Background: an optimization exercise with open tools, aiming at small area, a short achievable clock period and few clock cycles. Do not read the settings as production practice. Where RTL was checked, it was by simulation tests only, not by an equivalence proof against the original. Not every run is shown, and edits may drop behaviour that the tests do not exercise. For runs 6 and 7, only the layout was checked, not whether the RTL still works. Power and IR drop assume default switching activity.

File: run.sh
#!/bin/bash
# synth_recipe.tcl (not shown) runs the flow's synth.tcl, then flattens the netlist and writes it again
# the make line also repeats each setting of config.mk as NAME=value (left out here)
make -C /OpenROAD-flow-scripts/flow DESIGN_CONFIG=/design/flow/config.mk WORK_HOME=/design/flow/orfs CLKGATE_MAP_FILE= SYNTH_SCRIPT=/design/flow/synth_recipe.tcl finish
File: config.mk
export PLATFORM = sky130hd
export DESIGN_NAME = mult1
export DESIGN_NICKNAME = mult1
export VERILOG_FILES = /design/flow/design.v
export SDC_FILE = /design/flow/constraint.sdc
export NUM_CORES = 4
export LEC_CHECK = 0
export CAP_MARGIN = 20
export CORE_MARGIN = 2
export CORE_UTILIZATION = 40
export SLEW_MARGIN = 20
File: constraint.sdc
create_clock -name core_clock -period 5.0 [get_ports {clk}]
set_input_delay 1.0000 -clock core_clock [delete_from_list [all_inputs] [get_ports {clk}]]
set_output_delay 1.0000 -clock core_clock [all_outputs]
set_load 0.01 [all_outputs]
File: design.v
`timescale 1 ns / 100 ps
module mult1(clk, rst, start, ack, multiplicand, multiplier, product, done);
	input clk;
	input rst;
	input start;
	input ack;
	input [31:0] multiplicand;
	input [31:0] multiplier;
	output [63:0] product;
	output done;
localparam IDLE = 2'd0;
localparam ITER = 2'd1;
localparam FIN  = 2'd2;
localparam DONE = 2'd3;
reg [1:0]  state;
reg [2:0]  cnt;
reg [31:0] a_q;      
reg [31:0] b_q;      
reg [31:0] s_q;      
reg [31:0] c_q;      
reg [3:0]  sl_q;     
reg [3:0]  cl_q;     
reg        cy_q;     
assign done    = (state == DONE);
assign product = {s_q, b_q};
wire [35:0] p0 = {4'b0, a_q & {32{b_q[0]}}};
wire [35:0] p1 = {3'b0, a_q & {32{b_q[1]}}, 1'b0};
wire [35:0] p2 = {2'b0, a_q & {32{b_q[2]}}, 2'b0};
wire [35:0] p3 = {1'b0, a_q & {32{b_q[3]}}, 3'b0};
wire [35:0] sw = {4'b0, s_q};
wire [35:0] cw = {4'b0, c_q};
wire [35:0] s1 = sw ^ cw ^ p0;
wire [35:0] c1 = {(sw[34:0] & cw[34:0]) | (sw[34:0] & p0[34:0]) | (cw[34:0] & p0[34:0]), 1'b0};
wire [35:0] s2 = p1 ^ p2 ^ p3;
wire [35:0] c2 = {(p1[34:0] & p2[34:0]) | (p1[34:0] & p3[34:0]) | (p2[34:0] & p3[34:0]), 1'b0};
wire [35:0] s3 = s1 ^ c1 ^ s2;
wire [35:0] c3 = {(s1[34:0] & c1[34:0]) | (s1[34:0] & s2[34:0]) | (c1[34:0] & s2[34:0]), 1'b0};
wire [35:0] st = s3 ^ c3 ^ c2;
wire [35:0] ct = {(s3[34:0] & c3[34:0]) | (s3[34:0] & c2[34:0]) | (c3[34:0] & c2[34:0]), 1'b0};
wire [36:0] sum = {1'b0, s_q, sl_q} + {1'b0, c_q, cl_q} + {36'b0, cy_q};
wire [4:0]  lo  = {1'b0, sl_q} + {1'b0, cl_q} + {4'b0, cy_q};
always @(posedge clk or posedge rst)
	if (rst) begin
		state <= IDLE;
		cnt   <= 3'd0;
	end else begin
		case (state)
			IDLE: if (start) state <= ITER;
			ITER: if (cnt == 3'd7) state <= FIN;
			FIN:  state <= DONE;
			DONE: if (ack) state <= IDLE;
		endcase
		cnt <= (state == ITER) ? cnt + 3'd1 : 3'd0;
	end
always @(posedge clk or posedge rst)
	if (rst) begin
		s_q  <= 32'b0;
		c_q  <= 32'b0;
		sl_q <= 4'b0;
		cl_q <= 4'b0;
		cy_q <= 1'b0;
	end else begin
		case (state)
			IDLE: begin
				s_q  <= 32'b0;
				c_q  <= 32'b0;
				sl_q <= 4'b0;
				cl_q <= 4'b0;
				cy_q <= 1'b0;
			end
			ITER: begin
				s_q  <= st[35:4];
				c_q  <= ct[35:4];
				sl_q <= st[3:0];
				cl_q <= ct[3:0];
				cy_q <= lo[4];
			end
			default: begin
				s_q  <= sum[35:4];
				c_q  <= 32'b0;
				sl_q <= 4'b0;
				cl_q <= 4'b0;
				cy_q <= 1'b0;
			end
		endcase
	end
always @(posedge clk)
	case (state)
		IDLE: begin
			a_q <= multiplicand;
			b_q <= multiplier;
		end
		ITER, FIN: b_q <= {lo[3:0], b_q[31:4]};
		default: ;
	endcase
endmodule
run_1/io_fan.png
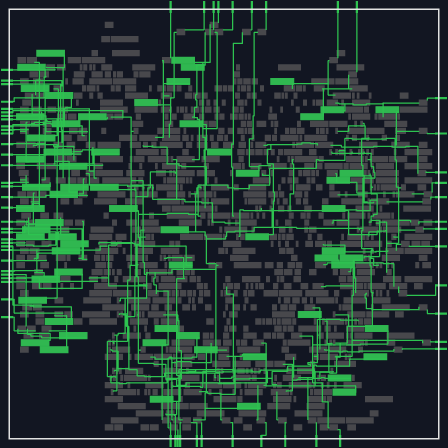
- green: `product` (bits 64; direction output; edge 32 left, 12 right, 11 bottom, 9 top; end cells 64; buffers 66; wire 5,280 µm)
Ports: 133
input/output buffers: 132

run_1/clock_tree.png
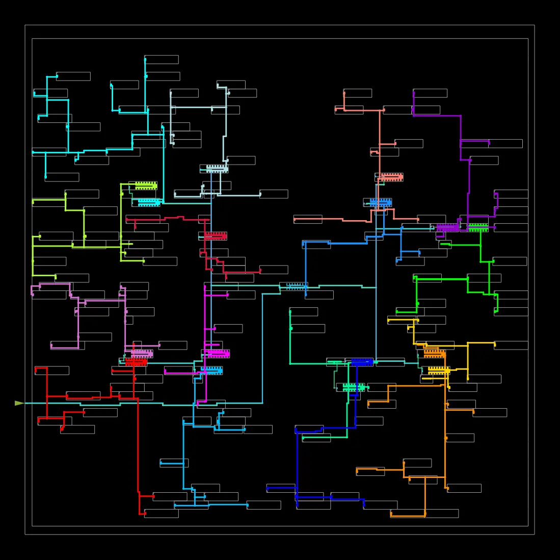
num sequential: 139
# H-tree levels: 4

==> results.txt, run 1 <==
- Status: timing/DRC/antenna clean
- Pin count of the biggest net entering global routing: 45
- Layout area overhead: 21.5%
- Die H: 165 µm
- Layout cells sized above 1: 8.15%
- Root Driver: clkbuf_16
- GRT Overall Usage: 21.0%
- Hold path startpoint: cnt[0]
- Die span in x: 165 µm
- Tmin final: 3.39 ns
- GRT Max-Usage Layer: met2
- Post-synth ARST share: 54.0%
- Setup TNS: 0 ns
- Post-CTS setup buffer count: 0
- Routed length per instance: 19.2 µm
- DIE AREA: 27,200 µm²
- Highest metal used: met4
- XOR/XNOR Fraction of Synth Area: 1.95%
- DR vias/cell: 5.29
- Starting Density: 40.9%
- Most frequent cells in the layout: clkdlybuf4s50_1 (132), fa_1 (124), nand2_1 (113), inv_1 (97), dfrtp_1 (75)
- Row count: 58
- Hpwl dp: 19.9 mm
- Max clock buf depth: 2
- Vias in the first global route: 7,937
- Post-route ant nets: 0
- Seq/Total Area, Yosys: 36.7%
- Met2 GRT Util: 33.7%
- Syn Area/Cell: 11.1 µm²
- Yosys warnings: 1
- Largest family of logic cells by synthesized area: adder cells
- Met1 Use GR: 28.0%
- First-pass GRT wire length: 43.4 mm
- Sink Count: 139
Testbench counts for the RTL of run 1, summed over its fixed seeds: cycles 5,632.
run_1/flops_by_reg.png
Other sequential cells in the stronger gray, the rest of the logic in the fainter gray.
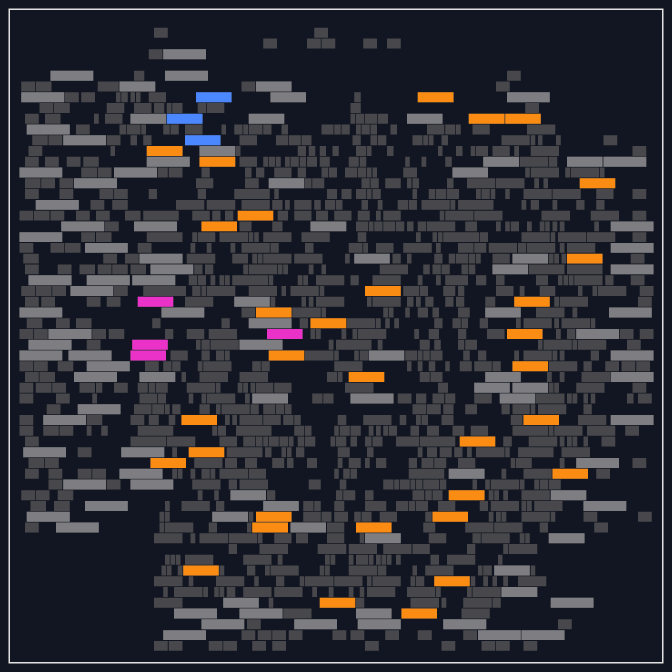
- blue: `cnt` (flops 3)
- magenta: `sl_q` (flops 4; where middle left)
- orange: `c_q` (flops 32)
Final Util: 49.7%
Seq/total area: 30.2%
Reg area: 3800 µm²
Seq. pwr: 0.00227 W

==> run 1: cell type report <==
type	instances	area, µm²	area share (%)
clock buffers	17	425	3.38
diodes	1	2.50	0.0199
repair buffers	141	1390	11.0
flip-flops and latches	139	3800	30.2
multi-input cells	657	5990	47.6
well taps	330	413	3.28
clock inverters	15	185	1.47
inverters	99	373	2.96
==> run 1: cell usage after synthesis (all sizes together) (4+ instances only) <==
master    n  area, µm²
inv      98        368
dfrtp    75       1880
o22ai    22        138
buf       4       20.0
fa      124       2480
o32ai     5       43.8
a21oi    26        130
o21a      9       67.6
and3      7       48.8
and2     52        327
nand4     9       56.3
nand2   113        424
mux2     30        338
o211ai    6       45.0
nor3     15       75.1
xor2     13        114
nand3    12       65.1
clkbuf   31        138
xnor2    10       87.6
nor2     55        206
or3       4       25.0
a31oi     4       25.0
nand2b    5       31.3
a21o     17        133
o21ai    19       95.1
edfxtp   64       1920
a211oi    4       42.5
nor2b     4       25.0
nor4      4       25.0
ha       47        588
o21bai    6       45.0
==> run 1: where the power goes <==
group | internal [W] | switching, W
combinational | 0.00272 | 0.00335
clock | 0.000718 | 0.000603
sequential | 0.00178 | 0.000496
total | 0.00522 | 0.00445
==> run 1: worst max-delay path, cell delays in order (launching register included) <==
cell	delay (ns)
edfxtp_1	0.81
buf_4	0.39
nand2_1	0.10
fa_1	0.49
inv_1	0.06
fa_1	0.52
inv_1	0.05
fa_1	0.47
inv_1	0.04
a221o_1	0.33
==> run 1: per-stage QoR <==
| step | hold slack, ns | cells | util [%] | setup slack, ns | power (W) |
|---|---|---|---|---|---|
| 2_1_floorplan | 0.403 | 931 | - | 2.09 | 0.00630 |
| 3_3_place_gp | 0.419 | 1366 | 47.3 | 1.76 | 0.00823 |
| 3_5_place_dp | 0.427 | 1366 | 47.3 | 1.68 | 0.00834 |
| 4_1_cts | 0.438 | 1398 | 49.7 | 1.66 | 0.00980 |
| 5_1_grt | 0.460 | 1398 | 49.7 | 1.52 | 0.0107 |
| 6_report | 0.435 | 1399 | 49.7 | 1.61 | 0.00966 |
==> run 1: kinds of logic after synthesis <==
kind of cell | Yosys count
xor gates and xnor gates | 23
buffers and inverters | 135
muxes | 32
adders and majority gates | 171
and+or+nand+nor | 291
DFF | 139
AOI/OAI and AO/OA | 140
run_1/metal_density.png
The bar under the picture is 50 µm long. The die is cut into 33 by 33 equal tiles; dark purple is low, yellow is high, scaled to the fullest tile. Values are wire area over tile area, all layers added.
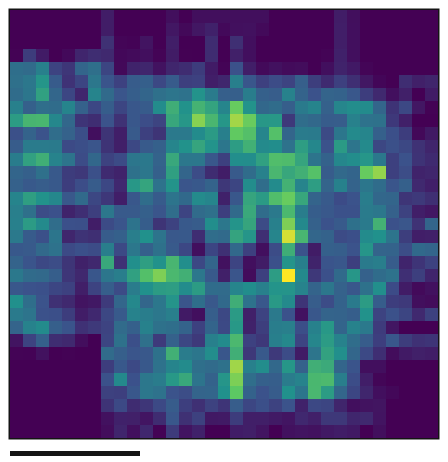

==> run 1 -> run 2 <==
==> design.v (replaced) <==
`timescale 1 ns / 100 ps
module mult1(clk, rst, start, ack, multiplicand, multiplier, product, done);
	input clk;
	input rst;
	input start;
	input ack;
	input [31:0] multiplicand;
	input [31:0] multiplier;
	output [63:0] product;
	output done;
reg        idle_q;   
reg        iter_q;   
reg        fin_q;    
reg        done_q;   
reg        first_q;  
reg [2:0]  cnt;
reg [31:0] a_q;      
reg [31:0] b_q;      
reg [31:0] s_q;      
reg [31:0] c_q;      
reg [3:0]  sl_q;     
reg [3:0]  cl_q;     
reg        cy_q;     
assign done    = done_q;
assign product = {a_q, b_q};
wire [31:0] sg = s_q & {32{~first_q}};
wire [31:0] cg = c_q & {32{~first_q}};
wire [35:0] p0 = {4'b0, a_q & {32{b_q[0]}}};
wire [35:0] p1 = {3'b0, a_q & {32{b_q[1]}}, 1'b0};
wire [35:0] p2 = {2'b0, a_q & {32{b_q[2]}}, 2'b0};
wire [35:0] p3 = {1'b0, a_q & {32{b_q[3]}}, 3'b0};
wire [35:0] sw = {4'b0, sg};
wire [35:0] cw = {4'b0, cg};
wire [35:0] s1 = sw ^ cw ^ p0;
wire [35:0] c1 = {(sw[34:0] & cw[34:0]) | (sw[34:0] & p0[34:0]) | (cw[34:0] & p0[34:0]), 1'b0};
wire [35:0] s2 = p1 ^ p2 ^ p3;
wire [35:0] c2 = {(p1[34:0] & p2[34:0]) | (p1[34:0] & p3[34:0]) | (p2[34:0] & p3[34:0]), 1'b0};
wire [35:0] s3 = s1 ^ c1 ^ s2;
wire [35:0] c3 = {(s1[34:0] & c1[34:0]) | (s1[34:0] & s2[34:0]) | (c1[34:0] & s2[34:0]), 1'b0};
wire [35:0] st = s3 ^ c3 ^ c2;
wire [35:0] ct = {(s3[34:0] & c3[34:0]) | (s3[34:0] & c2[34:0]) | (c3[34:0] & c2[34:0]), 1'b0};
wire [4:0]  lo  = {1'b0, sl_q} + {1'b0, cl_q} + {4'b0, cy_q};
wire [36:0] sum = {1'b0, s_q, sl_q} + {1'b0, c_q, cl_q} + {36'b0, cy_q};
wire a_nz = |multiplicand;
wire b_nz = |multiplier;
always @(posedge clk or posedge rst)
	if (rst) begin
		idle_q  <= 1'b1;
		iter_q  <= 1'b0;
		fin_q   <= 1'b0;
		done_q  <= 1'b0;
		first_q <= 1'b1;
		cnt     <= 3'd0;
	end else begin
		idle_q  <= (idle_q & ~start) | (done_q & ack);
		iter_q  <= (idle_q & start & a_nz & b_nz) | (iter_q & (cnt != 3'd7));
		fin_q   <= iter_q & (cnt == 3'd7);
		done_q  <= fin_q | (idle_q & start & ~(a_nz & b_nz)) | (done_q & ~ack);
		first_q <= idle_q;
		cnt     <= iter_q ? cnt + 3'd1 : 3'd0;
	end
always @(posedge clk) begin
	s_q  <= st[35:4];
	c_q  <= ct[35:4];
	sl_q <= st[3:0];
	cl_q <= ct[3:0];
	cy_q <= lo[4] & ~first_q;
end
always @(posedge clk)
	if (idle_q) begin
		a_q <= multiplicand & {32{b_nz}};
		b_q <= multiplier & {32{a_nz}};
	end else if (iter_q | fin_q) begin
		b_q <= {lo[3:0], b_q[31:4]};
		if (fin_q)
			a_q <= sum[35:4];
	end
endmodule
--- a/config.mk
+++ b/config.mk
@@ -5,7 +5,9 @@
 export SDC_FILE = /design/flow/constraint.sdc
 export NUM_CORES = 4
 export LEC_CHECK = 0
+export ABC_CLOCK_PERIOD_IN_PS = 2500
 export CAP_MARGIN = 20
 export CORE_MARGIN = 2
 export CORE_UTILIZATION = 40
+export SETUP_SLACK_MARGIN = 2.5
 export SLEW_MARGIN = 20
run_2/metal_density.png
The bar under the picture is 50 µm long. The die is cut into 34 by 34 equal tiles; dark purple is low, yellow is high, scaled to the fullest tile. Values are wire area over tile area, all layers added.
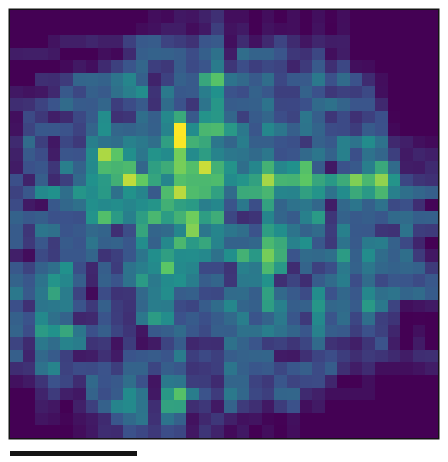
- mean over tiles: 0.17
- fullest tile: 0.66
- densest ninth of the die: center
- tiles over half the peak: 10%
- nearly empty tiles: 14%
Via Count: 8,408
routed length per instance: 19.1 µm
drt total wl: 30.8 mm
GRT Overall Usage: 21.6%

run_2/placement_by_type.png
Fill, decap, tap and diode cells in gray.
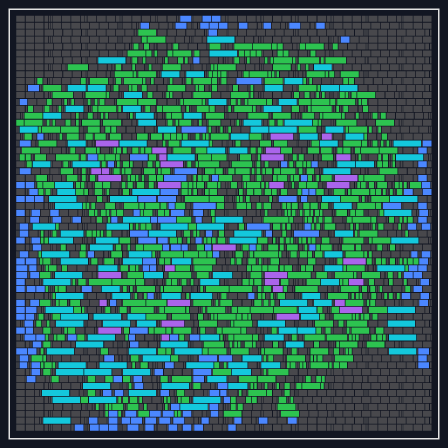
- cyan: flops (cells 141)
- purple: clock drivers and dummy loads (cells 32)
- green: combinational and other logic (cells 897)
- blue: other buffers and delay cells (cells 198)

==> run 2 against run 1 <==
  * Critical path type unchanged
  * Area after synthesis rose by 3.9%
  * Largest power group unchanged
  * Worst hold slack better by 0.0018 ns
  * Critical path depth decreased by 1
  * Synthesized cell count grew 16%
  * Critical endpoint is now s_q[26]
  * Non-clock buffer count rose by 57
  * Combinational power rose by 27%
  * Clock-buffer cell count unchanged
  * Total power rose by 18%
  * Wire length is 15% higher
  * Global-route usage grew 0.59 points
==> results.txt, run 2 <==
- Synth top cells by count: inv_1 (155), and2_1 (129), fa_1 (123) (was fa_1 (124), nand2_1 (113), inv_1 (98))
- Row count: 60 (was 58)
- Starting Density: 40.4% (was 40.9%)
- Sink Count: 141 (was 139)
- Pin count of the biggest net entering global routing: 54 (was 45)
- Tot Pwr: 0.0114 W (was 0.00966 W)
- Max clock buf depth: 2 (unchanged)
- Yosys warnings: 1 (unchanged)
- Critical Path Max Stage Delay: 0.69 ns (was 0.81 ns)
- Vias in the first global route: 8,715 (was 7,937)
- Input/output buffers: 132 (unchanged)
- Post-place setup slack: 1.36 ns (was 1.68 ns)
- Hold_ws: 0.437 ns (was 0.435 ns)
- Inst Count DP: 1,520 (was 1,366)
- Top post-synthesis cells by area: fa_1 (23%), edfxtp_1 (18%), dfxtp_1 (13%) (was fa_1 (24%), edfxtp_1 (19%), dfrtp_1 (18%))
- Layout area overhead: 35.0% (was 21.5%)
- Final Util: 54.5% (was 49.7%)
- Die span in x: 168 µm (was 165 µm)
- Hold path startpoint: cnt[0] (unchanged)
- PnR worst setup slack: 2.27 ns (was 1.61 ns)
- DIE AREA: 28,200 µm² (was 27,200 µm²)
- Setup TNS: 0 ns (unchanged)
- Worst-path cell chain: buf_12 > clkbuf_16 > nor2b_4 > fa_1 > inv_2 > fa_2 > inv_2 > fa_2 (was buf_4 > nand2_1 > fa_1 > inv_1 > fa_1 > inv_1 > fa_1 > inv_1 > a221o_1)
- Slowest CP cell: dfstp_4 (was edfxtp_1)
- Most frequent cells in the layout: inv_1 (139), and2_1 (124), fa_1 (101), clkdlybuf4s50_1 (100), nand2_1 (89) (was clkdlybuf4s50_1 (132), fa_1 (124), nand2_1 (113), inv_1 (97), dfrtp_1 (75))
- First-pass GRT wire length: 47.3 mm (was 43.4 mm)
- Non-filler cells, final: 1,609 (was 1,399)
- Root Driver: clkbuf_16 (unchanged)
- Antenna diodes: 0 (was 1)
- Post-route ant nets: 0 (unchanged)
- DR vias/cell: 5.23 (was 5.29)
- Buffer and inverter count on the worst path: 4 (unchanged)
- Die H: 168 µm (was 165 µm)
- Seq/Total Area, Yosys: 32.6% (was 36.7%)
- Post-synth ARST share: 5.67% (was 54.0%)
- Status: timing/DRC/antenna clean (unchanged)
- # H-tree levels: 4 (unchanged)
Testbench counts for the RTL of run 2, summed over its fixed seeds: cycles 5,119.
==> run 2: changes by cell type after synthesis, sizes merged, moves of 30 or more <==
cell,previous run,this run
dfrtp,75,6
and2,52,129
mux2,30,0
inv,98,155
o2bb2ai,0,31
dfxtp,0,69
nor2b,4,62
==> run 2: logic make-up (layout without fill, tap and decap cells) <==
| kind of cell | after synthesis | count (layout) | share of synthesized area (%) |
|---|---|---|---|
| AO/OA/AOI/OAI | 175 | 175 | 11.5 |
| XOR/XNOR | 25 | 25 | 2.03 |
| adder cells (fa/ha/maj) | 165 | 165 | 27.8 |
| buffers and inverters | 200 | 386 | 7.02 |
| flip-flops | 141 | 141 | 32.6 |
| multiplexers | 1 | 1 | 0.0930 |
| AND/OR/NAND/NOR | 373 | 375 | 19.0 |
==> run 2: worst max path at each step <==
stage / slack (ns) / end / cells after the start / start
2_1_floorplan: 2.50 / a_q[19] / 10 / c_q[5]
3_3_place_gp: 1.41 / b_q[1] / 6 / multiplicand[19]
3_5_place_dp: 1.36 / b_q[0] / 6 / multiplicand[19]
4_1_cts: 2.33 / s_q[6] / 8 / first_q
5_1_grt: 2.23 / s_q[20] / 8 / first_q
6_report: 2.27 / s_q[26] / 8 / first_q
==> run 2: repair_timing <==
| item | CTS | global route |
|---|---|---|
| pin swaps | 39 | 35 |
| resized for setup | 93 | 129 |
| cloned | 5 | 5 |
| setup endpoints to repair | 126 | 146 |
| buffers inserted | 31 | 16 |
==> run 2: cell type report <==
type	count	area, µm²
tap	341	427
inverter	156	586
fill	2328	12100
timing repair buffer	198	2200
clock inverter	15	189
sequential	141	3530
clock buffer	17	425
multi-input combinational	741	7160
==> run 2: power by group <==
| part | internal [W] | leakage [nW] | total, W | switching, W |
|---|---|---|---|---|
| registers | 0.00201 | 1.29 | 0.00236 | 0.000344 |
| clock network | 0.000682 | 0.299 | 0.00133 | 0.000645 |
| logic | 0.00351 | 4.62 | 0.00768 | 0.00417 |
| total | 0.00621 | 6.21 | 0.0114 | 0.00516 |
==> run 2: metal layers <==
layer | up-vias | share of wire [%] | global-route usage (%)
met5 | - | 0 | 0
met4 | 0 | 1.7 | 5.22
met3 | 33 | 4.5 | 3.53
met2 | 233 | 48 | 35.8
met1 | 4217 | 45 | 29.8
li1 | 3925 | - | -
run_2/flops_by_reg.png
Other sequential cells in the stronger gray, the rest of the logic in the fainter gray.
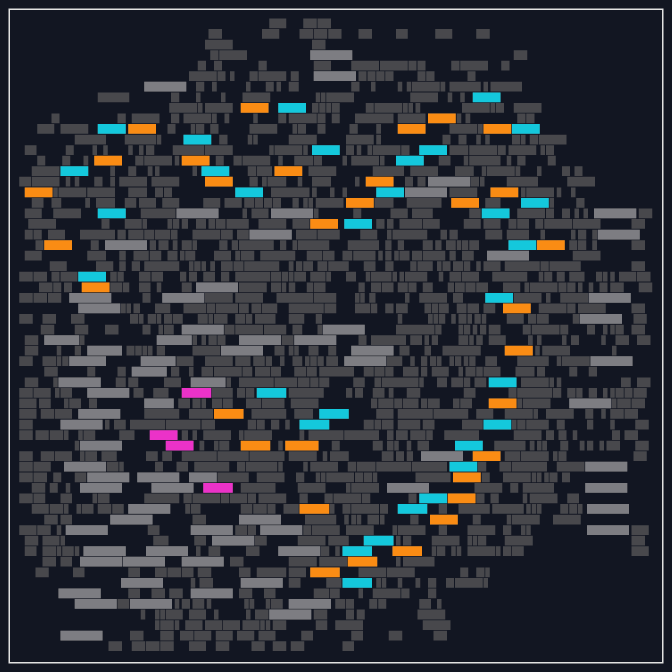

==> run 2 -> run 3 <==
--- a/config.mk
+++ b/config.mk
@@ -5,9 +5,8 @@
 export SDC_FILE = /design/flow/constraint.sdc
 export NUM_CORES = 4
 export LEC_CHECK = 0
-export ABC_CLOCK_PERIOD_IN_PS = 2500
 export CAP_MARGIN = 20
 export CORE_MARGIN = 2
 export CORE_UTILIZATION = 40
-export SETUP_SLACK_MARGIN = 2.5
+export SETUP_SLACK_MARGIN = 1.5
 export SLEW_MARGIN = 20
run_3/flops_by_reg.png
Other sequential cells in the stronger gray, the rest of the logic in the fainter gray.
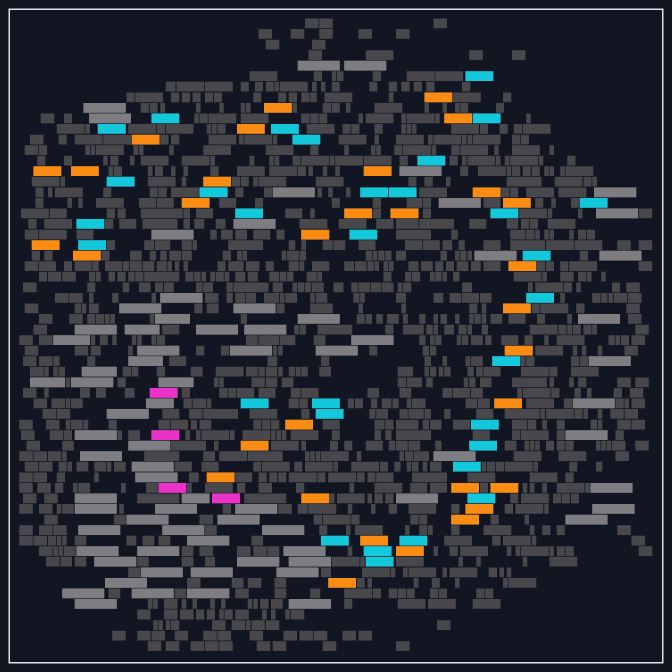
- orange: `c_q` (flops 32)
- cyan: `s_q` (flops 31)
- magenta: `sl_q` (flops 4)
- not colored: 74
Reg area: 3510 µm²
Seq/total area: 26.8%

run_3/io_fan.png
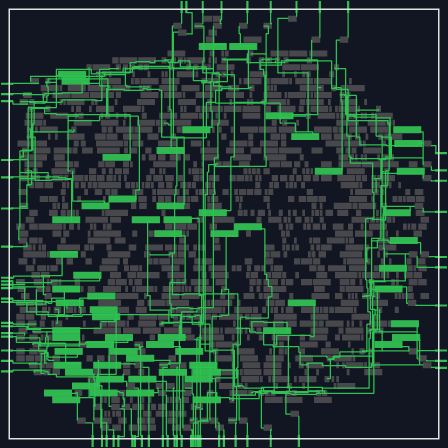
- green: `product` (bits 64; direction output; edge 25 bottom, 20 left, 10 right, 9 top; end cells 64; buffers 67; wire 5,610 µm)

==> run 3 against run 2 <==
  * Still clean
  * Utilization decreased by 5.4 points
  * Synthesized cell count unchanged
  * First-iteration DRC count decreased by 10%
  * Final area decreased by 9.9%
  * Non-clock buffer count decreased by 54
  * Area after synthesis unchanged
  * Sequential cell count unchanged
  * Wire length decreased by 13%
  * Critical path depth decreased by 6
  * Clock skew increased by 0.0018 ns
  * Largest cell class unchanged
==> results.txt, run 3 <==
- Drt total wl: 26.9 mm (was 30.8 mm)
- Tmin final: 3.24 ns (was 2.73 ns)
- GRT Overall Usage: 19.9% (was 21.6%)
- Synth top cells by count: inv_1 (155), and2_1 (129), fa_1 (123) (unchanged)
- Post-CTS setup buffer count: 0 (was 31)
- Largest family of logic cells by synthesized area: adder cells (unchanged)
- Die H: 168 µm (unchanged)
- DIE AREA: 28,200 µm² (unchanged)
- Post-synth top area cell: fa_1 (unchanged)
- Critical Path Max Stage Delay: 0.86 ns (was 0.69 ns)
- Post-Synth Adder-Cell Area: 27.8% (unchanged)
- Hpwl dp: 20.3 mm (about the same)
- Mux share of post-synthesis cell area: 0.0930% (unchanged)
- Vias in the first global route: 8,413 (was 8,715)
- Status: timing/DRC/antenna clean (unchanged)
- Non-filler cells, final: 1,553 (was 1,609)
- Crit path max-delay family: buffers and inverters (was adder cells)
- Row count: 60 (unchanged)
- Post-route ant nets: 0 (unchanged)
- DR vias/cell: 5.14 (was 5.23)
- XOR/XNOR Fraction of Synth Area: 2.03% (unchanged)
- Input/output buffers: 132 (unchanged)
- Setup TNS: 0 ns (unchanged)
- Root Driver: clkbuf_16 (unchanged)
- Simple-gate share of the synthesized area: 19.0% (unchanged)
- Ports: 133 (unchanged)
- Count leader, synth: inv_1 (unchanged)
- Synth top area share: 22.9% (unchanged)
- Slowest CP cell: edfxtp_1 (was dfstp_4)
- Syn Area/Cell: 9.96 µm² (unchanged)
- Post-synth ARST share: 5.67% (unchanged)
- Top post-synthesis cells by area: fa_1 (23%), edfxtp_1 (18%), dfxtp_1 (13%) (unchanged)
- Routed length per instance: 17.3 µm (was 19.1 µm)
- First-pass GRT wire length: 44.1 mm (was 47.3 mm)
- Seq/Total Area, Yosys: 32.6% (unchanged)
- Most frequent cells in the layout: inv_1 (155), clkdlybuf4s50_1 (132), and2_1 (129), fa_1 (123), nand2_1 (89) (was inv_1 (139), and2_1 (124), fa_1 (101), clkdlybuf4s50_1 (100), nand2_1 (89))
- Layout area overhead: 21.7% (was 35.0%)
- Layout cells sized above 1: 5.69% (was 20.3%)
- Complex-gate fraction of the synthesized area: 11.5% (unchanged)
run 3: cell counts after synthesis:
Identical to the previous run, type by type.
run 3: layout make-up:
class / count / area, µm²
Inverter: 156 / 586
Tap cell: 341 / 427
Fill cell: 2471 / 13600
Multi-Input combinational cell: 739 / 6510
Sequential cell: 141 / 3510
Clock inverter: 15 / 223
Timing Repair Buffer: 144 / 1410
Clock buffer: 17 / 425
run 3: stage by stage:
stage,worst slack [ns],power (W)
3_5_place_dp,1.37,0.00888
5_1_grt,1.67,0.0115
6_report,1.76,0.0103
3_3_place_gp,1.36,0.00881
2_1_floorplan,2.27,0.00683
4_1_cts,1.71,0.0104
run 3: kinds of logic (layout without fill, tap and decap cells):
kind of cell,Yosys count,after routing
multiplexers,1,1
buffers and inverters,200,332
XOR/XNOR,25,25
AO/OA/AOI/OAI,175,175
flip-flops,141,141
AND/OR/NAND/NOR,373,373
adder cells (fa/ha/maj),165,165
run 3: worst max-delay path by stage:
stage,startpoint,end,slack (ns),depth (start not counted)
final,b_q[3],product[3],1.76,2
after global routing,b_q[3],product[3],1.67,2
after CTS,b_q[3],product[3],1.71,2
after detailed placement,multiplicand[19],b_q[31],1.37,6
after global placement,multiplicand[3],b_q[31],1.36,7
after floorplan,first_q,s_q[0],2.27,8
run 3: worst reg2reg max path, cell delays in order, from the launching register on:
cell and delay, ns:
edfxtp_1 0.73, buf_4 0.36, and2_1 0.19, fa_1 0.53, inv_1 0.05, fa_1 0.56
inv_1 0.06, fa_1 0.43
run 3: metal layers:
layer  vias to the layer above  part of all wire, %  global-route usage, %
li1                       3798                    -                      -
met1                      3976                   47                   27.0
met2                       187                   48                   33.4
met3                        24                  3.9                   3.17
met4                         0                  1.3                   5.10
met5                         -                    0                      0
run 3: power breakdown:
group          internal [W]  total [W]  switching, W
Clock              0.000819    0.00141      0.000596
Combinational       0.00283    0.00654       0.00371
Sequential          0.00200    0.00235      0.000350
Total               0.00565     0.0103       0.00465
run_3/metal_density.png
The bar under the picture is 50 µm long. The die is cut into 34 by 34 equal tiles; dark purple is low, yellow is high, scaled to the fullest tile. Values are wire area over tile area, all layers added.
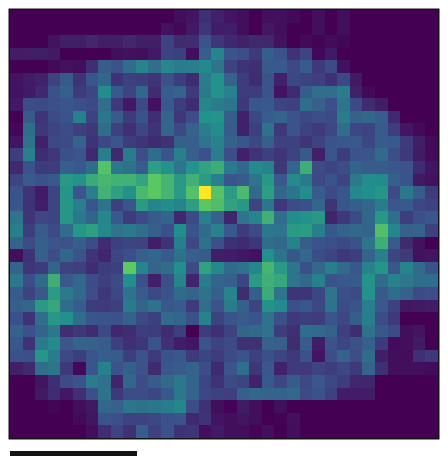

==> run 3 -> run 4 <==
--- a/config.mk
+++ b/config.mk
@@ -8,5 +8,5 @@
 export CAP_MARGIN = 20
 export CORE_MARGIN = 2
 export CORE_UTILIZATION = 40
-export SETUP_SLACK_MARGIN = 1.5
+export SETUP_SLACK_MARGIN = 3.5
 export SLEW_MARGIN = 20
run_4/metal_density.png
The bar under the picture is 50 µm long. The die is cut into 34 by 34 equal tiles; dark purple is low, yellow is high, scaled to the fullest tile. Values are wire area over tile area, all layers added.
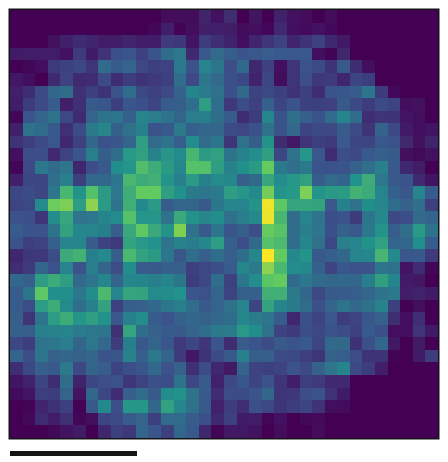
- nearly empty tiles: 13%
- tiles over half the peak: 11%
- fullest tile: 0.71
- densest ninth of the die: center
drt total wl: 33.5 mm
Via Count: 8,967

==> run 4 against run 3 <==
  * Still clean
  * First-iteration DRC count is 47% higher
  * Clock-buffer cell count stayed put
  * Synthesized cell count stayed put
  * Register-to-register slack better by 0.35 ns
  * Setup slack better by 0.55 ns
  * Combinational power is 32% higher
==> results.txt, run 4 <==
- Met1 Use GR: 32.3% (was 27.0%)
- DIE AREA: 28,200 µm² (unchanged)
- Vias in the first global route: 9,255 (was 8,413)
- Antenna diodes: 0 (unchanged)
- Row count: 60 (unchanged)
- GRT Overall Usage: 24.2% (was 19.9%)
- Post-place setup slack: 1.26 ns (was 1.37 ns)
- GRT Max-Usage Layer: met2 (unchanged)
- Count leader, synth: inv_1 (unchanged)
- Final Util: 59.8% (was 49.1%)
- Slowest CP cell: dfstp_4 (was edfxtp_1)
- Status: timing/DRC/antenna clean (unchanged)
- Sink Count: 141 (unchanged)
- Critical Path Max Stage Delay: 0.69 ns (was 0.86 ns)
- PnR worst setup slack: 2.31 ns (was 1.76 ns)
- Hold_ws: 0.475 ns (was 0.438 ns)
- Critical Path Start: first_q (was b_q[3])
- Ports: 133 (unchanged)
- Sequential power share: 19.1% (was 22.8%)
- Seq/Total Area, Yosys: 32.6% (unchanged)
- Layout cells sized above 1: 41.5% (was 5.69%)
- Routed length per instance: 19.5 µm (was 17.3 µm)
- Cell Int Power: 0.00686 W (was 0.00565 W)
- Synth top cells by count: inv_1 (155), and2_1 (129), fa_1 (123) (unchanged)
- Gate power share: 69.9% (was 63.5%)
- Yosys warnings: 1 (unchanged)
- Starting Density: 40.4% (unchanged)
- Post-route ant nets: 0 (unchanged)
- Setup TNS: 0 ns (unchanged)
run_4/flops_by_reg.png
Other sequential cells in the stronger gray, the rest of the logic in the fainter gray.
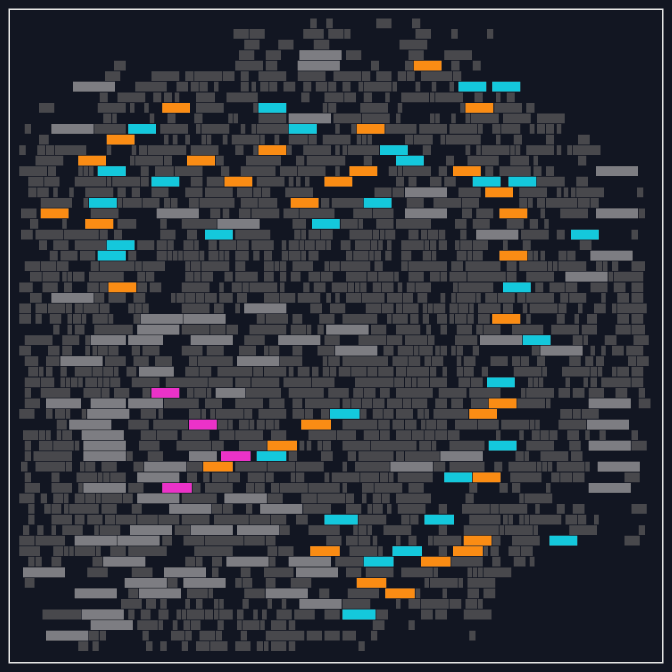
- orange: `c_q` (flops 32)
- cyan: `s_q` (flops 31; where all over the die)
- magenta: `sl_q` (flops 4)
- not colored: 74

==> run 4: cell counts after synthesis <==
No cell type changed its count.
==> run 4: worst paths after layout <==
kind | cells past startpoint | end | slack [ns]
min in group asynchronous | 2 | done_q | 0.80
worst max-delay path | 8 | s_q[20] | 2.31
worst max register to register | 8 | s_q[20] | 2.31
worst min register to register | 1 | cnt[0] | 0.48
worst min-delay path | 1 | cnt[0] | 0.48
max in group asynchronous | 2 | first_q | 3.91
==> run 4: power groups by stage <==
stage / clock network [W] / logic, W / registers, W
2_1_floorplan: 0 / 0.00494 / 0.00235
3_3_place_gp: 0 / 0.00684 / 0.00242
3_5_place_dp: 0 / 0.00691 / 0.00242
4_1_cts: 0.00137 / 0.00798 / 0.00235
5_1_grt: 0.00142 / 0.00975 / 0.00241
6_report: 0.00135 / 0.00864 / 0.00236
==> run 4: routing by layer <==
metal | part of all wire (%) | vias to the layer above
met2 | 48 | 288
li1 | - | 4135
met1 | 43 | 4494
met5 | 0 | -
met4 | 2.1 | 0
met3 | 6.3 | 50
==> run 4: what timing repair did <==
action / CTS / global route
hold buffers: 0 / 0
setup buffers: 112 / 38
pin swaps: 79 / 59
cloned: 10 / 1
hold endpoints to repair: 0 / 0
gates resized for setup: 591 / 159
endpoints found under the setup margin: 264 / 231
==> run 4: area by class of cell <==
cell class / count / area (µm²)
clock buffers: 17 / 425
fillers: 2210 / 10700
inverters: 156 / 588
multi-input cells: 744 / 7900
well taps: 341 / 427
repair buffers: 299 / 2880
flip-flops and latches: 141 / 3540
clock inverters: 15 / 180
==> run 4: logic make-up after synthesis <==
kind of cell             after synthesis  share of synthesized area (%)
AND/OR/NAND/NOR                      373                           19.0
buffers and inverters                200                           7.02
AO/OA/AOI/OAI                        175                           11.5
adder cells (fa/ha/maj)              165                           27.8
flip-flops                           141                           32.6
XOR/XNOR                              25                           2.03
multiplexers                           1                         0.0930
==> run 4: worst max-delay path: cells and delay by family, from the launching register on <==
family / cells / cell delay, ns
buf+inv: 4 / 0.43
fa+ha+maj: 3 / 1.46
simple gates: 1 / 0.05
flops: 1 / 0.69
==> run 4: metrics by stage <==
stage | power [W] | std cells
after detailed placement | 0.00933 | 1520
after global routing | 0.0136 | 1713
after CTS | 0.0117 | 1674
final | 0.0124 | 1713
after global placement | 0.00925 | 1520
after floorplan | 0.00729 | 1080
run_4/placement_by_type.png
Fill, decap, tap and diode cells in gray.
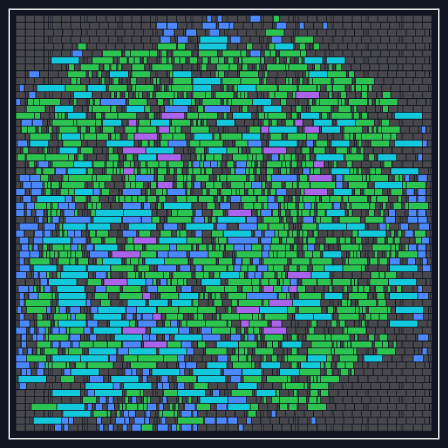

==> run 4 -> run 5 <==
--- a/config.mk
+++ b/config.mk
@@ -8,5 +8,4 @@
 export CAP_MARGIN = 20
 export CORE_MARGIN = 2
 export CORE_UTILIZATION = 40
-export SETUP_SLACK_MARGIN = 3.5
 export SLEW_MARGIN = 20
run_5/placement_by_type.png
Fill, decap, tap and diode cells in gray.
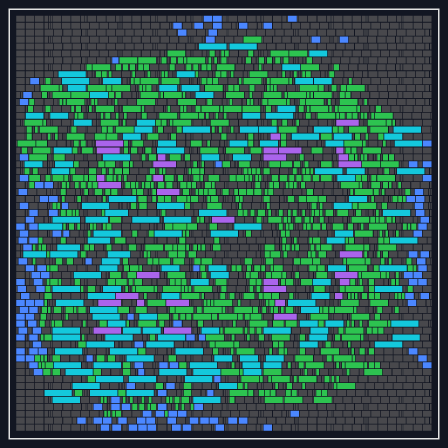
- blue: other buffers and delay cells (cells 144)
- purple: clock drivers and dummy loads (cells 32)
- green: combinational and other logic (cells 895)
- cyan: flops (cells 141)
Design Area, Final: 13,100 µm²
Final Util: 49.1%
row count: 60
core area: 26,700 µm²

run_5/clock_tree.png
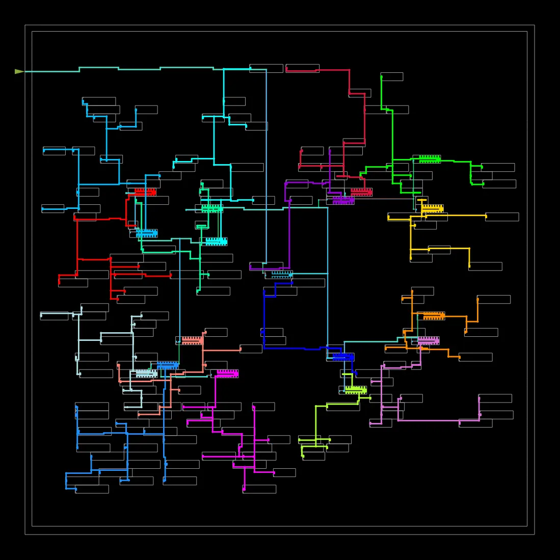
num sequential: 141
Root Driver: clkbuf_16

==> run 5 against run 4 <==
  * Register-to-register slack worse by 0.35 ns
  * Sequential cell count unchanged
  * Fmax down 17%
  * Sequential power about the same
  * Wire length down 20%
  * Via count down 11%
  * Critical path type is now register to primary output
  * Synthesized cell count unchanged
  * Clock power up 4%
  * Clock skew up 0.0010 ns
==> results.txt, run 5 <==
- Synth top area share: 22.9% (unchanged)
- Routed wl met3: 1.05 mm (was 2.12 mm)
- Critical Path Start: b_q[3] (was first_q)
- First-pass GRT wire length: 44.1 mm (was 52.2 mm)
- PnR worst setup slack: 1.76 ns (was 2.31 ns)
- Setup TNS: 0 ns (unchanged)
- Highest metal used: met4 (unchanged)
- Layout cells sized above 1: 5.69% (was 41.5%)
- Critical path destination: product[3] (was s_q[20])
- Worst-path cell chain: buf_4 > clkdlybuf4s50_1 (was buf_12 > clkbuf_16 > nor2b_4 > fa_1 > inv_1 > fa_1 > inv_1 > fa_2)
- Hpwl dp: 20.3 mm (was 20.8 mm)
- Tot Pwr: 0.0103 W (was 0.0124 W)
- Slowest CP cell: edfxtp_1 (was dfstp_4)
- Vias in the first global route: 8,413 (was 9,255)
- Register-to-register setup slack: 1.96 ns (was 2.31 ns)
- Max clock buf depth: 2 (unchanged)
- Count leader, synth: inv_1 (unchanged)
- Sink Count: 141 (unchanged)
- Sw Ratio: 45.2% (was 44.5%)
- Layout area overhead: 21.7% (was 48.2%)
- Hold_ws: 0.438 ns (was 0.475 ns)
- Yosys warnings: 1 (unchanged)
- Seq/Total Area, Yosys: 32.6% (unchanged)
- Post-CTS Hold Buffers: 0 (unchanged)
- Post-synth ARST share: 5.67% (unchanged)
- Most frequent cells in the layout: inv_1 (155), clkdlybuf4s50_1 (132), and2_1 (129), fa_1 (123), nand2_1 (89) (was inv_1 (134), fa_1 (97), nand2_1 (88), and2_1 (87))
- Post-cts sizing count: 0 (was 591)
- Syn Area/Cell: 9.96 µm² (unchanged)
- Antenna diodes: 0 (unchanged)
- Tmin final: 3.24 ns (was 2.69 ns)
- Starting Density: 40.4% (unchanged)
- Drt total wl: 26.9 mm (was 33.5 mm)
- WL met2: 13.0 mm (was 16.1 mm)
- Input/output buffers: 132 (unchanged)
- # H-tree levels: 4 (unchanged)
- R2R cell count: 7 (was 8)
- Synth top cells by count: inv_1 (155), and2_1 (129), fa_1 (123) (unchanged)
- DR vias/cell: 5.14 (was 5.23)
- Die span in x: 168 µm (unchanged)
- Post-CTS setup buffer count: 0 (was 112)
- Critical Path Max Stage Delay: 0.86 ns (was 0.69 ns)
- Status: timing/DRC/antenna clean (unchanged)
- Post-route ant nets: 0 (unchanged)
- Post-synth top area cell: fa_1 (unchanged)
- Die H: 168 µm (unchanged)
- Clk pwr share: 13.7% (was 10.9%)
-- run 5: cell counts after synthesis --
Identical to the previous run, type by type.
-- run 5: how the worst min path moves through the flow --
stage | depth (start not counted) | to | start
2_1_floorplan | 0 | first_q | idle_q
3_3_place_gp | 1 | cnt[0] | cnt[0]
3_5_place_dp | 1 | cnt[0] | cnt[0]
4_1_cts | 1 | cnt[0] | cnt[0]
5_1_grt | 1 | cnt[0] | cnt[0]
6_report | 1 | cnt[0] | cnt[0]
-- run 5: critical path: cells and delay by family (launching register included) --
| family | cells | cell delay (ns) |
|---|---|---|
| buffers and inverters | 2 | 0.93 |
| flip-flops | 1 | 0.86 |
-- run 5: per-stage QoR --
| step | cells | utilization (%) |
|---|---|---|
| 3_5_place_dp | 1521 | 46.7 |
| 5_1_grt | 1553 | 49.1 |
| 3_3_place_gp | 1521 | 46.7 |
| 4_1_cts | 1553 | 49.1 |
| 6_report | 1553 | 49.1 |
| 2_1_floorplan | 1080 | - |
-- run 5: per-layer routing --
metal / global-route usage, % / vias to the layer above
li1: - / 3798
met1: 27.0 / 3976
met2: 33.4 / 187
met3: 3.17 / 24
met4: 5.10 / 0
met5: 0 / -
-- run 5: area by class of cell --
class	instances	area [µm²]
Clock buffer	17	425
Clock inverter	15	223
Fill cell	2471	13600
Inverter	156	586
Multi-Input combinational cell	739	6510
Sequential cell	141	3510
Tap cell	341	427
Timing Repair Buffer	144	1410
-- run 5: power groups by stage --
stage,sequential [W],combinational [W],clock [W]
global placement,0.00238,0.00643,0
CTS,0.00235,0.00663,0.00144
floorplan,0.00229,0.00454,0
detailed placement,0.00237,0.00651,0
global route,0.00240,0.00757,0.00148
finish,0.00235,0.00654,0.00141
-- run 5: cell families (layout without fill, tap and decap cells) --
kind of cell / after synthesis / after routing / synth area share [%]
fa+ha+maj: 165 / 165 / 27.8
buf+inv: 200 / 332 / 7.02
xor+xnor: 25 / 25 / 2.03
simple gates: 373 / 373 / 19.0
mux: 1 / 1 / 0.0930
compound gates: 175 / 175 / 11.5
flops: 141 / 141 / 32.6
==> run 6: a larger rewrite; changed files in full <==
==> design.v <==
`timescale 1 ns / 100 ps
module mult1_fa(a, b, ci, s, co);
	input a, b, ci;
	output s, co;
	assign s  = a ^ b ^ ci;
	assign co = (a & b) | (a & ci) | (b & ci);
endmodule
module mult1(clk, rst, start, ack, multiplicand, multiplier, product, done);
	input clk;
	input rst;
	input start;
	input ack;
	input [31:0] multiplicand;
	input [31:0] multiplier;
	output [63:0] product;
	output done;
reg        idle_q;   
reg        iter_q;   
reg        fin_q;    
reg        done_q;   
reg        first_q;  
reg [2:0]  cnt;
reg [31:0] a_q;      
reg [31:0] b_q;      
reg [31:0] s_q;      
reg [31:0] c_q;      
reg [3:0]  sl_q;     
reg [3:0]  cl_q;     
reg        cy_q;     
assign done    = done_q;
assign product = {a_q, b_q};
wire [31:0] sg = s_q & {32{~first_q}};
wire [31:0] cg = c_q & {32{~first_q}};
wire [31:0] pp0 = a_q & {32{b_q[0]}};
wire [31:0] pp1 = a_q & {32{b_q[1]}};
wire [31:0] pp2 = a_q & {32{b_q[2]}};
wire [31:0] pp3 = a_q & {32{b_q[3]}};
wire s1, k2, s3, k4, s5, k6, s7, k8, s9, k10, s11, k12, s13, k14, s15, k16, s17, k18, s19, k20, s21, k22, s23, k24, s25, k26, s27, k28, s29, k30, s31, k32, s33, k34, s35, k36, s37, k38, s39, k40, s41, k42, s43, k44, s45, k46, s47, k48, s49, k50, s51, k52, s53, k54, s55, k56, s57, k58, s59, k60, s61, k62, s63, k64, s65, k66, s67, k68, s69, k70, s71, k72, s73, k74, s75, k76, s77, k78, s79, k80, s81, k82, s83, k84, s85, k86, s87, k88, s89, k90, s91, k92, s93, k94, s95, k96, s97, k98, s99, k100, s101, k102, s103, k104, s105, k106, s107, k108, s109, k110, s111, k112, s113, k114, s115, k116, s117, k118, s119, k120, s121, k122, s123, k124, s125, k126, s127, k128, s129, k130, s131, k132, s133, k134, s135, k136, s137, k138, s139, k140, s141, k142, s143, k144, s145, k146, s147, k148, s149, k150, s151, k152, s153, k154, s155, k156, s157, k158, s159, k160, s161, k162, s163, k164, s165, k166, s167, k168, s169, k170, s171, k172, s173, k174, s175, k176, s177, k178, s179, k180, s181, k182, s183, k184, s185, k186, s187, k188, s189, k190, s191, k192, s193, k194, s195, k196, s197, k198, s199, k200, s201, k202, s203, k204, s205, k206, s207, k208, s209, k210, s211, k212, s213, k214, s215, k216, s217, k218, s219, k220, s221, k222, s223, k224, s225, k226, s227, k228, s229, k230, s231, k232, s233, k234, s235, k236, s237, k238, s239, k240, s241, k242, s243, k244, s245, k246, s247, k248, s249, k250, s251, k252, s253, k254, s255, k256;
mult1_fa f2 (.a(cg[0]), .b(sg[0]), .ci(pp0[0]), .s(s1), .co(k2));
mult1_fa f4 (.a(cg[1]), .b(sg[1]), .ci(pp0[1]), .s(s3), .co(k4));
mult1_fa f6 (.a(pp1[0]), .b(k2), .ci(s3), .s(s5), .co(k6));
mult1_fa f8 (.a(cg[2]), .b(sg[2]), .ci(pp0[2]), .s(s7), .co(k8));
mult1_fa f10 (.a(pp1[1]), .b(pp2[0]), .ci(k4), .s(s9), .co(k10));
mult1_fa f12 (.a(s7), .b(k6), .ci(s9), .s(s11), .co(k12));
mult1_fa f14 (.a(cg[3]), .b(sg[3]), .ci(pp0[3]), .s(s13), .co(k14));
mult1_fa f16 (.a(pp1[2]), .b(pp2[1]), .ci(pp3[0]), .s(s15), .co(k16));
mult1_fa f18 (.a(k8), .b(s13), .ci(s15), .s(s17), .co(k18));
mult1_fa f20 (.a(k10), .b(s17), .ci(k12), .s(s19), .co(k20));
mult1_fa f22 (.a(cg[4]), .b(sg[4]), .ci(pp0[4]), .s(s21), .co(k22));
mult1_fa f24 (.a(pp1[3]), .b(pp2[2]), .ci(pp3[1]), .s(s23), .co(k24));
mult1_fa f26 (.a(k14), .b(k16), .ci(s21), .s(s25), .co(k26));
mult1_fa f28 (.a(s23), .b(k18), .ci(s25), .s(s27), .co(k28));
mult1_fa f30 (.a(cg[5]), .b(sg[5]), .ci(pp0[5]), .s(s29), .co(k30));
mult1_fa f32 (.a(pp1[4]), .b(pp2[3]), .ci(pp3[2]), .s(s31), .co(k32));
mult1_fa f34 (.a(k22), .b(k24), .ci(s29), .s(s33), .co(k34));
mult1_fa f36 (.a(s31), .b(k26), .ci(s33), .s(s35), .co(k36));
mult1_fa f38 (.a(cg[6]), .b(sg[6]), .ci(pp0[6]), .s(s37), .co(k38));
mult1_fa f40 (.a(pp1[5]), .b(pp2[4]), .ci(pp3[3]), .s(s39), .co(k40));
mult1_fa f42 (.a(k30), .b(k32), .ci(s37), .s(s41), .co(k42));
mult1_fa f44 (.a(s39), .b(k34), .ci(s41), .s(s43), .co(k44));
mult1_fa f46 (.a(cg[7]), .b(sg[7]), .ci(pp0[7]), .s(s45), .co(k46));
mult1_fa f48 (.a(pp1[6]), .b(pp2[5]), .ci(pp3[4]), .s(s47), .co(k48));
mult1_fa f50 (.a(k38), .b(k40), .ci(s45), .s(s49), .co(k50));
mult1_fa f52 (.a(s47), .b(k42), .ci(s49), .s(s51), .co(k52));
mult1_fa f54 (.a(cg[8]), .b(sg[8]), .ci(pp0[8]), .s(s53), .co(k54));
mult1_fa f56 (.a(pp1[7]), .b(pp2[6]), .ci(pp3[5]), .s(s55), .co(k56));
mult1_fa f58 (.a(k46), .b(k48), .ci(s53), .s(s57), .co(k58));
mult1_fa f60 (.a(s55), .b(k50), .ci(s57), .s(s59), .co(k60));
mult1_fa f62 (.a(cg[9]), .b(sg[9]), .ci(pp0[9]), .s(s61), .co(k62));
mult1_fa f64 (.a(pp1[8]), .b(pp2[7]), .ci(pp3[6]), .s(s63), .co(k64));
mult1_fa f66 (.a(k54), .b(k56), .ci(s61), .s(s65), .co(k66));
mult1_fa f68 (.a(s63), .b(k58), .ci(s65), .s(s67), .co(k68));
mult1_fa f70 (.a(cg[10]), .b(sg[10]), .ci(pp0[10]), .s(s69), .co(k70));
mult1_fa f72 (.a(pp1[9]), .b(pp2[8]), .ci(pp3[7]), .s(s71), .co(k72));
mult1_fa f74 (.a(k62), .b(k64), .ci(s69), .s(s73), .co(k74));
mult1_fa f76 (.a(s71), .b(k66), .ci(s73), .s(s75), .co(k76));
mult1_fa f78 (.a(cg[11]), .b(sg[11]), .ci(pp0[11]), .s(s77), .co(k78));
mult1_fa f80 (.a(pp1[10]), .b(pp2[9]), .ci(pp3[8]), .s(s79), .co(k80));
mult1_fa f82 (.a(k70), .b(k72), .ci(s77), .s(s81), .co(k82));
mult1_fa f84 (.a(s79), .b(k74), .ci(s81), .s(s83), .co(k84));
mult1_fa f86 (.a(cg[12]), .b(sg[12]), .ci(pp0[12]), .s(s85), .co(k86));
mult1_fa f88 (.a(pp1[11]), .b(pp2[10]), .ci(pp3[9]), .s(s87), .co(k88));
mult1_fa f90 (.a(k78), .b(k80), .ci(s85), .s(s89), .co(k90));
mult1_fa f92 (.a(s87), .b(k82), .ci(s89), .s(s91), .co(k92));
mult1_fa f94 (.a(cg[13]), .b(sg[13]), .ci(pp0[13]), .s(s93), .co(k94));
mult1_fa f96 (.a(pp1[12]), .b(pp2[11]), .ci(pp3[10]), .s(s95), .co(k96));
mult1_fa f98 (.a(k86), .b(k88), .ci(s93), .s(s97), .co(k98));
mult1_fa f100 (.a(s95), .b(k90), .ci(s97), .s(s99), .co(k100));
mult1_fa f102 (.a(cg[14]), .b(sg[14]), .ci(pp0[14]), .s(s101), .co(k102));
mult1_fa f104 (.a(pp1[13]), .b(pp2[12]), .ci(pp3[11]), .s(s103), .co(k104));
mult1_fa f106 (.a(k94), .b(k96), .ci(s101), .s(s105), .co(k106));
mult1_fa f108 (.a(s103), .b(k98), .ci(s105), .s(s107), .co(k108));
mult1_fa f110 (.a(cg[15]), .b(sg[15]), .ci(pp0[15]), .s(s109), .co(k110));
mult1_fa f112 (.a(pp1[14]), .b(pp2[13]), .ci(pp3[12]), .s(s111), .co(k112));
mult1_fa f114 (.a(k102), .b(k104), .ci(s109), .s(s113), .co(k114));
mult1_fa f116 (.a(s111), .b(k106), .ci(s113), .s(s115), .co(k116));
mult1_fa f118 (.a(cg[16]), .b(sg[16]), .ci(pp0[16]), .s(s117), .co(k118));
mult1_fa f120 (.a(pp1[15]), .b(pp2[14]), .ci(pp3[13]), .s(s119), .co(k120));
mult1_fa f122 (.a(k110), .b(k112), .ci(s117), .s(s121), .co(k122));
mult1_fa f124 (.a(s119), .b(k114), .ci(s121), .s(s123), .co(k124));
mult1_fa f126 (.a(cg[17]), .b(sg[17]), .ci(pp0[17]), .s(s125), .co(k126));
mult1_fa f128 (.a(pp1[16]), .b(pp2[15]), .ci(pp3[14]), .s(s127), .co(k128));
mult1_fa f130 (.a(k118), .b(k120), .ci(s125), .s(s129), .co(k130));
mult1_fa f132 (.a(s127), .b(k122), .ci(s129), .s(s131), .co(k132));
mult1_fa f134 (.a(cg[18]), .b(sg[18]), .ci(pp0[18]), .s(s133), .co(k134));
mult1_fa f136 (.a(pp1[17]), .b(pp2[16]), .ci(pp3[15]), .s(s135), .co(k136));
mult1_fa f138 (.a(k126), .b(k128), .ci(s133), .s(s137), .co(k138));
mult1_fa f140 (.a(s135), .b(k130), .ci(s137), .s(s139), .co(k140));
mult1_fa f142 (.a(cg[19]), .b(sg[19]), .ci(pp0[19]), .s(s141), .co(k142));
mult1_fa f144 (.a(pp1[18]), .b(pp2[17]), .ci(pp3[16]), .s(s143), .co(k144));
mult1_fa f146 (.a(k134), .b(k136), .ci(s141), .s(s145), .co(k146));
mult1_fa f148 (.a(s143), .b(k138), .ci(s145), .s(s147), .co(k148));
mult1_fa f150 (.a(cg[20]), .b(sg[20]), .ci(pp0[20]), .s(s149), .co(k150));
mult1_fa f152 (.a(pp1[19]), .b(pp2[18]), .ci(pp3[17]), .s(s151), .co(k152));
mult1_fa f154 (.a(k142), .b(k144), .ci(s149), .s(s153), .co(k154));
mult1_fa f156 (.a(s151), .b(k146), .ci(s153), .s(s155), .co(k156));
mult1_fa f158 (.a(cg[21]), .b(sg[21]), .ci(pp0[21]), .s(s157), .co(k158));
mult1_fa f160 (.a(pp1[20]), .b(pp2[19]), .ci(pp3[18]), .s(s159), .co(k160));
mult1_fa f162 (.a(k150), .b(k152), .ci(s157), .s(s161), .co(k162));
mult1_fa f164 (.a(s159), .b(k154), .ci(s161), .s(s163), .co(k164));
mult1_fa f166 (.a(cg[22]), .b(sg[22]), .ci(pp0[22]), .s(s165), .co(k166));
mult1_fa f168 (.a(pp1[21]), .b(pp2[20]), .ci(pp3[19]), .s(s167), .co(k168));
mult1_fa f170 (.a(k158), .b(k160), .ci(s165), .s(s169), .co(k170));
mult1_fa f172 (.a(s167), .b(k162), .ci(s169), .s(s171), .co(k172));
mult1_fa f174 (.a(cg[23]), .b(sg[23]), .ci(pp0[23]), .s(s173), .co(k174));
mult1_fa f176 (.a(pp1[22]), .b(pp2[21]), .ci(pp3[20]), .s(s175), .co(k176));
mult1_fa f178 (.a(k166), .b(k168), .ci(s173), .s(s177), .co(k178));
mult1_fa f180 (.a(s175), .b(k170), .ci(s177), .s(s179), .co(k180));
mult1_fa f182 (.a(cg[24]), .b(sg[24]), .ci(pp0[24]), .s(s181), .co(k182));
mult1_fa f184 (.a(pp1[23]), .b(pp2[22]), .ci(pp3[21]), .s(s183), .co(k184));
mult1_fa f186 (.a(k174), .b(k176), .ci(s181), .s(s185), .co(k186));
mult1_fa f188 (.a(s183), .b(k178), .ci(s185), .s(s187), .co(k188));
mult1_fa f190 (.a(cg[25]), .b(sg[25]), .ci(pp0[25]), .s(s189), .co(k190));
mult1_fa f192 (.a(pp1[24]), .b(pp2[23]), .ci(pp3[22]), .s(s191), .co(k192));
mult1_fa f194 (.a(k182), .b(k184), .ci(s189), .s(s193), .co(k194));
mult1_fa f196 (.a(s191), .b(k186), .ci(s193), .s(s195), .co(k196));
mult1_fa f198 (.a(cg[26]), .b(sg[26]), .ci(pp0[26]), .s(s197), .co(k198));
mult1_fa f200 (.a(pp1[25]), .b(pp2[24]), .ci(pp3[23]), .s(s199), .co(k200));
mult1_fa f202 (.a(k190), .b(k192), .ci(s197), .s(s201), .co(k202));
mult1_fa f204 (.a(s199), .b(k194), .ci(s201), .s(s203), .co(k204));
mult1_fa f206 (.a(cg[27]), .b(sg[27]), .ci(pp0[27]), .s(s205), .co(k206));
mult1_fa f208 (.a(pp1[26]), .b(pp2[25]), .ci(pp3[24]), .s(s207), .co(k208));
mult1_fa f210 (.a(k198), .b(k200), .ci(s205), .s(s209), .co(k210));
mult1_fa f212 (.a(s207), .b(k202), .ci(s209), .s(s211), .co(k212));
mult1_fa f214 (.a(cg[28]), .b(sg[28]), .ci(pp0[28]), .s(s213), .co(k214));
mult1_fa f216 (.a(pp1[27]), .b(pp2[26]), .ci(pp3[25]), .s(s215), .co(k216));
mult1_fa f218 (.a(k206), .b(k208), .ci(s213), .s(s217), .co(k218));
mult1_fa f220 (.a(s215), .b(k210), .ci(s217), .s(s219), .co(k220));
mult1_fa f222 (.a(cg[29]), .b(sg[29]), .ci(pp0[29]), .s(s221), .co(k222));
mult1_fa f224 (.a(pp1[28]), .b(pp2[27]), .ci(pp3[26]), .s(s223), .co(k224));
mult1_fa f226 (.a(k214), .b(k216), .ci(s221), .s(s225), .co(k226));
mult1_fa f228 (.a(s223), .b(k218), .ci(s225), .s(s227), .co(k228));
mult1_fa f230 (.a(cg[30]), .b(sg[30]), .ci(pp0[30]), .s(s229), .co(k230));
mult1_fa f232 (.a(pp1[29]), .b(pp2[28]), .ci(pp3[27]), .s(s231), .co(k232));
mult1_fa f234 (.a(k222), .b(k224), .ci(s229), .s(s233), .co(k234));
mult1_fa f236 (.a(s231), .b(k226), .ci(s233), .s(s235), .co(k236));
mult1_fa f238 (.a(cg[31]), .b(sg[31]), .ci(pp0[31]), .s(s237), .co(k238));
mult1_fa f240 (.a(pp1[30]), .b(pp2[29]), .ci(pp3[28]), .s(s239), .co(k240));
mult1_fa f242 (.a(k230), .b(k232), .ci(s237), .s(s241), .co(k242));
mult1_fa f244 (.a(s239), .b(k234), .ci(s241), .s(s243), .co(k244));
mult1_fa f246 (.a(pp1[31]), .b(pp2[30]), .ci(pp3[29]), .s(s245), .co(k246));
mult1_fa f248 (.a(k238), .b(k240), .ci(s245), .s(s247), .co(k248));
mult1_fa f250 (.a(k242), .b(s247), .ci(k244), .s(s249), .co(k250));
mult1_fa f252 (.a(pp2[31]), .b(pp3[30]), .ci(k246), .s(s251), .co(k252));
mult1_fa f254 (.a(k248), .b(s251), .ci(k250), .s(s253), .co(k254));
mult1_fa f256 (.a(pp3[31]), .b(k252), .ci(k254), .s(s255), .co(k256));
wire [35:0] st = {k256, s255, s253, s249, k236, k228, k220, k212, k204, k196, k188, k180, k172, k164, k156, k148, k140, k132, k124, k116, k108, k100, k92, k84, k76, k68, k60, k52, k44, k36, k28, k20, s19, s11, s5, s1};
wire [35:0] ct = {1'b0, 1'b0, 1'b0, 1'b0, s243, s235, s227, s219, s211, s203, s195, s187, s179, s171, s163, s155, s147, s139, s131, s123, s115, s107, s99, s91, s83, s75, s67, s59, s51, s43, s35, s27, 1'b0, 1'b0, 1'b0, 1'b0};
wire [4:0]  lo  = {1'b0, sl_q} + {1'b0, cl_q} + {4'b0, cy_q};
wire [36:0] sum = {1'b0, s_q, sl_q} + {1'b0, c_q, cl_q} + {36'b0, cy_q};
wire a_nz = |multiplicand;
wire b_nz = |multiplier;
always @(posedge clk or posedge rst)
	if (rst) begin
		idle_q  <= 1'b1;
		iter_q  <= 1'b0;
		fin_q   <= 1'b0;
		done_q  <= 1'b0;
		first_q <= 1'b1;
		cnt     <= 3'd0;
	end else begin
		idle_q  <= (idle_q & ~start) | (done_q & ack);
		iter_q  <= (idle_q & start & a_nz & b_nz) | (iter_q & (cnt != 3'd7));
		fin_q   <= iter_q & (cnt == 3'd7);
		done_q  <= fin_q | (idle_q & start & ~(a_nz & b_nz)) | (done_q & ~ack);
		first_q <= idle_q;
		cnt     <= iter_q ? cnt + 3'd1 : 3'd0;
	end
always @(posedge clk) begin
	s_q  <= st[35:4];
	c_q  <= ct[35:4];
	sl_q <= st[3:0];
	cl_q <= ct[3:0];
	cy_q <= lo[4] & ~first_q;
end
always @(posedge clk)
	if (idle_q) begin
		a_q <= multiplicand & {32{b_nz}};
		b_q <= multiplier & {32{a_nz}};
	end else if (iter_q | fin_q) begin
		b_q <= {lo[3:0], b_q[31:4]};
		if (fin_q)
			a_q <= sum[35:4];
	end
endmodule
==> config.mk <==
export PLATFORM = sky130hd
export DESIGN_NAME = mult1
export DESIGN_NICKNAME = mult1
export VERILOG_FILES = /design/flow/design.v
export SDC_FILE = /design/flow/constraint.sdc
export NUM_CORES = 4
export LEC_CHECK = 0
export CAP_MARGIN = 20
export CORE_MARGIN = 2
export CORE_UTILIZATION = 40
export SETUP_SLACK_MARGIN = 2.5
export SLEW_MARGIN = 20
export SYNTH_HIERARCHICAL = 1
export SYNTH_MINIMUM_KEEP_SIZE = 0
run_6/placement_by_type.png
Fill, decap, tap and diode cells in gray.
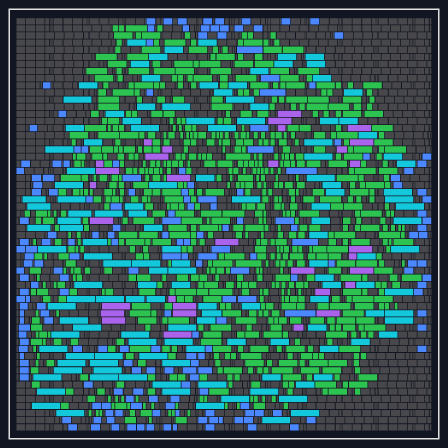
- green: combinational and other logic (cells 761)
- blue: other buffers and delay cells (cells 198)
- cyan: flops (cells 137)
- purple: clock drivers and dummy loads (cells 32)
core area: 25,000 µm²
Final Util: 54.7%
row count: 58

==> run 6 against run 5 <==
  * Setup slack lost 0.026 ns
  * Clock-buffer cell count is the same
  * Register-to-register slack lost 0.22 ns
  * Non-clock buffer count grew 54
  * Wire length grew 13%
  * Global-route usage grew 3.6 points
  * Die area shrank 5.4%
  * First-iteration DRC count grew 27%
  * Critical path depth grew 5
  * Critical path type is now register to register
==> results.txt, run 6 <==
- Mux share of post-synthesis cell area: 0.197% (was 0.0930%)
- Top post-synthesis cells by area: fa_1 (25%), edfxtp_1 (19%), dfxtp_1 (13%) (was fa_1 (23%), edfxtp_1 (18%), dfxtp_1 (13%))
- Slowest CP cell: dfstp_4 (was edfxtp_1)
- XOR/XNOR Fraction of Synth Area: 2.07% (was 2.03%)
- Hold path startpoint: cnt[0] (unchanged)
- Critical Path Start: first_q (was b_q[3])
- Drt total wl: 30.3 mm (was 26.9 mm)
- Worst-path cell chain: nor2b_4 > fa_1 > fa_1 > fa_2 > fa_2 > fa_2 > fa_1 (was buf_4 > clkdlybuf4s50_1)
- Syn Area/Cell: 10.8 µm² (was 9.96 µm²)
- Status: timing/DRC/antenna clean (unchanged)
- Crit path max-delay family: adder cells (was buffers and inverters)
- Vias in the first global route: 8,254 (was 8,413)
- Most frequent cells in the layout: and2_1 (133), clkdlybuf4s50_1 (90), nand2_1 (82), fa_1 (74) (was inv_1 (155), clkdlybuf4s50_1 (132), and2_1 (129), fa_1 (123), nand2_1 (89))
- Complex-gate fraction of the synthesized area: 12.2% (was 11.5%)
- Largest family of logic cells by synthesized area: adder cells (unchanged)
- First-pass GRT wire length: 47.2 mm (was 44.1 mm)
- Max clock buf depth: 2 (unchanged)
- Routed length per instance: 20.8 µm (was 17.3 µm)
- Ports: 133 (unchanged)
- Post-synth ARST share: 5.84% (was 5.67%)
- Starting Density: 40.6% (was 40.4%)
- # H-tree levels: 4 (unchanged)
- Layout cells sized above 1: 21.6% (was 5.69%)
- Die H: 163 µm (was 168 µm)
- Post-CTS Hold Buffers: 0 (unchanged)
- Simple-gate share of the synthesized area: 20.4% (was 19.0%)
- GRT Overall Usage: 23.5% (was 19.9%)
- Setup TNS: 0 ns (unchanged)
run_6/clock_tree.png
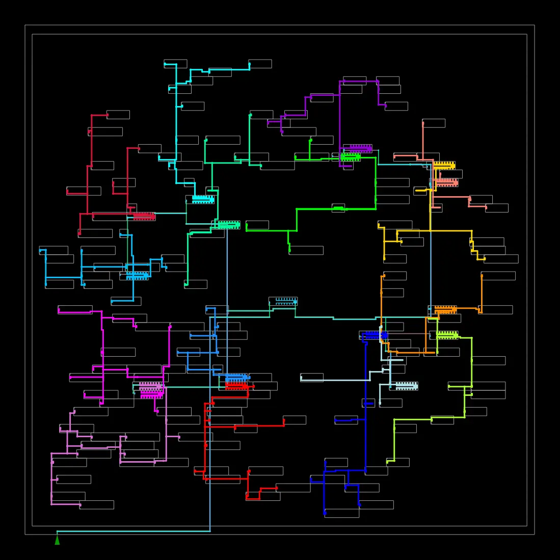
CTS Buf Count: 17
num sequential: 137
Sink Count: 137

-- run 6: cell families (layout without fill, tap and decap cells) --
group,after synthesis,after routing
other cells,1,4
buf+inv,58,245
mux,2,2
flops,137,137
fa+ha+maj,160,160
xor+xnor,24,24
simple gates,377,377
compound gates,179,179
-- run 6: what timing repair did --
item,in CTS,in global routing
cloned,6,0
resized for setup,140,104
setup endpoints to repair,135,135
pin swaps,36,58
buffers inserted,36,16
-- run 6: area by class of cell --
cell class / count / area (µm²)
inverters: 15 / 56.3
flip-flops and latches: 137 / 3430
well taps: 330 / 413
clock buffers: 17 / 425
repair buffers: 198 / 2080
clock inverters: 15 / 195
fillers: 2182 / 11300
multi-input cells: 746 / 7100
-- run 6: path summary, 6_finish.rpt --
kind                            slack [ns]  endpoint  cells past startpoint
worst min register to register        0.42    cnt[0]                      1
worst max-delay path                  1.74   s_q[30]                      7
min in group asynchronous             0.82    cnt[2]                      2
worst max register to register        1.74   s_q[30]                      7
max in group asynchronous             3.89    idle_q                      2
worst min-delay path                  0.42    cnt[0]                      1
-- run 6: stage by stage --
stage / hold WS [ns] / total power [W] / utilization (%) / instances / area (µm²)
after floorplan: 0.383 / 0.00690 / - / 941 / 10200
after global placement: 0.416 / 0.00888 / 47.2 / 1368 / 11800
after detailed placement: 0.422 / 0.00895 / 47.2 / 1368 / 11800
after CTS: 0.429 / 0.0109 / 52.9 / 1442 / 13200
after global routing: 0.455 / 0.0122 / 54.7 / 1458 / 13700
final: 0.425 / 0.0112 / 54.7 / 1458 / 13700
-- run 6: modules after synthesis, one instance, submodules excluded --
| module | area (µm²) | flops+latches | times used |
|---|---|---|---|
| mult1 | 7600 | 137 | 1 |
| mult1_fa | 20.0 | 0 | 128 |
-- run 6: where the power goes --
group	switching (W)	total, W	internal, W	leakage [nW]
registers	0.000345	0.00233	0.00199	1.25
logic	0.00403	0.00751	0.00348	3.71
clock network	0.000590	0.00136	0.000767	0.304
total	0.00496	0.0112	0.00624	5.27
-- run 6: metal layers --
layer  track usage [%]  up-vias  wire length, µm
li1                  -     3616                -
met1              33.1     3995            13600
met2              37.9      257            14400
met3              4.72       35             1860
met4              4.87        0              435
met5                 0        -                0
run_6/metal_density.png
The bar under the picture is 50 µm long. The die is cut into 33 by 33 equal tiles; dark purple is low, yellow is high, scaled to the fullest tile. Values are wire area over tile area, all layers added.
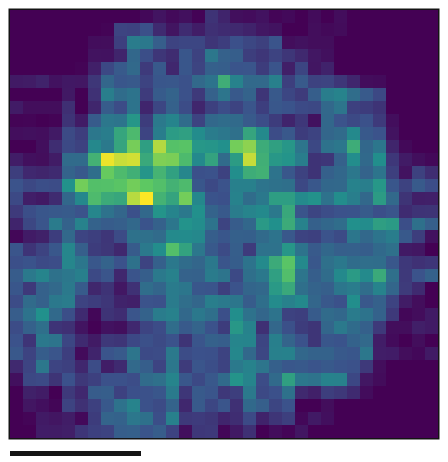

==> run 6 -> run 7 <==
--- a/config.mk
+++ b/config.mk
@@ -8,7 +8,7 @@
 export CAP_MARGIN = 20
 export CORE_MARGIN = 2
 export CORE_UTILIZATION = 40
-export SETUP_SLACK_MARGIN = 2.5
+export SETUP_SLACK_MARGIN = 2.0
 export SLEW_MARGIN = 20
 export SYNTH_HIERARCHICAL = 1
 export SYNTH_MINIMUM_KEEP_SIZE = 0
run_7/metal_density.png
The bar under the picture is 50 µm long. The die is cut into 33 by 33 equal tiles; dark purple is low, yellow is high, scaled to the fullest tile. Values are wire area over tile area, all layers added.
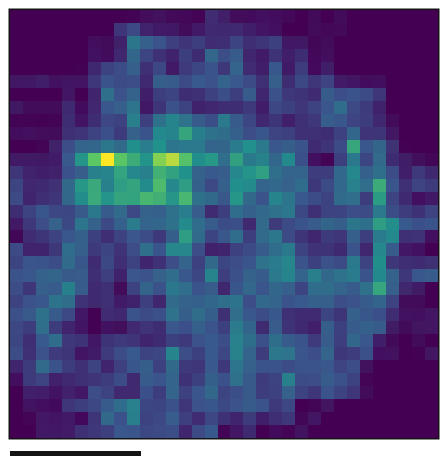
- mean over tiles: 0.17
- emptiest ninth of the die: upper right
- tiles over half the peak: 3.6%
- fullest tile: 0.84
- nearly empty tiles: 17%
- densest ninth of the die: center
GRT Overall Usage: 22.3%
Via Count: 7,678
routed length per instance: 20.0 µm

run_7/placement_by_type.png
Fill, decap, tap and diode cells in gray.
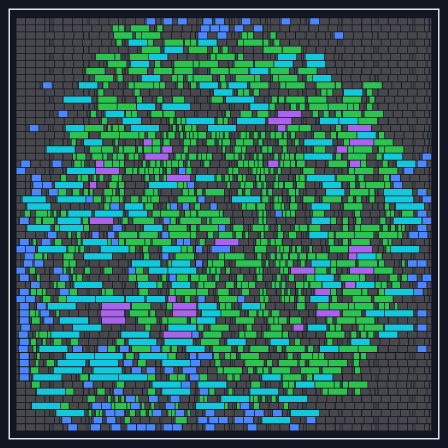
- purple: clock drivers and dummy loads (cells 32)
- green: combinational and other logic (cells 761)
- cyan: flops (cells 137)
- blue: other buffers and delay cells (cells 160)

==> run 7 against run 6 <==
  * Global-route usage decreased by 1.2 points
  * Synthesized cell count stayed put
  * Critical path type unchanged
  * Non-clock buffer count shrank 38
  * Setup slack improved by 0.015 ns
  * Total power is 6.3% lower
  * Combinational power is 9.2% lower
  * Clock-buffer cell count is the same
==> results.txt, run 7 <==
- Tmin final: 3.25 ns (was 3.26 ns)
- Syn Area/Cell: 10.8 µm² (unchanged)
- Inst Count DP: 1,368 (unchanged)
- CTS Buf Count: 17 (unchanged)
- Post-synth top area cell: fa_1 (unchanged)
- Die H: 163 µm (unchanged)
- Post-synth ARST share: 5.84% (unchanged)
- Pin count of the biggest net entering global routing: 70 (unchanged)
- Row count: 58 (unchanged)
- DR vias/cell: 5.41 (was 5.42)
- Most frequent cells in the layout: and2_1 (135), clkdlybuf4s50_1 (132), fa_1 (123), nand2_1 (83), dfxtp_1 (65) (was and2_1 (133), clkdlybuf4s50_1 (90), nand2_1 (82), fa_1 (74))
- Sw Ratio: 44.3% (about the same)
- Post-place setup slack: 1.14 ns (unchanged)
- Status: timing/DRC/antenna clean (unchanged)
- Input/output buffers: 132 (unchanged)
- Vias in the first global route: 8,057 (was 8,254)
- Primary FF master, synth: dfxtp_1 (unchanged)
- DIE AREA: 26,700 µm² (unchanged)
- Synthesis-stage register bit count: 137 (unchanged)
- Final Skew: 0.0119 ns (was 0.0105 ns)
- Top post-synthesis cells by area: fa_1 (25%), edfxtp_1 (19%), dfxtp_1 (13%) (unchanged)
- Count leader, synth: and2_1 (unchanged)
- Worst-path cell chain: nor2b_2 > fa_1 > fa_1 > fa_2 > fa_2 > fa_2 > fa_1 (was nor2b_4 > fa_1 > fa_1 > fa_2 > fa_2 > fa_2 > fa_1)
- Cell Int Power: 0.00585 W (was 0.00624 W)
- Seq/Total Area, Yosys: 33.7% (unchanged)
- Synth top cells by count: and2_1 (135), fa_1 (128), nand2_1 (83) (unchanged)
- Critical Path AT: 3.55 ns (was 3.57 ns)
- Final worst-path cycle share: 65.0% (was 65.3%)
- Die span in x: 163 µm (unchanged)
- Worst setup EP type: register (unchanged)
- Drt total wl: 28.3 mm (was 30.3 mm)
- Slowest CP cell: dfstp_4 (unchanged)
- Starting Density: 40.6% (unchanged)
- Sequential power share: 22.1% (was 20.8%)
- Non-filler cells, final: 1,420 (was 1,458)
- Hpwl dp: 20.8 mm (unchanged)
- Root Driver: clkbuf_16 (unchanged)
- Setup TNS: 0 ns (unchanged)
- Layout cells sized above 1: 7.80% (was 21.6%)
- # H-tree levels: 4 (unchanged)
- Fin. Hold Viols: 0 (unchanged)
- Ports: 133 (unchanged)
- NetSw: 0.00465 W (was 0.00496 W)
- Core area: 25,000 µm² (unchanged)
- Clk pwr share: 12.9% (was 12.1%)
- Gate power share: 65.0% (was 67.0%)
- Post-route ant nets: 0 (unchanged)
- Antenna diodes: 0 (unchanged)
- CP startpoint kind: register (unchanged)
- Yosys warnings: 7 (unchanged)
run 7: power groups by stage:
stage                     combinational [W]  clock (W)  sequential, W
final                               0.00682    0.00136        0.00232
after CTS                           0.00685    0.00138        0.00232
after global placement              0.00643          0        0.00245
after floorplan                     0.00460          0        0.00230
after global routing                0.00774    0.00142        0.00238
after detailed placement            0.00651          0        0.00244
run 7: worst paths after layout:
kind,slack [ns],startpoint,endpoint,depth (start not counted)
max,1.75,first_q,s_q[30],7
min,0.42,cnt[0],cnt[0],1
max reg2reg,1.75,first_q,s_q[30],7
min reg2reg,0.42,cnt[0],cnt[0],1
max in group asynchronous,3.89,rst,idle_q,2
min in group asynchronous,0.82,rst,cnt[1],2
run 7: metal layers:
metal | part of all wire [%] | GRT usage (%)
met1 | 46 | 31.3
met2 | 46 | 35.2
met3 | 5.8 | 4.70
met4 | 1.8 | 5.99
met5 | 0 | 0
run 7: layout make-up:
class	count	area, µm²
clock buffer	17	425
multi-input combinational	746	6570
sequential	137	3430
clock inverter	15	195
inverter	15	56.3
timing repair buffer	160	1560
fill	2297	12400
tap	330	413
run 7: per-module statistics from Yosys (local to each module, per instance):
| module | cell area [µm²] | flops+latches | copies in the design | cells inside |
|---|---|---|---|---|
| mult1 | 7600 | 137 | 1 | 810 |
| mult1_fa | 20.0 | 0 | 128 | 1 |
run 7: timing repair:
item	CTS	global route
gates resized for setup	3	8
setup endpoints to repair	33	5
gates cloned	0	0
setup buffers	17	3
pin swaps	2	2
run 7: kinds of logic after synthesis:
logic type | synth area share, %
compound gates | 12.2
xor+xnor | 2.07
fa+ha+maj | 29.1
buf+inv | 2.22
flops | 33.7
mux | 0.197
other cells | 0.0369
simple gates | 20.4
run 7: critical path, delay by kind of cell, from the launching register on:
kind                     cells  cell delay (ns)
adder cells (fa/ha/maj)      6             2.42
flip-flops                   1             0.65
AND/OR/NAND/NOR              1             0.05
run 7: through the flow:
stage          hold slack [ns]  util (%)  total power (W)  area [µm²]
5_1_grt                  0.455      50.5           0.0115       12700
3_3_place_gp             0.416      47.2          0.00888       11800
2_1_floorplan            0.383         -          0.00690       10200
6_report                 0.424      50.5           0.0105       12700
4_1_cts                  0.429      50.3           0.0106       12600
3_5_place_dp             0.422      47.2          0.00895       11800
run_7/flops_by_reg.png
Other sequential cells in the stronger gray, the rest of the logic in the fainter gray.
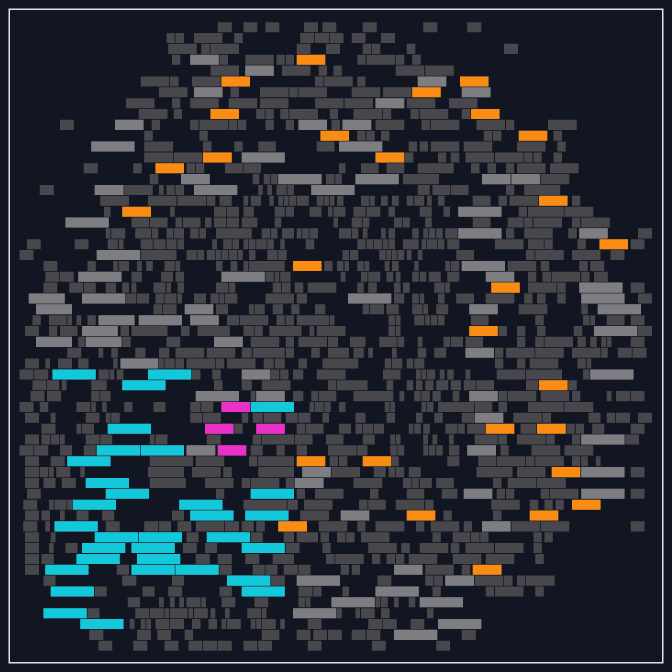

## Run 8: files that changed since run 7, shown whole
==> design.v <==
`timescale 1 ns / 100 ps
module mult1_fa(a, b, ci, s, co);
	input a, b, ci;
	output s, co;
	assign s  = a ^ b ^ ci;
	assign co = (a & b) | (a & ci) | (b & ci);
endmodule
module mult1_ha(a, b, s, co);
	input a, b;
	output s, co;
	assign s  = ~(a ^ b);
	assign co = a | b;
endmodule
module mult1(clk, rst, start, ack, multiplicand, multiplier, product, done);
	input clk;
	input rst;
	input start;
	input ack;
	input [31:0] multiplicand;
	input [31:0] multiplier;
	output [63:0] product;
	output done;
reg        idle_q;   
reg        iter_q;   
reg        fin_q;    
reg        done_q;   
reg        first_q;  
reg [2:0]  cnt;
reg [31:0] a_q;      
reg [31:0] b_q;      
reg [31:0] s_n;      
reg [31:0] c_n;      
reg [3:0]  sl_n;     
reg [3:0]  cl_n;     
reg        cy_q;     
assign done    = done_q;
assign product = {a_q, b_q};
wire [31:0] sg = s_n | {32{first_q}};
wire [31:0] cg = c_n | {32{first_q}};
wire [31:0] pp0 = ~(a_q & {32{b_q[0]}});
wire [31:0] pp1 = ~(a_q & {32{b_q[1]}});
wire [31:0] pp2 = ~(a_q & {32{b_q[2]}});
wire [31:0] pp3 = ~(a_q & {32{b_q[3]}});
wire s1, k2, s3, k4, s5, k6, s7, k8, s9, k10, s11, k12, s13, k14, s15, k16, s17, k18, s19, k20, s21, k22, s23, k24, s25, k26, s27, k28, s29, k30, s31, k32, s33, k34, s35, k36, s37, k38, s39, k40, s41, k42, s43, k44, s45, k46, s47, k48, s49, k50, s51, k52, s53, k54, s55, k56, s57, k58, s59, k60, s61, k62, s63, k64, s65, k66, s67, k68, s69, k70, s71, k72, s73, k74, s75, k76, s77, k78, s79, k80, s81, k82, s83, k84, s85, k86, s87, k88, s89, k90, s91, k92, s93, k94, s95, k96, s97, k98, s99, k100, s101, k102, s103, k104, s105, k106, s107, k108, s109, k110, s111, k112, s113, k114, s115, k116, s117, k118, s119, k120, s121, k122, s123, k124, s125, k126, s127, k128, s129, k130, s131, k132, s133, k134, s135, k136, s137, k138, s139, k140, s141, k142, s143, k144, s145, k146, s147, k148, s149, k150, s151, k152, s153, k154, s155, k156, s157, k158, s159, k160, s161, k162, s163, k164, s165, k166, s167, k168, s169, k170, s171, k172, s173, k174, s175, k176, s177, k178, s179, k180, s181, k182, s183, k184, s185, k186, s187, k188, s189, k190, s191, k192, s193, k194, s195, k196, s197, k198, s199, k200, s201, k202, s203, k204, s205, k206, s207, k208, s209, k210, s211, k212, s213, k214, s215, k216, s217, k218, s219, k220, s221, k222, s223, k224, s225, k226, s227, k228, s229, k230, s231, k232, s233, k234, s235, k236, s237, k238, s239, k240, s241, k242, s243, k244, s245, k246, s247, k248, s249, k250, s251, k252, s253, k254, s255, k256;
mult1_ha h2 (.a(sg[2]), .b(cg[2]), .s(s1), .co(k2));
mult1_fa f4 (.a(sg[3]), .b(cg[3]), .ci(pp0[3]), .s(s3), .co(k4));
mult1_ha h6 (.a(pp1[2]), .b(pp2[1]), .s(s5), .co(k6));
mult1_fa f8 (.a(sg[4]), .b(cg[4]), .ci(pp0[4]), .s(s7), .co(k8));
mult1_fa f10 (.a(pp1[3]), .b(pp2[2]), .ci(pp3[1]), .s(s9), .co(k10));
mult1_fa f12 (.a(sg[5]), .b(cg[5]), .ci(pp0[5]), .s(s11), .co(k12));
mult1_fa f14 (.a(pp1[4]), .b(pp2[3]), .ci(pp3[2]), .s(s13), .co(k14));
mult1_fa f16 (.a(sg[6]), .b(cg[6]), .ci(pp0[6]), .s(s15), .co(k16));
mult1_fa f18 (.a(pp1[5]), .b(pp2[4]), .ci(pp3[3]), .s(s17), .co(k18));
mult1_fa f20 (.a(sg[7]), .b(cg[7]), .ci(pp0[7]), .s(s19), .co(k20));
mult1_fa f22 (.a(pp1[6]), .b(pp2[5]), .ci(pp3[4]), .s(s21), .co(k22));
mult1_fa f24 (.a(sg[8]), .b(cg[8]), .ci(pp0[8]), .s(s23), .co(k24));
mult1_fa f26 (.a(pp1[7]), .b(pp2[6]), .ci(pp3[5]), .s(s25), .co(k26));
mult1_fa f28 (.a(sg[9]), .b(cg[9]), .ci(pp0[9]), .s(s27), .co(k28));
mult1_fa f30 (.a(pp1[8]), .b(pp2[7]), .ci(pp3[6]), .s(s29), .co(k30));
mult1_fa f32 (.a(sg[10]), .b(cg[10]), .ci(pp0[10]), .s(s31), .co(k32));
mult1_fa f34 (.a(pp1[9]), .b(pp2[8]), .ci(pp3[7]), .s(s33), .co(k34));
mult1_fa f36 (.a(sg[11]), .b(cg[11]), .ci(pp0[11]), .s(s35), .co(k36));
mult1_fa f38 (.a(pp1[10]), .b(pp2[9]), .ci(pp3[8]), .s(s37), .co(k38));
mult1_fa f40 (.a(sg[12]), .b(cg[12]), .ci(pp0[12]), .s(s39), .co(k40));
mult1_fa f42 (.a(pp1[11]), .b(pp2[10]), .ci(pp3[9]), .s(s41), .co(k42));
mult1_fa f44 (.a(sg[13]), .b(cg[13]), .ci(pp0[13]), .s(s43), .co(k44));
mult1_fa f46 (.a(pp1[12]), .b(pp2[11]), .ci(pp3[10]), .s(s45), .co(k46));
mult1_fa f48 (.a(sg[14]), .b(cg[14]), .ci(pp0[14]), .s(s47), .co(k48));
mult1_fa f50 (.a(pp1[13]), .b(pp2[12]), .ci(pp3[11]), .s(s49), .co(k50));
mult1_fa f52 (.a(sg[15]), .b(cg[15]), .ci(pp0[15]), .s(s51), .co(k52));
mult1_fa f54 (.a(pp1[14]), .b(pp2[13]), .ci(pp3[12]), .s(s53), .co(k54));
mult1_fa f56 (.a(sg[16]), .b(cg[16]), .ci(pp0[16]), .s(s55), .co(k56));
mult1_fa f58 (.a(pp1[15]), .b(pp2[14]), .ci(pp3[13]), .s(s57), .co(k58));
mult1_fa f60 (.a(sg[17]), .b(cg[17]), .ci(pp0[17]), .s(s59), .co(k60));
mult1_fa f62 (.a(pp1[16]), .b(pp2[15]), .ci(pp3[14]), .s(s61), .co(k62));
mult1_fa f64 (.a(sg[18]), .b(cg[18]), .ci(pp0[18]), .s(s63), .co(k64));
mult1_fa f66 (.a(pp1[17]), .b(pp2[16]), .ci(pp3[15]), .s(s65), .co(k66));
mult1_fa f68 (.a(sg[19]), .b(cg[19]), .ci(pp0[19]), .s(s67), .co(k68));
mult1_fa f70 (.a(pp1[18]), .b(pp2[17]), .ci(pp3[16]), .s(s69), .co(k70));
mult1_fa f72 (.a(sg[20]), .b(cg[20]), .ci(pp0[20]), .s(s71), .co(k72));
mult1_fa f74 (.a(pp1[19]), .b(pp2[18]), .ci(pp3[17]), .s(s73), .co(k74));
mult1_fa f76 (.a(sg[21]), .b(cg[21]), .ci(pp0[21]), .s(s75), .co(k76));
mult1_fa f78 (.a(pp1[20]), .b(pp2[19]), .ci(pp3[18]), .s(s77), .co(k78));
mult1_fa f80 (.a(sg[22]), .b(cg[22]), .ci(pp0[22]), .s(s79), .co(k80));
mult1_fa f82 (.a(pp1[21]), .b(pp2[20]), .ci(pp3[19]), .s(s81), .co(k82));
mult1_fa f84 (.a(sg[23]), .b(cg[23]), .ci(pp0[23]), .s(s83), .co(k84));
mult1_fa f86 (.a(pp1[22]), .b(pp2[21]), .ci(pp3[20]), .s(s85), .co(k86));
mult1_fa f88 (.a(sg[24]), .b(cg[24]), .ci(pp0[24]), .s(s87), .co(k88));
mult1_fa f90 (.a(pp1[23]), .b(pp2[22]), .ci(pp3[21]), .s(s89), .co(k90));
mult1_fa f92 (.a(sg[25]), .b(cg[25]), .ci(pp0[25]), .s(s91), .co(k92));
mult1_fa f94 (.a(pp1[24]), .b(pp2[23]), .ci(pp3[22]), .s(s93), .co(k94));
mult1_fa f96 (.a(sg[26]), .b(cg[26]), .ci(pp0[26]), .s(s95), .co(k96));
mult1_fa f98 (.a(pp1[25]), .b(pp2[24]), .ci(pp3[23]), .s(s97), .co(k98));
mult1_fa f100 (.a(sg[27]), .b(cg[27]), .ci(pp0[27]), .s(s99), .co(k100));
mult1_fa f102 (.a(pp1[26]), .b(pp2[25]), .ci(pp3[24]), .s(s101), .co(k102));
mult1_fa f104 (.a(sg[28]), .b(cg[28]), .ci(pp0[28]), .s(s103), .co(k104));
mult1_fa f106 (.a(pp1[27]), .b(pp2[26]), .ci(pp3[25]), .s(s105), .co(k106));
mult1_fa f108 (.a(sg[29]), .b(cg[29]), .ci(pp0[29]), .s(s107), .co(k108));
mult1_fa f110 (.a(pp1[28]), .b(pp2[27]), .ci(pp3[26]), .s(s109), .co(k110));
mult1_fa f112 (.a(sg[30]), .b(cg[30]), .ci(pp0[30]), .s(s111), .co(k112));
mult1_fa f114 (.a(pp1[29]), .b(pp2[28]), .ci(pp3[27]), .s(s113), .co(k114));
mult1_fa f116 (.a(sg[31]), .b(cg[31]), .ci(pp0[31]), .s(s115), .co(k116));
mult1_fa f118 (.a(pp1[30]), .b(pp2[29]), .ci(pp3[28]), .s(s117), .co(k118));
mult1_ha h120 (.a(pp1[31]), .b(pp2[30]), .s(s119), .co(k120));
mult1_ha h122 (.a(sg[1]), .b(cg[1]), .s(s121), .co(k122));
mult1_fa f124 (.a(s1), .b(pp0[2]), .ci(pp1[1]), .s(s123), .co(k124));
mult1_fa f126 (.a(k2), .b(s3), .ci(s5), .s(s125), .co(k126));
mult1_fa f128 (.a(k4), .b(k6), .ci(s7), .s(s127), .co(k128));
mult1_fa f130 (.a(k8), .b(k10), .ci(s11), .s(s129), .co(k130));
mult1_fa f132 (.a(k12), .b(k14), .ci(s15), .s(s131), .co(k132));
mult1_fa f134 (.a(k16), .b(k18), .ci(s19), .s(s133), .co(k134));
mult1_fa f136 (.a(k20), .b(k22), .ci(s23), .s(s135), .co(k136));
mult1_fa f138 (.a(k24), .b(k26), .ci(s27), .s(s137), .co(k138));
mult1_fa f140 (.a(k28), .b(k30), .ci(s31), .s(s139), .co(k140));
mult1_fa f142 (.a(k32), .b(k34), .ci(s35), .s(s141), .co(k142));
mult1_fa f144 (.a(k36), .b(k38), .ci(s39), .s(s143), .co(k144));
mult1_fa f146 (.a(k40), .b(k42), .ci(s43), .s(s145), .co(k146));
mult1_fa f148 (.a(k44), .b(k46), .ci(s47), .s(s147), .co(k148));
mult1_fa f150 (.a(k48), .b(k50), .ci(s51), .s(s149), .co(k150));
mult1_fa f152 (.a(k52), .b(k54), .ci(s55), .s(s151), .co(k152));
mult1_fa f154 (.a(k56), .b(k58), .ci(s59), .s(s153), .co(k154));
mult1_fa f156 (.a(k60), .b(k62), .ci(s63), .s(s155), .co(k156));
mult1_fa f158 (.a(k64), .b(k66), .ci(s67), .s(s157), .co(k158));
mult1_fa f160 (.a(k68), .b(k70), .ci(s71), .s(s159), .co(k160));
mult1_fa f162 (.a(k72), .b(k74), .ci(s75), .s(s161), .co(k162));
mult1_fa f164 (.a(k76), .b(k78), .ci(s79), .s(s163), .co(k164));
mult1_fa f166 (.a(k80), .b(k82), .ci(s83), .s(s165), .co(k166));
mult1_fa f168 (.a(k84), .b(k86), .ci(s87), .s(s167), .co(k168));
mult1_fa f170 (.a(k88), .b(k90), .ci(s91), .s(s169), .co(k170));
mult1_fa f172 (.a(k92), .b(k94), .ci(s95), .s(s171), .co(k172));
mult1_fa f174 (.a(k96), .b(k98), .ci(s99), .s(s173), .co(k174));
mult1_fa f176 (.a(k100), .b(k102), .ci(s103), .s(s175), .co(k176));
mult1_fa f178 (.a(k104), .b(k106), .ci(s107), .s(s177), .co(k178));
mult1_fa f180 (.a(k108), .b(k110), .ci(s111), .s(s179), .co(k180));
mult1_fa f182 (.a(k112), .b(k114), .ci(s115), .s(s181), .co(k182));
mult1_fa f184 (.a(k116), .b(k118), .ci(s119), .s(s183), .co(k184));
mult1_ha h186 (.a(k120), .b(pp2[31]), .s(s185), .co(k186));
mult1_ha h188 (.a(sg[0]), .b(cg[0]), .s(s187), .co(k188));
mult1_fa f190 (.a(s121), .b(pp0[1]), .ci(pp1[0]), .s(s189), .co(k190));
mult1_fa f192 (.a(k122), .b(s123), .ci(pp2[0]), .s(s191), .co(k192));
mult1_fa f194 (.a(k124), .b(s125), .ci(pp3[0]), .s(s193), .co(k194));
mult1_fa f196 (.a(k126), .b(s127), .ci(s9), .s(s195), .co(k196));
mult1_fa f198 (.a(k128), .b(s129), .ci(s13), .s(s197), .co(k198));
mult1_fa f200 (.a(k130), .b(s131), .ci(s17), .s(s199), .co(k200));
mult1_fa f202 (.a(k132), .b(s133), .ci(s21), .s(s201), .co(k202));
mult1_fa f204 (.a(k134), .b(s135), .ci(s25), .s(s203), .co(k204));
mult1_fa f206 (.a(k136), .b(s137), .ci(s29), .s(s205), .co(k206));
mult1_fa f208 (.a(k138), .b(s139), .ci(s33), .s(s207), .co(k208));
mult1_fa f210 (.a(k140), .b(s141), .ci(s37), .s(s209), .co(k210));
mult1_fa f212 (.a(k142), .b(s143), .ci(s41), .s(s211), .co(k212));
mult1_fa f214 (.a(k144), .b(s145), .ci(s45), .s(s213), .co(k214));
mult1_fa f216 (.a(k146), .b(s147), .ci(s49), .s(s215), .co(k216));
mult1_fa f218 (.a(k148), .b(s149), .ci(s53), .s(s217), .co(k218));
mult1_fa f220 (.a(k150), .b(s151), .ci(s57), .s(s219), .co(k220));
mult1_fa f222 (.a(k152), .b(s153), .ci(s61), .s(s221), .co(k222));
mult1_fa f224 (.a(k154), .b(s155), .ci(s65), .s(s223), .co(k224));
mult1_fa f226 (.a(k156), .b(s157), .ci(s69), .s(s225), .co(k226));
mult1_fa f228 (.a(k158), .b(s159), .ci(s73), .s(s227), .co(k228));
mult1_fa f230 (.a(k160), .b(s161), .ci(s77), .s(s229), .co(k230));
mult1_fa f232 (.a(k162), .b(s163), .ci(s81), .s(s231), .co(k232));
mult1_fa f234 (.a(k164), .b(s165), .ci(s85), .s(s233), .co(k234));
mult1_fa f236 (.a(k166), .b(s167), .ci(s89), .s(s235), .co(k236));
mult1_fa f238 (.a(k168), .b(s169), .ci(s93), .s(s237), .co(k238));
mult1_fa f240 (.a(k170), .b(s171), .ci(s97), .s(s239), .co(k240));
mult1_fa f242 (.a(k172), .b(s173), .ci(s101), .s(s241), .co(k242));
mult1_fa f244 (.a(k174), .b(s175), .ci(s105), .s(s243), .co(k244));
mult1_fa f246 (.a(k176), .b(s177), .ci(s109), .s(s245), .co(k246));
mult1_fa f248 (.a(k178), .b(s179), .ci(s113), .s(s247), .co(k248));
mult1_fa f250 (.a(k180), .b(s181), .ci(s117), .s(s249), .co(k250));
mult1_fa f252 (.a(k182), .b(s183), .ci(pp3[29]), .s(s251), .co(k252));
mult1_fa f254 (.a(k184), .b(s185), .ci(pp3[30]), .s(s253), .co(k254));
mult1_ha h256 (.a(k186), .b(pp3[31]), .s(s255), .co(k256));
wire [35:0] st = {k256, k254, k252, k250, k248, k246, k244, k242, k240, k238, k236, k234, k232, k230, k228, k226, k224, k222, k220, k218, k216, k214, k212, k210, k208, k206, k204, k202, k200, k198, k196, k194, k192, k190, k188, s187};
wire [35:0] ct = {1'b1, s255, s253, s251, s249, s247, s245, s243, s241, s239, s237, s235, s233, s231, s229, s227, s225, s223, s221, s219, s217, s215, s213, s211, s209, s207, s205, s203, s201, s199, s197, s195, s193, s191, s189, pp0[0]};
wire [4:0]  lo  = {1'b0, ~sl_n} + {1'b0, ~cl_n} + {4'b0, cy_q};
wire [36:0] sum = {1'b0, ~s_n, ~sl_n} + {1'b0, ~c_n, ~cl_n} + {36'b0, cy_q};
wire a_nz = |multiplicand;
wire b_nz = |multiplier;
always @(posedge clk or posedge rst)
	if (rst) begin
		idle_q  <= 1'b1;
		iter_q  <= 1'b0;
		fin_q   <= 1'b0;
		done_q  <= 1'b0;
		first_q <= 1'b1;
		cnt     <= 3'd0;
	end else begin
		idle_q  <= (idle_q & ~start) | (done_q & ack);
		iter_q  <= (idle_q & start & a_nz & b_nz) | (iter_q & (cnt != 3'd7));
		fin_q   <= iter_q & (cnt == 3'd7);
		done_q  <= fin_q | (idle_q & start & ~(a_nz & b_nz)) | (done_q & ~ack);
		first_q <= idle_q;
		cnt     <= iter_q ? cnt + 3'd1 : 3'd0;
	end
always @(posedge clk) begin
	s_n  <= st[35:4];
	c_n  <= ct[35:4];
	sl_n <= st[3:0];
	cl_n <= ct[3:0];
	cy_q <= lo[4] & ~first_q;
end
always @(posedge clk)
	if (idle_q) begin
		a_q <= multiplicand & {32{b_nz}};
		b_q <= multiplier & {32{a_nz}};
	end else if (iter_q | fin_q) begin
		b_q <= {lo[3:0], b_q[31:4]};
		if (fin_q)
			a_q <= sum[35:4];
	end
endmodule
run_8/flops_by_reg.png
Other sequential cells in the stronger gray, the rest of the logic in the fainter gray.
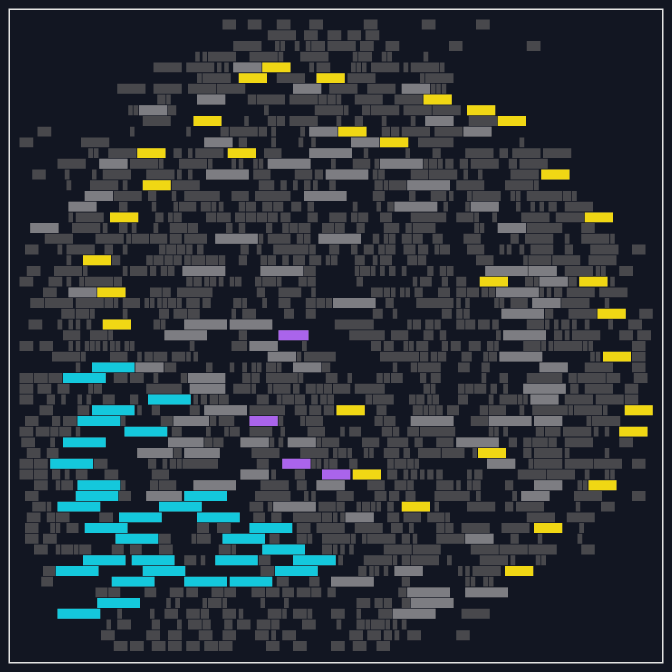
- cyan: `b_q` (flops 32; where lower left)
- yellow: `c_n` (flops 31)
- purple: `cl_n` (flops 4)
- not colored: 77
Seq/total area: 27.8%
Seq. pwr: 0.00239 W
Reg area: 3570 µm²
Final Util: 49.7%

==> run 8 against run 7 <==
  * Synthesized cell count up 11%
  * Worst hold slack better by 0.036 ns
  * Combinational power about the same
  * Sequential share of layout area up 0.72 points
  * Die area up 2.6%
  * Still clean
  * Area after synthesis up 2.6%
==> results.txt, run 8 <==
- Hpwl dp: 20.5 mm (was 20.8 mm)
- Layout area overhead: 22.9% (was 24.4%)
- GRT Overall Usage: 21.1% (was 22.3%)
- Layout cells sized above 1: 11.9% (was 7.80%)
- Pin count of the biggest net entering global routing: 70 (unchanged)
- # H-tree levels: 4 (unchanged)
- Antenna diodes: 0 (unchanged)
- Synthesis-stage register bit count: 144 (was 137)
- CP startpoint kind: register (unchanged)
- Fin. Hold Viols: 0 (unchanged)
- Hold-critical path endpoint: cnt[0] (unchanged)
- DR vias/cell: 5.20 (was 5.41)
- Routed length per instance: 17.9 µm (was 20.0 µm)
- Cell Int Power: 0.00590 W (was 0.00585 W)
- Row count: 59 (was 58)
- Final worst-path cycle share: 59.0% (was 65.0%)
- Final Skew: 0.0150 ns (was 0.0119 ns)
- Non-filler cells, final: 1,516 (was 1,420)
- Inst Count DP: 1,474 (was 1,368)
- Die H: 166 µm (was 163 µm)
- Status: timing/DRC/antenna clean (unchanged)
- Critical Path AT: 3.16 ns (was 3.55 ns)
- Setup TNS: 0 ns (unchanged)
- Sequential power share: 22.6% (was 22.1%)
- Most frequent cells in the layout: nand2_1 (209), clkdlybuf4s50_1 (132), fa_1 (121), inv_1 (109), dfxtp_1 (71) (was and2_1 (135), clkdlybuf4s50_1 (132), fa_1 (123), nand2_1 (83), dfxtp_1 (65))
- FF-to-FF End: a_q[30] (was s_q[30])
- Synth top cells by count: nand2_1 (209), fa_1 (123), inv_1 (111) (was and2_1 (135), fa_1 (128), nand2_1 (83))
- Seq/Total Area, Yosys: 34.2% (was 33.7%)
- First-pass GRT wire length: 44.1 mm (was 45.0 mm)
- Die span in x: 166 µm (was 163 µm)
- Yosys warnings: 7 (unchanged)
- Tmin final: 2.95 ns (was 3.25 ns)
- Core area: 25,800 µm² (was 25,000 µm²)
- Worst setup EP type: register (unchanged)
- Gate power share: 64.6% (was 65.0%)
- Fill count: 2,455 (was 2,297)
Testbench counts for the RTL of run 8, summed over its fixed seeds: cycles 5,119.
run_8/metal_density.png
The bar under the picture is 50 µm long. The die is cut into 33 by 33 equal tiles; dark purple is low, yellow is high, scaled to the fullest tile. Values are wire area over tile area, all layers added.
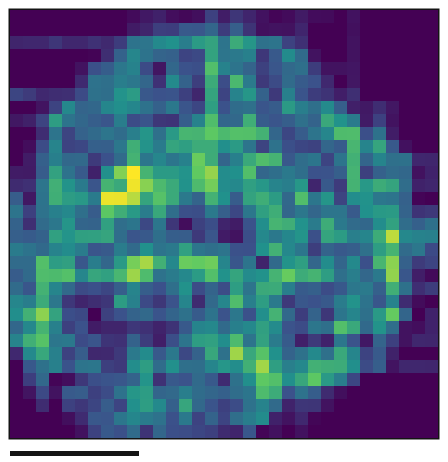
- mean over tiles: 0.15
- fullest tile: 0.51
- nearly empty tiles: 16%
- tiles over half the peak: 19%
- emptiest ninth of the die: upper right

run 8: through the flow:
stage / power, W / hold slack (ns) / cell area (µm²) / setup WS, ns / util [%]
after floorplan: 0.00719 / 0.353 / 10400 / 2.11 / -
after global placement: 0.00902 / 0.424 / 12100 / 1.59 / 46.7
after detailed placement: 0.00917 / 0.446 / 12100 / 1.62 / 46.7
after CTS: 0.0106 / 0.460 / 12800 / 1.91 / 49.4
after global routing: 0.0117 / 0.482 / 12800 / 1.92 / 49.7
final: 0.0106 / 0.461 / 12800 / 2.05 / 49.7
run 8: what timing repair did:
action                     CTS  global route
setup buffers                6             4
gates resized for setup      8             8
pin swaps                    9             9
setup endpoints to repair   10            17
run 8: final cells by class:
class                           count  area, µm²  share of cell area, %
Inverter                          112        420                   3.28
Multi-Input combinational cell    742       6330                   49.3
Clock buffer                       17        425                   3.32
Tap cell                          335        419                   3.27
Clock inverter                     15        201                   1.57
Sequential cell                   144       3570                   27.8
Timing Repair Buffer              151       1460                   11.4
run 8: routing by layer:
layer	GRT usage, %	vias up	part of all wire, %	wire, µm
met2	34.6	202	48	13100
met5	0	-	0	0
met1	28.9	3928	46	12600
met3	4.07	24	4.7	1270
li1	-	3733	-	-
met4	5.41	0	1.1	296
run 8: worst max path at each step:
stage,to
2_1_floorplan,a_q[26]
3_3_place_gp,b_q[30]
3_5_place_dp,b_q[30]
4_1_cts,a_q[30]
5_1_grt,a_q[30]
6_report,a_q[30]
run 8: power by group through the flow:
stage                     Clock (W)  Sequential (W)  Combinational, W
after CTS                   0.00136         0.00244           0.00682
after global placement            0         0.00248           0.00654
final                       0.00135         0.00239           0.00683
after floorplan                   0         0.00237           0.00482
after detailed placement          0         0.00247           0.00671
after global routing        0.00142         0.00245           0.00784
run 8: critical path, cell delays in order (launching register included):
cell and delay [ns]:
dfxtp_2 0.32, inv_2 0.03, fa_2 0.36, inv_2 0.06
fa_2 0.20, nor2b_2 0.05, o31a_1 0.28, o31ai_4 0.30
a21oi_4 0.11, a311oi_4 0.35, o41ai_4 0.13, a21o_2 0.21
a221o_1 0.30
run 8: kinds of logic after synthesis:
logic type	share of synthesized area, %
XOR/XNOR	2.35
multiplexers	0.288
other	0.0359
adder cells (fa/ha/maj)	28.7
flip-flops	34.2
buffers and inverters	5.77
AND/OR/NAND/NOR	16.1
AO/OA/AOI/OAI	12.6
run_8/io_fan.png
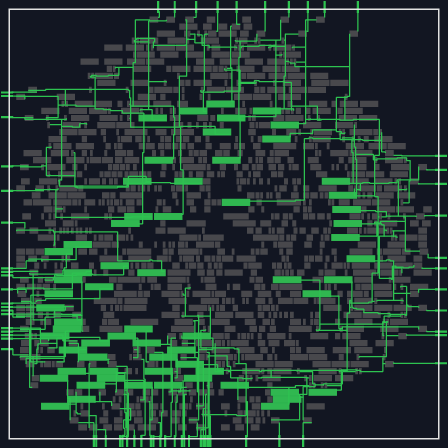

==> run 8 -> run 9 <==
--- a/config.mk
+++ b/config.mk
@@ -8,7 +8,7 @@
 export CAP_MARGIN = 20
 export CORE_MARGIN = 2
 export CORE_UTILIZATION = 40
-export SETUP_SLACK_MARGIN = 2.0
+export SETUP_SLACK_MARGIN = 2.5
 export SLEW_MARGIN = 20
 export SYNTH_HIERARCHICAL = 1
 export SYNTH_MINIMUM_KEEP_SIZE = 0
run_9/io_fan.png
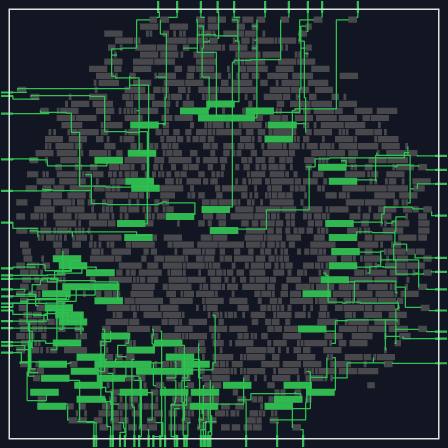
- green: `product` (bits 64; direction output; edge 24 bottom, 19 left, 11 right, 10 top; end cells 64; buffers 64; wire 3,350 µm)

==> run 9 against run 8 <==
  * Non-clock buffer count rose by 61
  * Sequential power barely moved
  * Sequential share of layout area fell by 2.7 points
  * Largest cell class unchanged
  * Largest power group unchanged
  * Highest routed layer unchanged
==> results.txt, run 9 <==
- Status: timing/DRC/antenna clean (unchanged)
- Root Driver: clkbuf_16 (unchanged)
- Yosys warnings: 7 (unchanged)
- Starting Density: 40.4% (unchanged)
- Post-route ant nets: 0 (unchanged)
- DR vias/cell: 5.26 (was 5.20)
- Post-synth top area cell: fa_1 (unchanged)
- Critical Path AT: 3.24 ns (was 3.16 ns)
- Final worst-path cycle share: 61.0% (was 59.0%)
- Tmin final: 3.05 ns (was 2.95 ns)
- Synthesis-stage register bit count: 144 (unchanged)
- First-pass GRT wire length: 47.6 mm (was 44.1 mm)
- Most frequent cells in the layout: nand2_1 (208), clkdlybuf4s50_1 (116), inv_1 (109), fa_2 (69), dfxtp_1 (69) (was nand2_1 (209), clkdlybuf4s50_1 (132), fa_1 (121), inv_1 (109), dfxtp_1 (71))
- Top post-synthesis cells by area: fa_1 (24%), edfxtp_1 (18%), dfxtp_1 (14%) (unchanged)
- PnR worst setup slack: 1.95 ns (was 2.05 ns)
- Setup TNS: 0 ns (unchanged)
- Seq/Total Area, Yosys: 34.2% (unchanged)
- Hpwl dp: 20.3 mm (was 20.5 mm)
- Synth top cells by count: nand2_1 (209), fa_1 (123), inv_1 (111) (unchanged)
- Post-CTS Hold Buffers: 0 (unchanged)
- Layout area overhead: 36.0% (was 22.9%)
- Design Area, Final: 14,200 µm² (was 12,800 µm²)
- Synth top area share: 23.6% (unchanged)
- Routed length per instance: 19.2 µm (was 17.9 µm)
- Worst hold path stage count: 1 (unchanged)
- Tot Pwr: 0.0116 W (was 0.0106 W)
- Row count: 59 (unchanged)
- Slowest CP cell: o41a_1 (was fa_2)
- Input/output buffers: 132 (unchanged)
- Via Count: 8,298 (was 7,887)
- Worst-path cell chain: inv_2 > fa_2 > inv_2 > fa_2 > nor2b_2 > o31a_1 > o31ai_4 > a21oi_4 > a311oi_4 > o41ai_4 > mux2i_1 > o41a_1 (was inv_2 > fa_2 > inv_2 > fa_2 > nor2b_2 > o31a_1 > o31ai_4 > a21oi_4 > a311oi_4 > o41ai_4 > a21o_2 > a221o_1)
- Total area of multi-input combinational cells: 6920 µm² (was 6330 µm²)
- Fin. Hold Viols: 0 (unchanged)
- Die H: 166 µm (unchanged)
- Post-place setup slack: 1.62 ns (about the same)
- Max clock buf depth: 2 (unchanged)
- Ports: 133 (unchanged)
- R2R cell count: 12 (unchanged)
- Primary FF master, synth: dfxtp_1 (unchanged)
- Hold_ws: 0.442 ns (was 0.461 ns)
- CP startpoint kind: register (unchanged)
- Antenna diodes: 0 (unchanged)
- Syn Area/Cell: 9.99 µm² (unchanged)
- # H-tree levels: 4 (unchanged)
- Drt total wl: 30.3 mm (was 27.2 mm)
- Critical Path Max Stage Delay: 0.42 ns (was 0.36 ns)
- Fill count: 2,294 (was 2,455)
- Inst Count DP: 1,474 (unchanged)
- Final Skew: 0.0131 ns (was 0.0150 ns)
- Non-filler cells, final: 1,577 (was 1,516)
- Die span in x: 166 µm (unchanged)
- Count leader, synth: nand2_1 (unchanged)
run_9/placement_by_type.png
Fill, decap, tap and diode cells in gray.
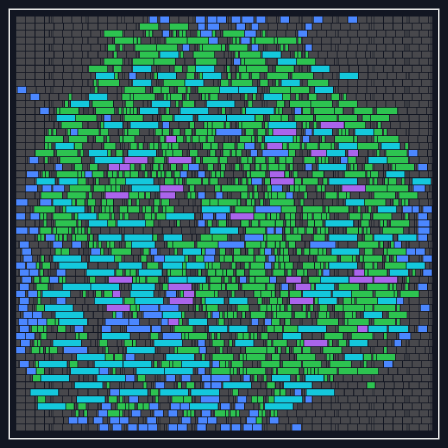
- blue: other buffers and delay cells (cells 212)
- purple: clock drivers and dummy loads (cells 32)
- cyan: flops (cells 144)
- green: combinational and other logic (cells 854)
core area: 25,800 µm²
Final Util: 54.9%
Seq/total area: 25.2%

-- run 9: cell count changes in the layout (fill, tap and decap cells not counted), sizes merged --
cell and change:
buf +58, clkbuf +3, clkdlybuf4s50 -16, clkinv -3, dlygate4sd2 +1, dlymetal6s2s +15, inv +3
-- run 9: cell families (layout without fill, tap and decap cells) --
family,after synthesis,after routing,synth area share [%]
flops,144,144,34.2
xor+xnor,28,28,2.35
simple gates,360,360,16.1
mux,3,3,0.288
compound gates,184,184,12.6
buf+inv,159,356,5.77
other cells,1,1,0.0359
fa+ha+maj,166,166,28.7
-- run 9: Yosys stat by module (local to each module, per instance) --
module / flops+latches / area, µm²
mult1_fa: 0 / 20.0
mult1: 144 / 7820
mult1_ha: 0 / 27.5
-- run 9: path summary, 6_finish.rpt --
kind                          from      end  slack [ns]
max                        sl_n[0]  a_q[26]        1.95
min                         cnt[0]   cnt[0]        0.44
max reg2reg                sl_n[0]  a_q[26]        1.95
min reg2reg                 cnt[0]   cnt[0]        0.44
max in group asynchronous      rst  first_q        3.93
min in group asynchronous      rst   done_q        0.79
-- run 9: what timing repair did --
| item | CTS | global route |
|---|---|---|
| resized for setup | 176 | 58 |
| cloned | 5 | 3 |
| setup buffers | 33 | 30 |
| setup endpoints to repair | 135 | 143 |
| pin swaps | 94 | 78 |
-- run 9: report_power, final --
part           total (W)  switching, W  leakage [nW]  internal [W]
clock network    0.00135      0.000660         0.304      0.000691
registers        0.00240      0.000318          1.31       0.00208
logic            0.00787       0.00407          4.25       0.00380
-- run 9: routing by layer --
metal	up-vias	global-route usage, %	part of all wire [%]
met2	228	38.5	49
li1	3858	-	-
met5	-	0	0
met1	4181	31.3	45
met4	0	4.98	1.3
met3	31	3.82	4.8
-- run 9: cell type report --
cell class                      count  share of cell area, %
Timing Repair Buffer              212                   15.8
Tap cell                          335                   2.95
Multi-Input combinational cell    742                   48.7
Clock inverter                     15                   1.38
Clock buffer                       17                   3.00
Inverter                          112                   2.96
Sequential cell                   144                   25.2
-- run 9: worst max-delay path, delay by kind of cell, from the launching register on --
family	cells	cell delay, ns
compound gates	6	1.55
fa+ha+maj	2	0.62
flops	1	0.32
mux	1	0.15
buf+inv	2	0.11
simple gates	1	0.05
run_9/metal_density.png
The bar under the picture is 50 µm long. The die is cut into 33 by 33 equal tiles; dark purple is low, yellow is high, scaled to the fullest tile. Values are wire area over tile area, all layers added.
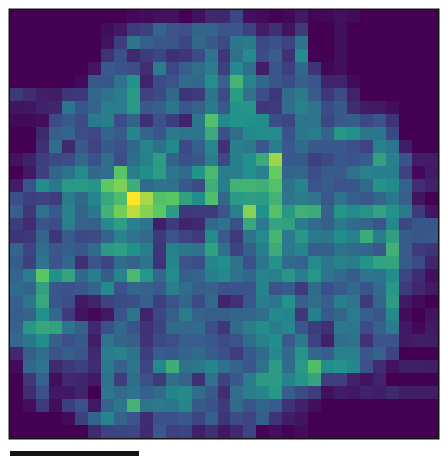

==> run 9 -> run 10 <==
==> flow/run.sh (new file) <==
#!/bin/bash
# The standard layout (standard.sh: the ORFS synthesis and flow), with one change:
# the port buffers that ORFS's buffer_ports inserts are the small sky130_fd_sc_hd__buf_1
# instead of the delay-cell buffer it picks by default. Every port still gets a buffer.
set -euo pipefail
export BUFFER_PORTS_ARGS="-buffer_cell sky130_fd_sc_hd__buf_1"
bash standard.sh finish > standard.log 2>&1
==> standard.sh (new file) <==
#!/bin/bash
# synth_recipe.tcl (not shown) runs the flow's synth.tcl, then flattens the netlist and writes it again
# the make line also repeats each setting of config.mk as NAME=value (left out here)
make -C /OpenROAD-flow-scripts/flow DESIGN_CONFIG=/design/flow/config.mk WORK_HOME=/design/flow/orfs CLKGATE_MAP_FILE= SYNTH_SCRIPT=/design/flow/synth_recipe.tcl "${@:-finish}"
removed: run.sh
run_10/metal_density.png
The bar under the picture is 50 µm long. The die is cut into 33 by 33 equal tiles; dark purple is low, yellow is high, scaled to the fullest tile. Values are wire area over tile area, all layers added.
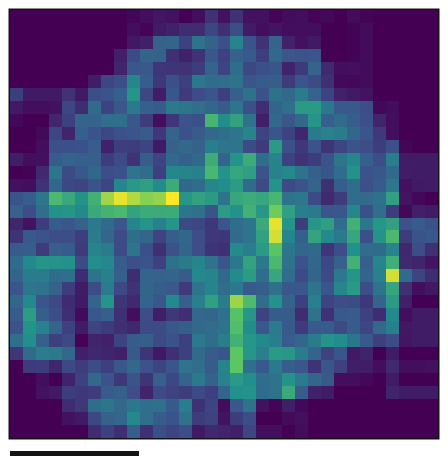
- mean over tiles: 0.17
- tiles over half the peak: 10%
- fullest tile: 0.71
- densest ninth of the die: center
- nearly empty tiles: 17%

==> run 10 against run 9 <==
  * Clock-buffer cell count did not move
  * Critical endpoint is now a_q[28]
  * Worst hold slack got worse by 0.0077 ns
  * Final area fell by 9.5%
  * Utilization fell by 5.2 points
  * Fmax rose by 2.7%
  * Register-to-register slack improved by 0.08 ns
  * Critical path depth did not move
  * First-iteration DRC count rose by 7.4%
  * Cell count fell by 2.4%
  * Clock power barely moved
  * Highest routed layer unchanged
  * Largest cell class unchanged
==> results.txt, run 10 <==
- Post-synth top area cell: fa_1 (unchanged)
- Synth top cells by count: nand2_1 (209), fa_1 (123), inv_1 (111) (unchanged)
- CTS Buf Count: 17 (unchanged)
- Pin count of the biggest net entering global routing: 83 (was 50)
- Row count: 59 (unchanged)
- Input/output buffers: 132 (unchanged)
- NetSw: 0.00502 W (was 0.00505 W)
- # H-tree levels: 4 (unchanged)
- Final worst-path cycle share: 59.4% (was 61.0%)
- Buffer and inverter count on the worst path: 2 (unchanged)
- Vias in the first global route: 8,405 (was 8,700)
- Fin. Hold Viols: 0 (unchanged)
- Layout area overhead: 23.0% (was 36.0%)
- PnR worst setup slack: 2.03 ns (was 1.95 ns)
- Drt total wl: 29.6 mm (was 30.3 mm)
- Sequential power share: 21.5% (was 20.6%)
- Critical Path Max Stage Delay: 0.39 ns (was 0.42 ns)
- Status: timing/DRC/antenna clean (unchanged)
- Tmin final: 2.97 ns (was 3.05 ns)
- Worst-path cell chain: inv_2 > fa_2 > inv_2 > fa_2 > nor2b_2 > o31a_1 > o31ai_4 > o41ai_1 > o211ai_1 > a21oi_1 > or3_1 > a32o_1 (was inv_2 > fa_2 > inv_2 > fa_2 > nor2b_2 > o31a_1 > o31ai_4 > a21oi_4 > a311oi_4 > o41ai_4 > mux2i_1 > o41a_1)
- Post-place setup slack: 2.03 ns (was 1.62 ns)
- GRT Overall Usage: 22.7% (was 22.9%)
- DR vias/cell: 5.33 (was 5.26)
- Primary FF master, synth: dfxtp_1 (unchanged)
- Yosys warnings: 7 (unchanged)
- Core area: 25,800 µm² (unchanged)
- Inst Count DP: 1,474 (unchanged)
- Sw Ratio: 44.6% (was 43.5%)
run_10/flops_by_reg.png
Other sequential cells in the stronger gray, the rest of the logic in the fainter gray.
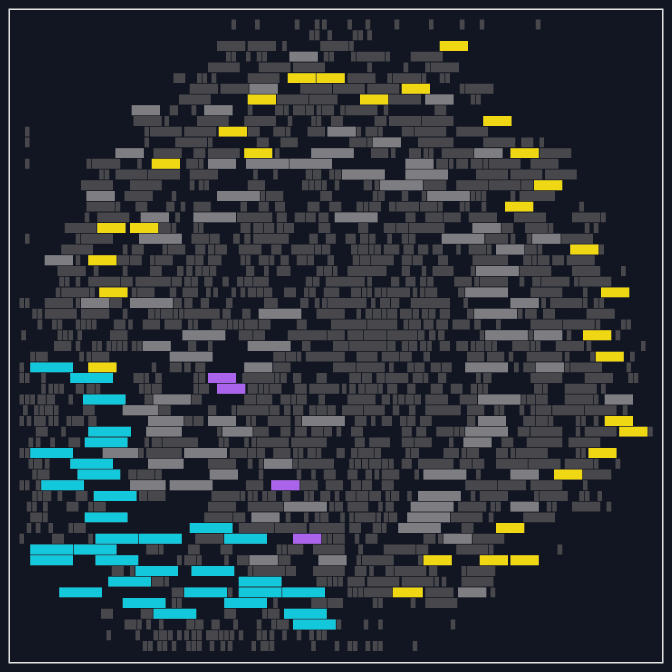
- purple: `cl_n` (flops 4)
- cyan: `b_q` (flops 32; where lower left)
- yellow: `c_n` (flops 31; where all over the die)
- not colored: 77

-- run 10: cell counts after synthesis --
No cell type changed its count.
-- run 10: per-stage QoR --
stage / util [%] / hold WS [ns] / power, W
3_3_place_gp: 43.5 / 0.420 / 0.00871
2_1_floorplan: - / 0.353 / 0.00720
6_report: 49.7 / 0.434 / 0.0113
5_1_grt: 49.7 / 0.460 / 0.0124
4_1_cts: 48.8 / 0.434 / 0.0110
3_5_place_dp: 43.5 / 0.423 / 0.00892
-- run 10: routing by layer --
metal,part of all wire (%),GRT usage (%)
met2,48,37.1
met3,5.3,3.92
met4,2.0,6.86
met5,0,0
met1,44,30.9
-- run 10: final timing paths --
path                           end  slack, ns     from  cells past startpoint
max                        a_q[28]       2.03  sl_n[0]                     12
min                         cnt[0]       0.43   cnt[0]                      1
max reg2reg                a_q[28]       2.03  sl_n[0]                     12
min reg2reg                 cnt[0]       0.43   cnt[0]                      1
max in group asynchronous  first_q       4.23      rst                      2
min in group asynchronous   cnt[1]       0.47      rst                      2
-- run 10: cell type report --
class                   count  area, µm²
fillers                  2410      13000
multi-input cells         742       6820
flip-flops and latches    144       3570
repair buffers            174       1000
clock buffers              17        425
inverters                 112        420
well taps                 335        419
clock inverters            15        188
-- run 10: timing repair --
item                                    in CTS  in global routing
gates resized for setup                    150                 47
endpoints found under the setup margin      86                117
gates cloned                                 4                  0
setup buffers                               21                  8
pin swaps                                   94                 63
-- run 10: cells by family after synthesis --
family          Yosys count  synth area share, %
compound gates          184                 12.6
xor+xnor                 28                 2.35
fa+ha+maj               166                 28.7
buf+inv                 159                 5.77
flops                   144                 34.2
mux                       3                0.288
other cells               1               0.0359
simple gates            360                 16.1
-- run 10: power by group through the flow --
stage / Clock [W] / Sequential (W) / Combinational, W
after detailed placement: 0 / 0.00245 / 0.00647
after floorplan: 0 / 0.00238 / 0.00483
final: 0.00132 / 0.00242 / 0.00751
after global routing: 0.00139 / 0.00247 / 0.00851
after CTS: 0.00134 / 0.00242 / 0.00720
after global placement: 0 / 0.00247 / 0.00624
-- run 10: modules after synthesis (local to each module, per instance) --
module / cells / flip-flops and latches / copies in the design / cell area [µm²]
mult1_fa: 1 / 0 / 121 / 20.0
mult1_ha: 5 / 0 / 7 / 27.5
mult1: 889 / 144 / 1 / 7820

==> gallery <==
Nets reached from selected ports.
(a)
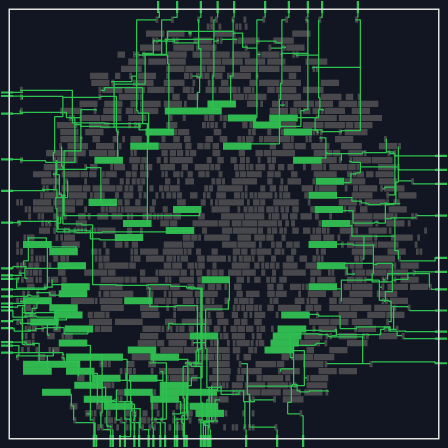
(b)
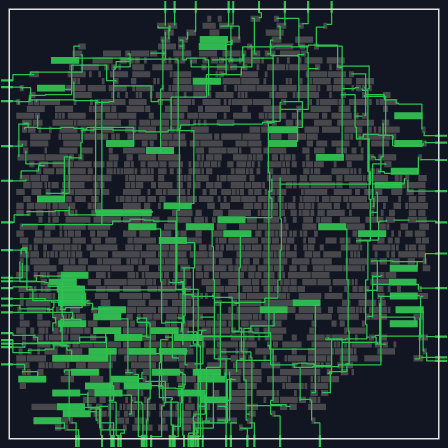
(b): run 4
(a): run 10


## Gallery

Cells colored by class.
Fill, decap, tap and diode cells in gray.
shot_01.png
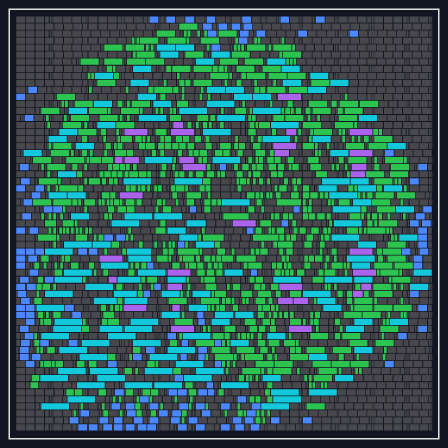
shot_02.png
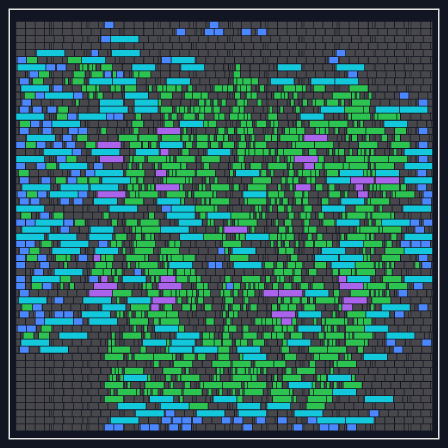
- shot_02.png = run 1
- shot_01.png = run 8

## what the ideal ports hide
The results above use ideal ports. As a check the final layouts listed here were re-extracted and re-timed, cells and wires unchanged.
Step 1 assumes that a clkbuf_16 drives the clock port and a buf_2 every other input.
Step 2 adds t to the input delays and takes it off the output delays; t is the mean of the earliest and latest rising clock arrival at the registers after step 1. Input paths then give back, and output paths get back, about the clock's delay inside the block.
a / b / c = ideal ports / drivers / drivers and shift; a / b = the first two.
run | t (ns) | setup WS [ns] | hold WS [ns] | worst data-port slew with drivers (ns)
run 1 | 0.469 | 1.613 / 1.613 / 1.613 | 0.435 / 0.435 / 0.435 | 0.06
run 2 | 0.491 | 2.266 / 2.266 / 2.066 | 0.437 / 0.437 / 0.437 | 0.04
run 3 | 0.477 | 1.763 / 1.715 / 1.386 | 0.438 / 0.438 / 0.438 | 0.04
run 4 | 0.484 | 2.311 / 2.311 / 2.256 | 0.475 / 0.475 / 0.475 | 0.05
run 5 | 0.477 | 1.763 / 1.715 / 1.386 | 0.438 / 0.438 / 0.438 | 0.04
run 6 | 0.473 | 1.736 / 1.736 / 1.736 | 0.425 / 0.425 / 0.425 | 0.04
run 7 | 0.467 | 1.751 / 1.751 / 1.655 | 0.424 / 0.424 / 0.424 | 0.04
run 8 | 0.492 | 2.048 / 2.048 / 1.667 | 0.461 / 0.461 / 0.461 | 0.06
run 9 | 0.486 | 1.950 / 1.950 / 1.950 | 0.442 / 0.442 / 0.442 | 0.05
run 10 | 0.489 | 2.030 / 2.030 / 2.030 | 0.434 / 0.434 / 0.434 | 0.04
After both steps setup and hold are still met in every run listed. The setup slack of run 8, which loses most, moves by 0.000 ns with the drivers and by -0.381 ns with both steps.
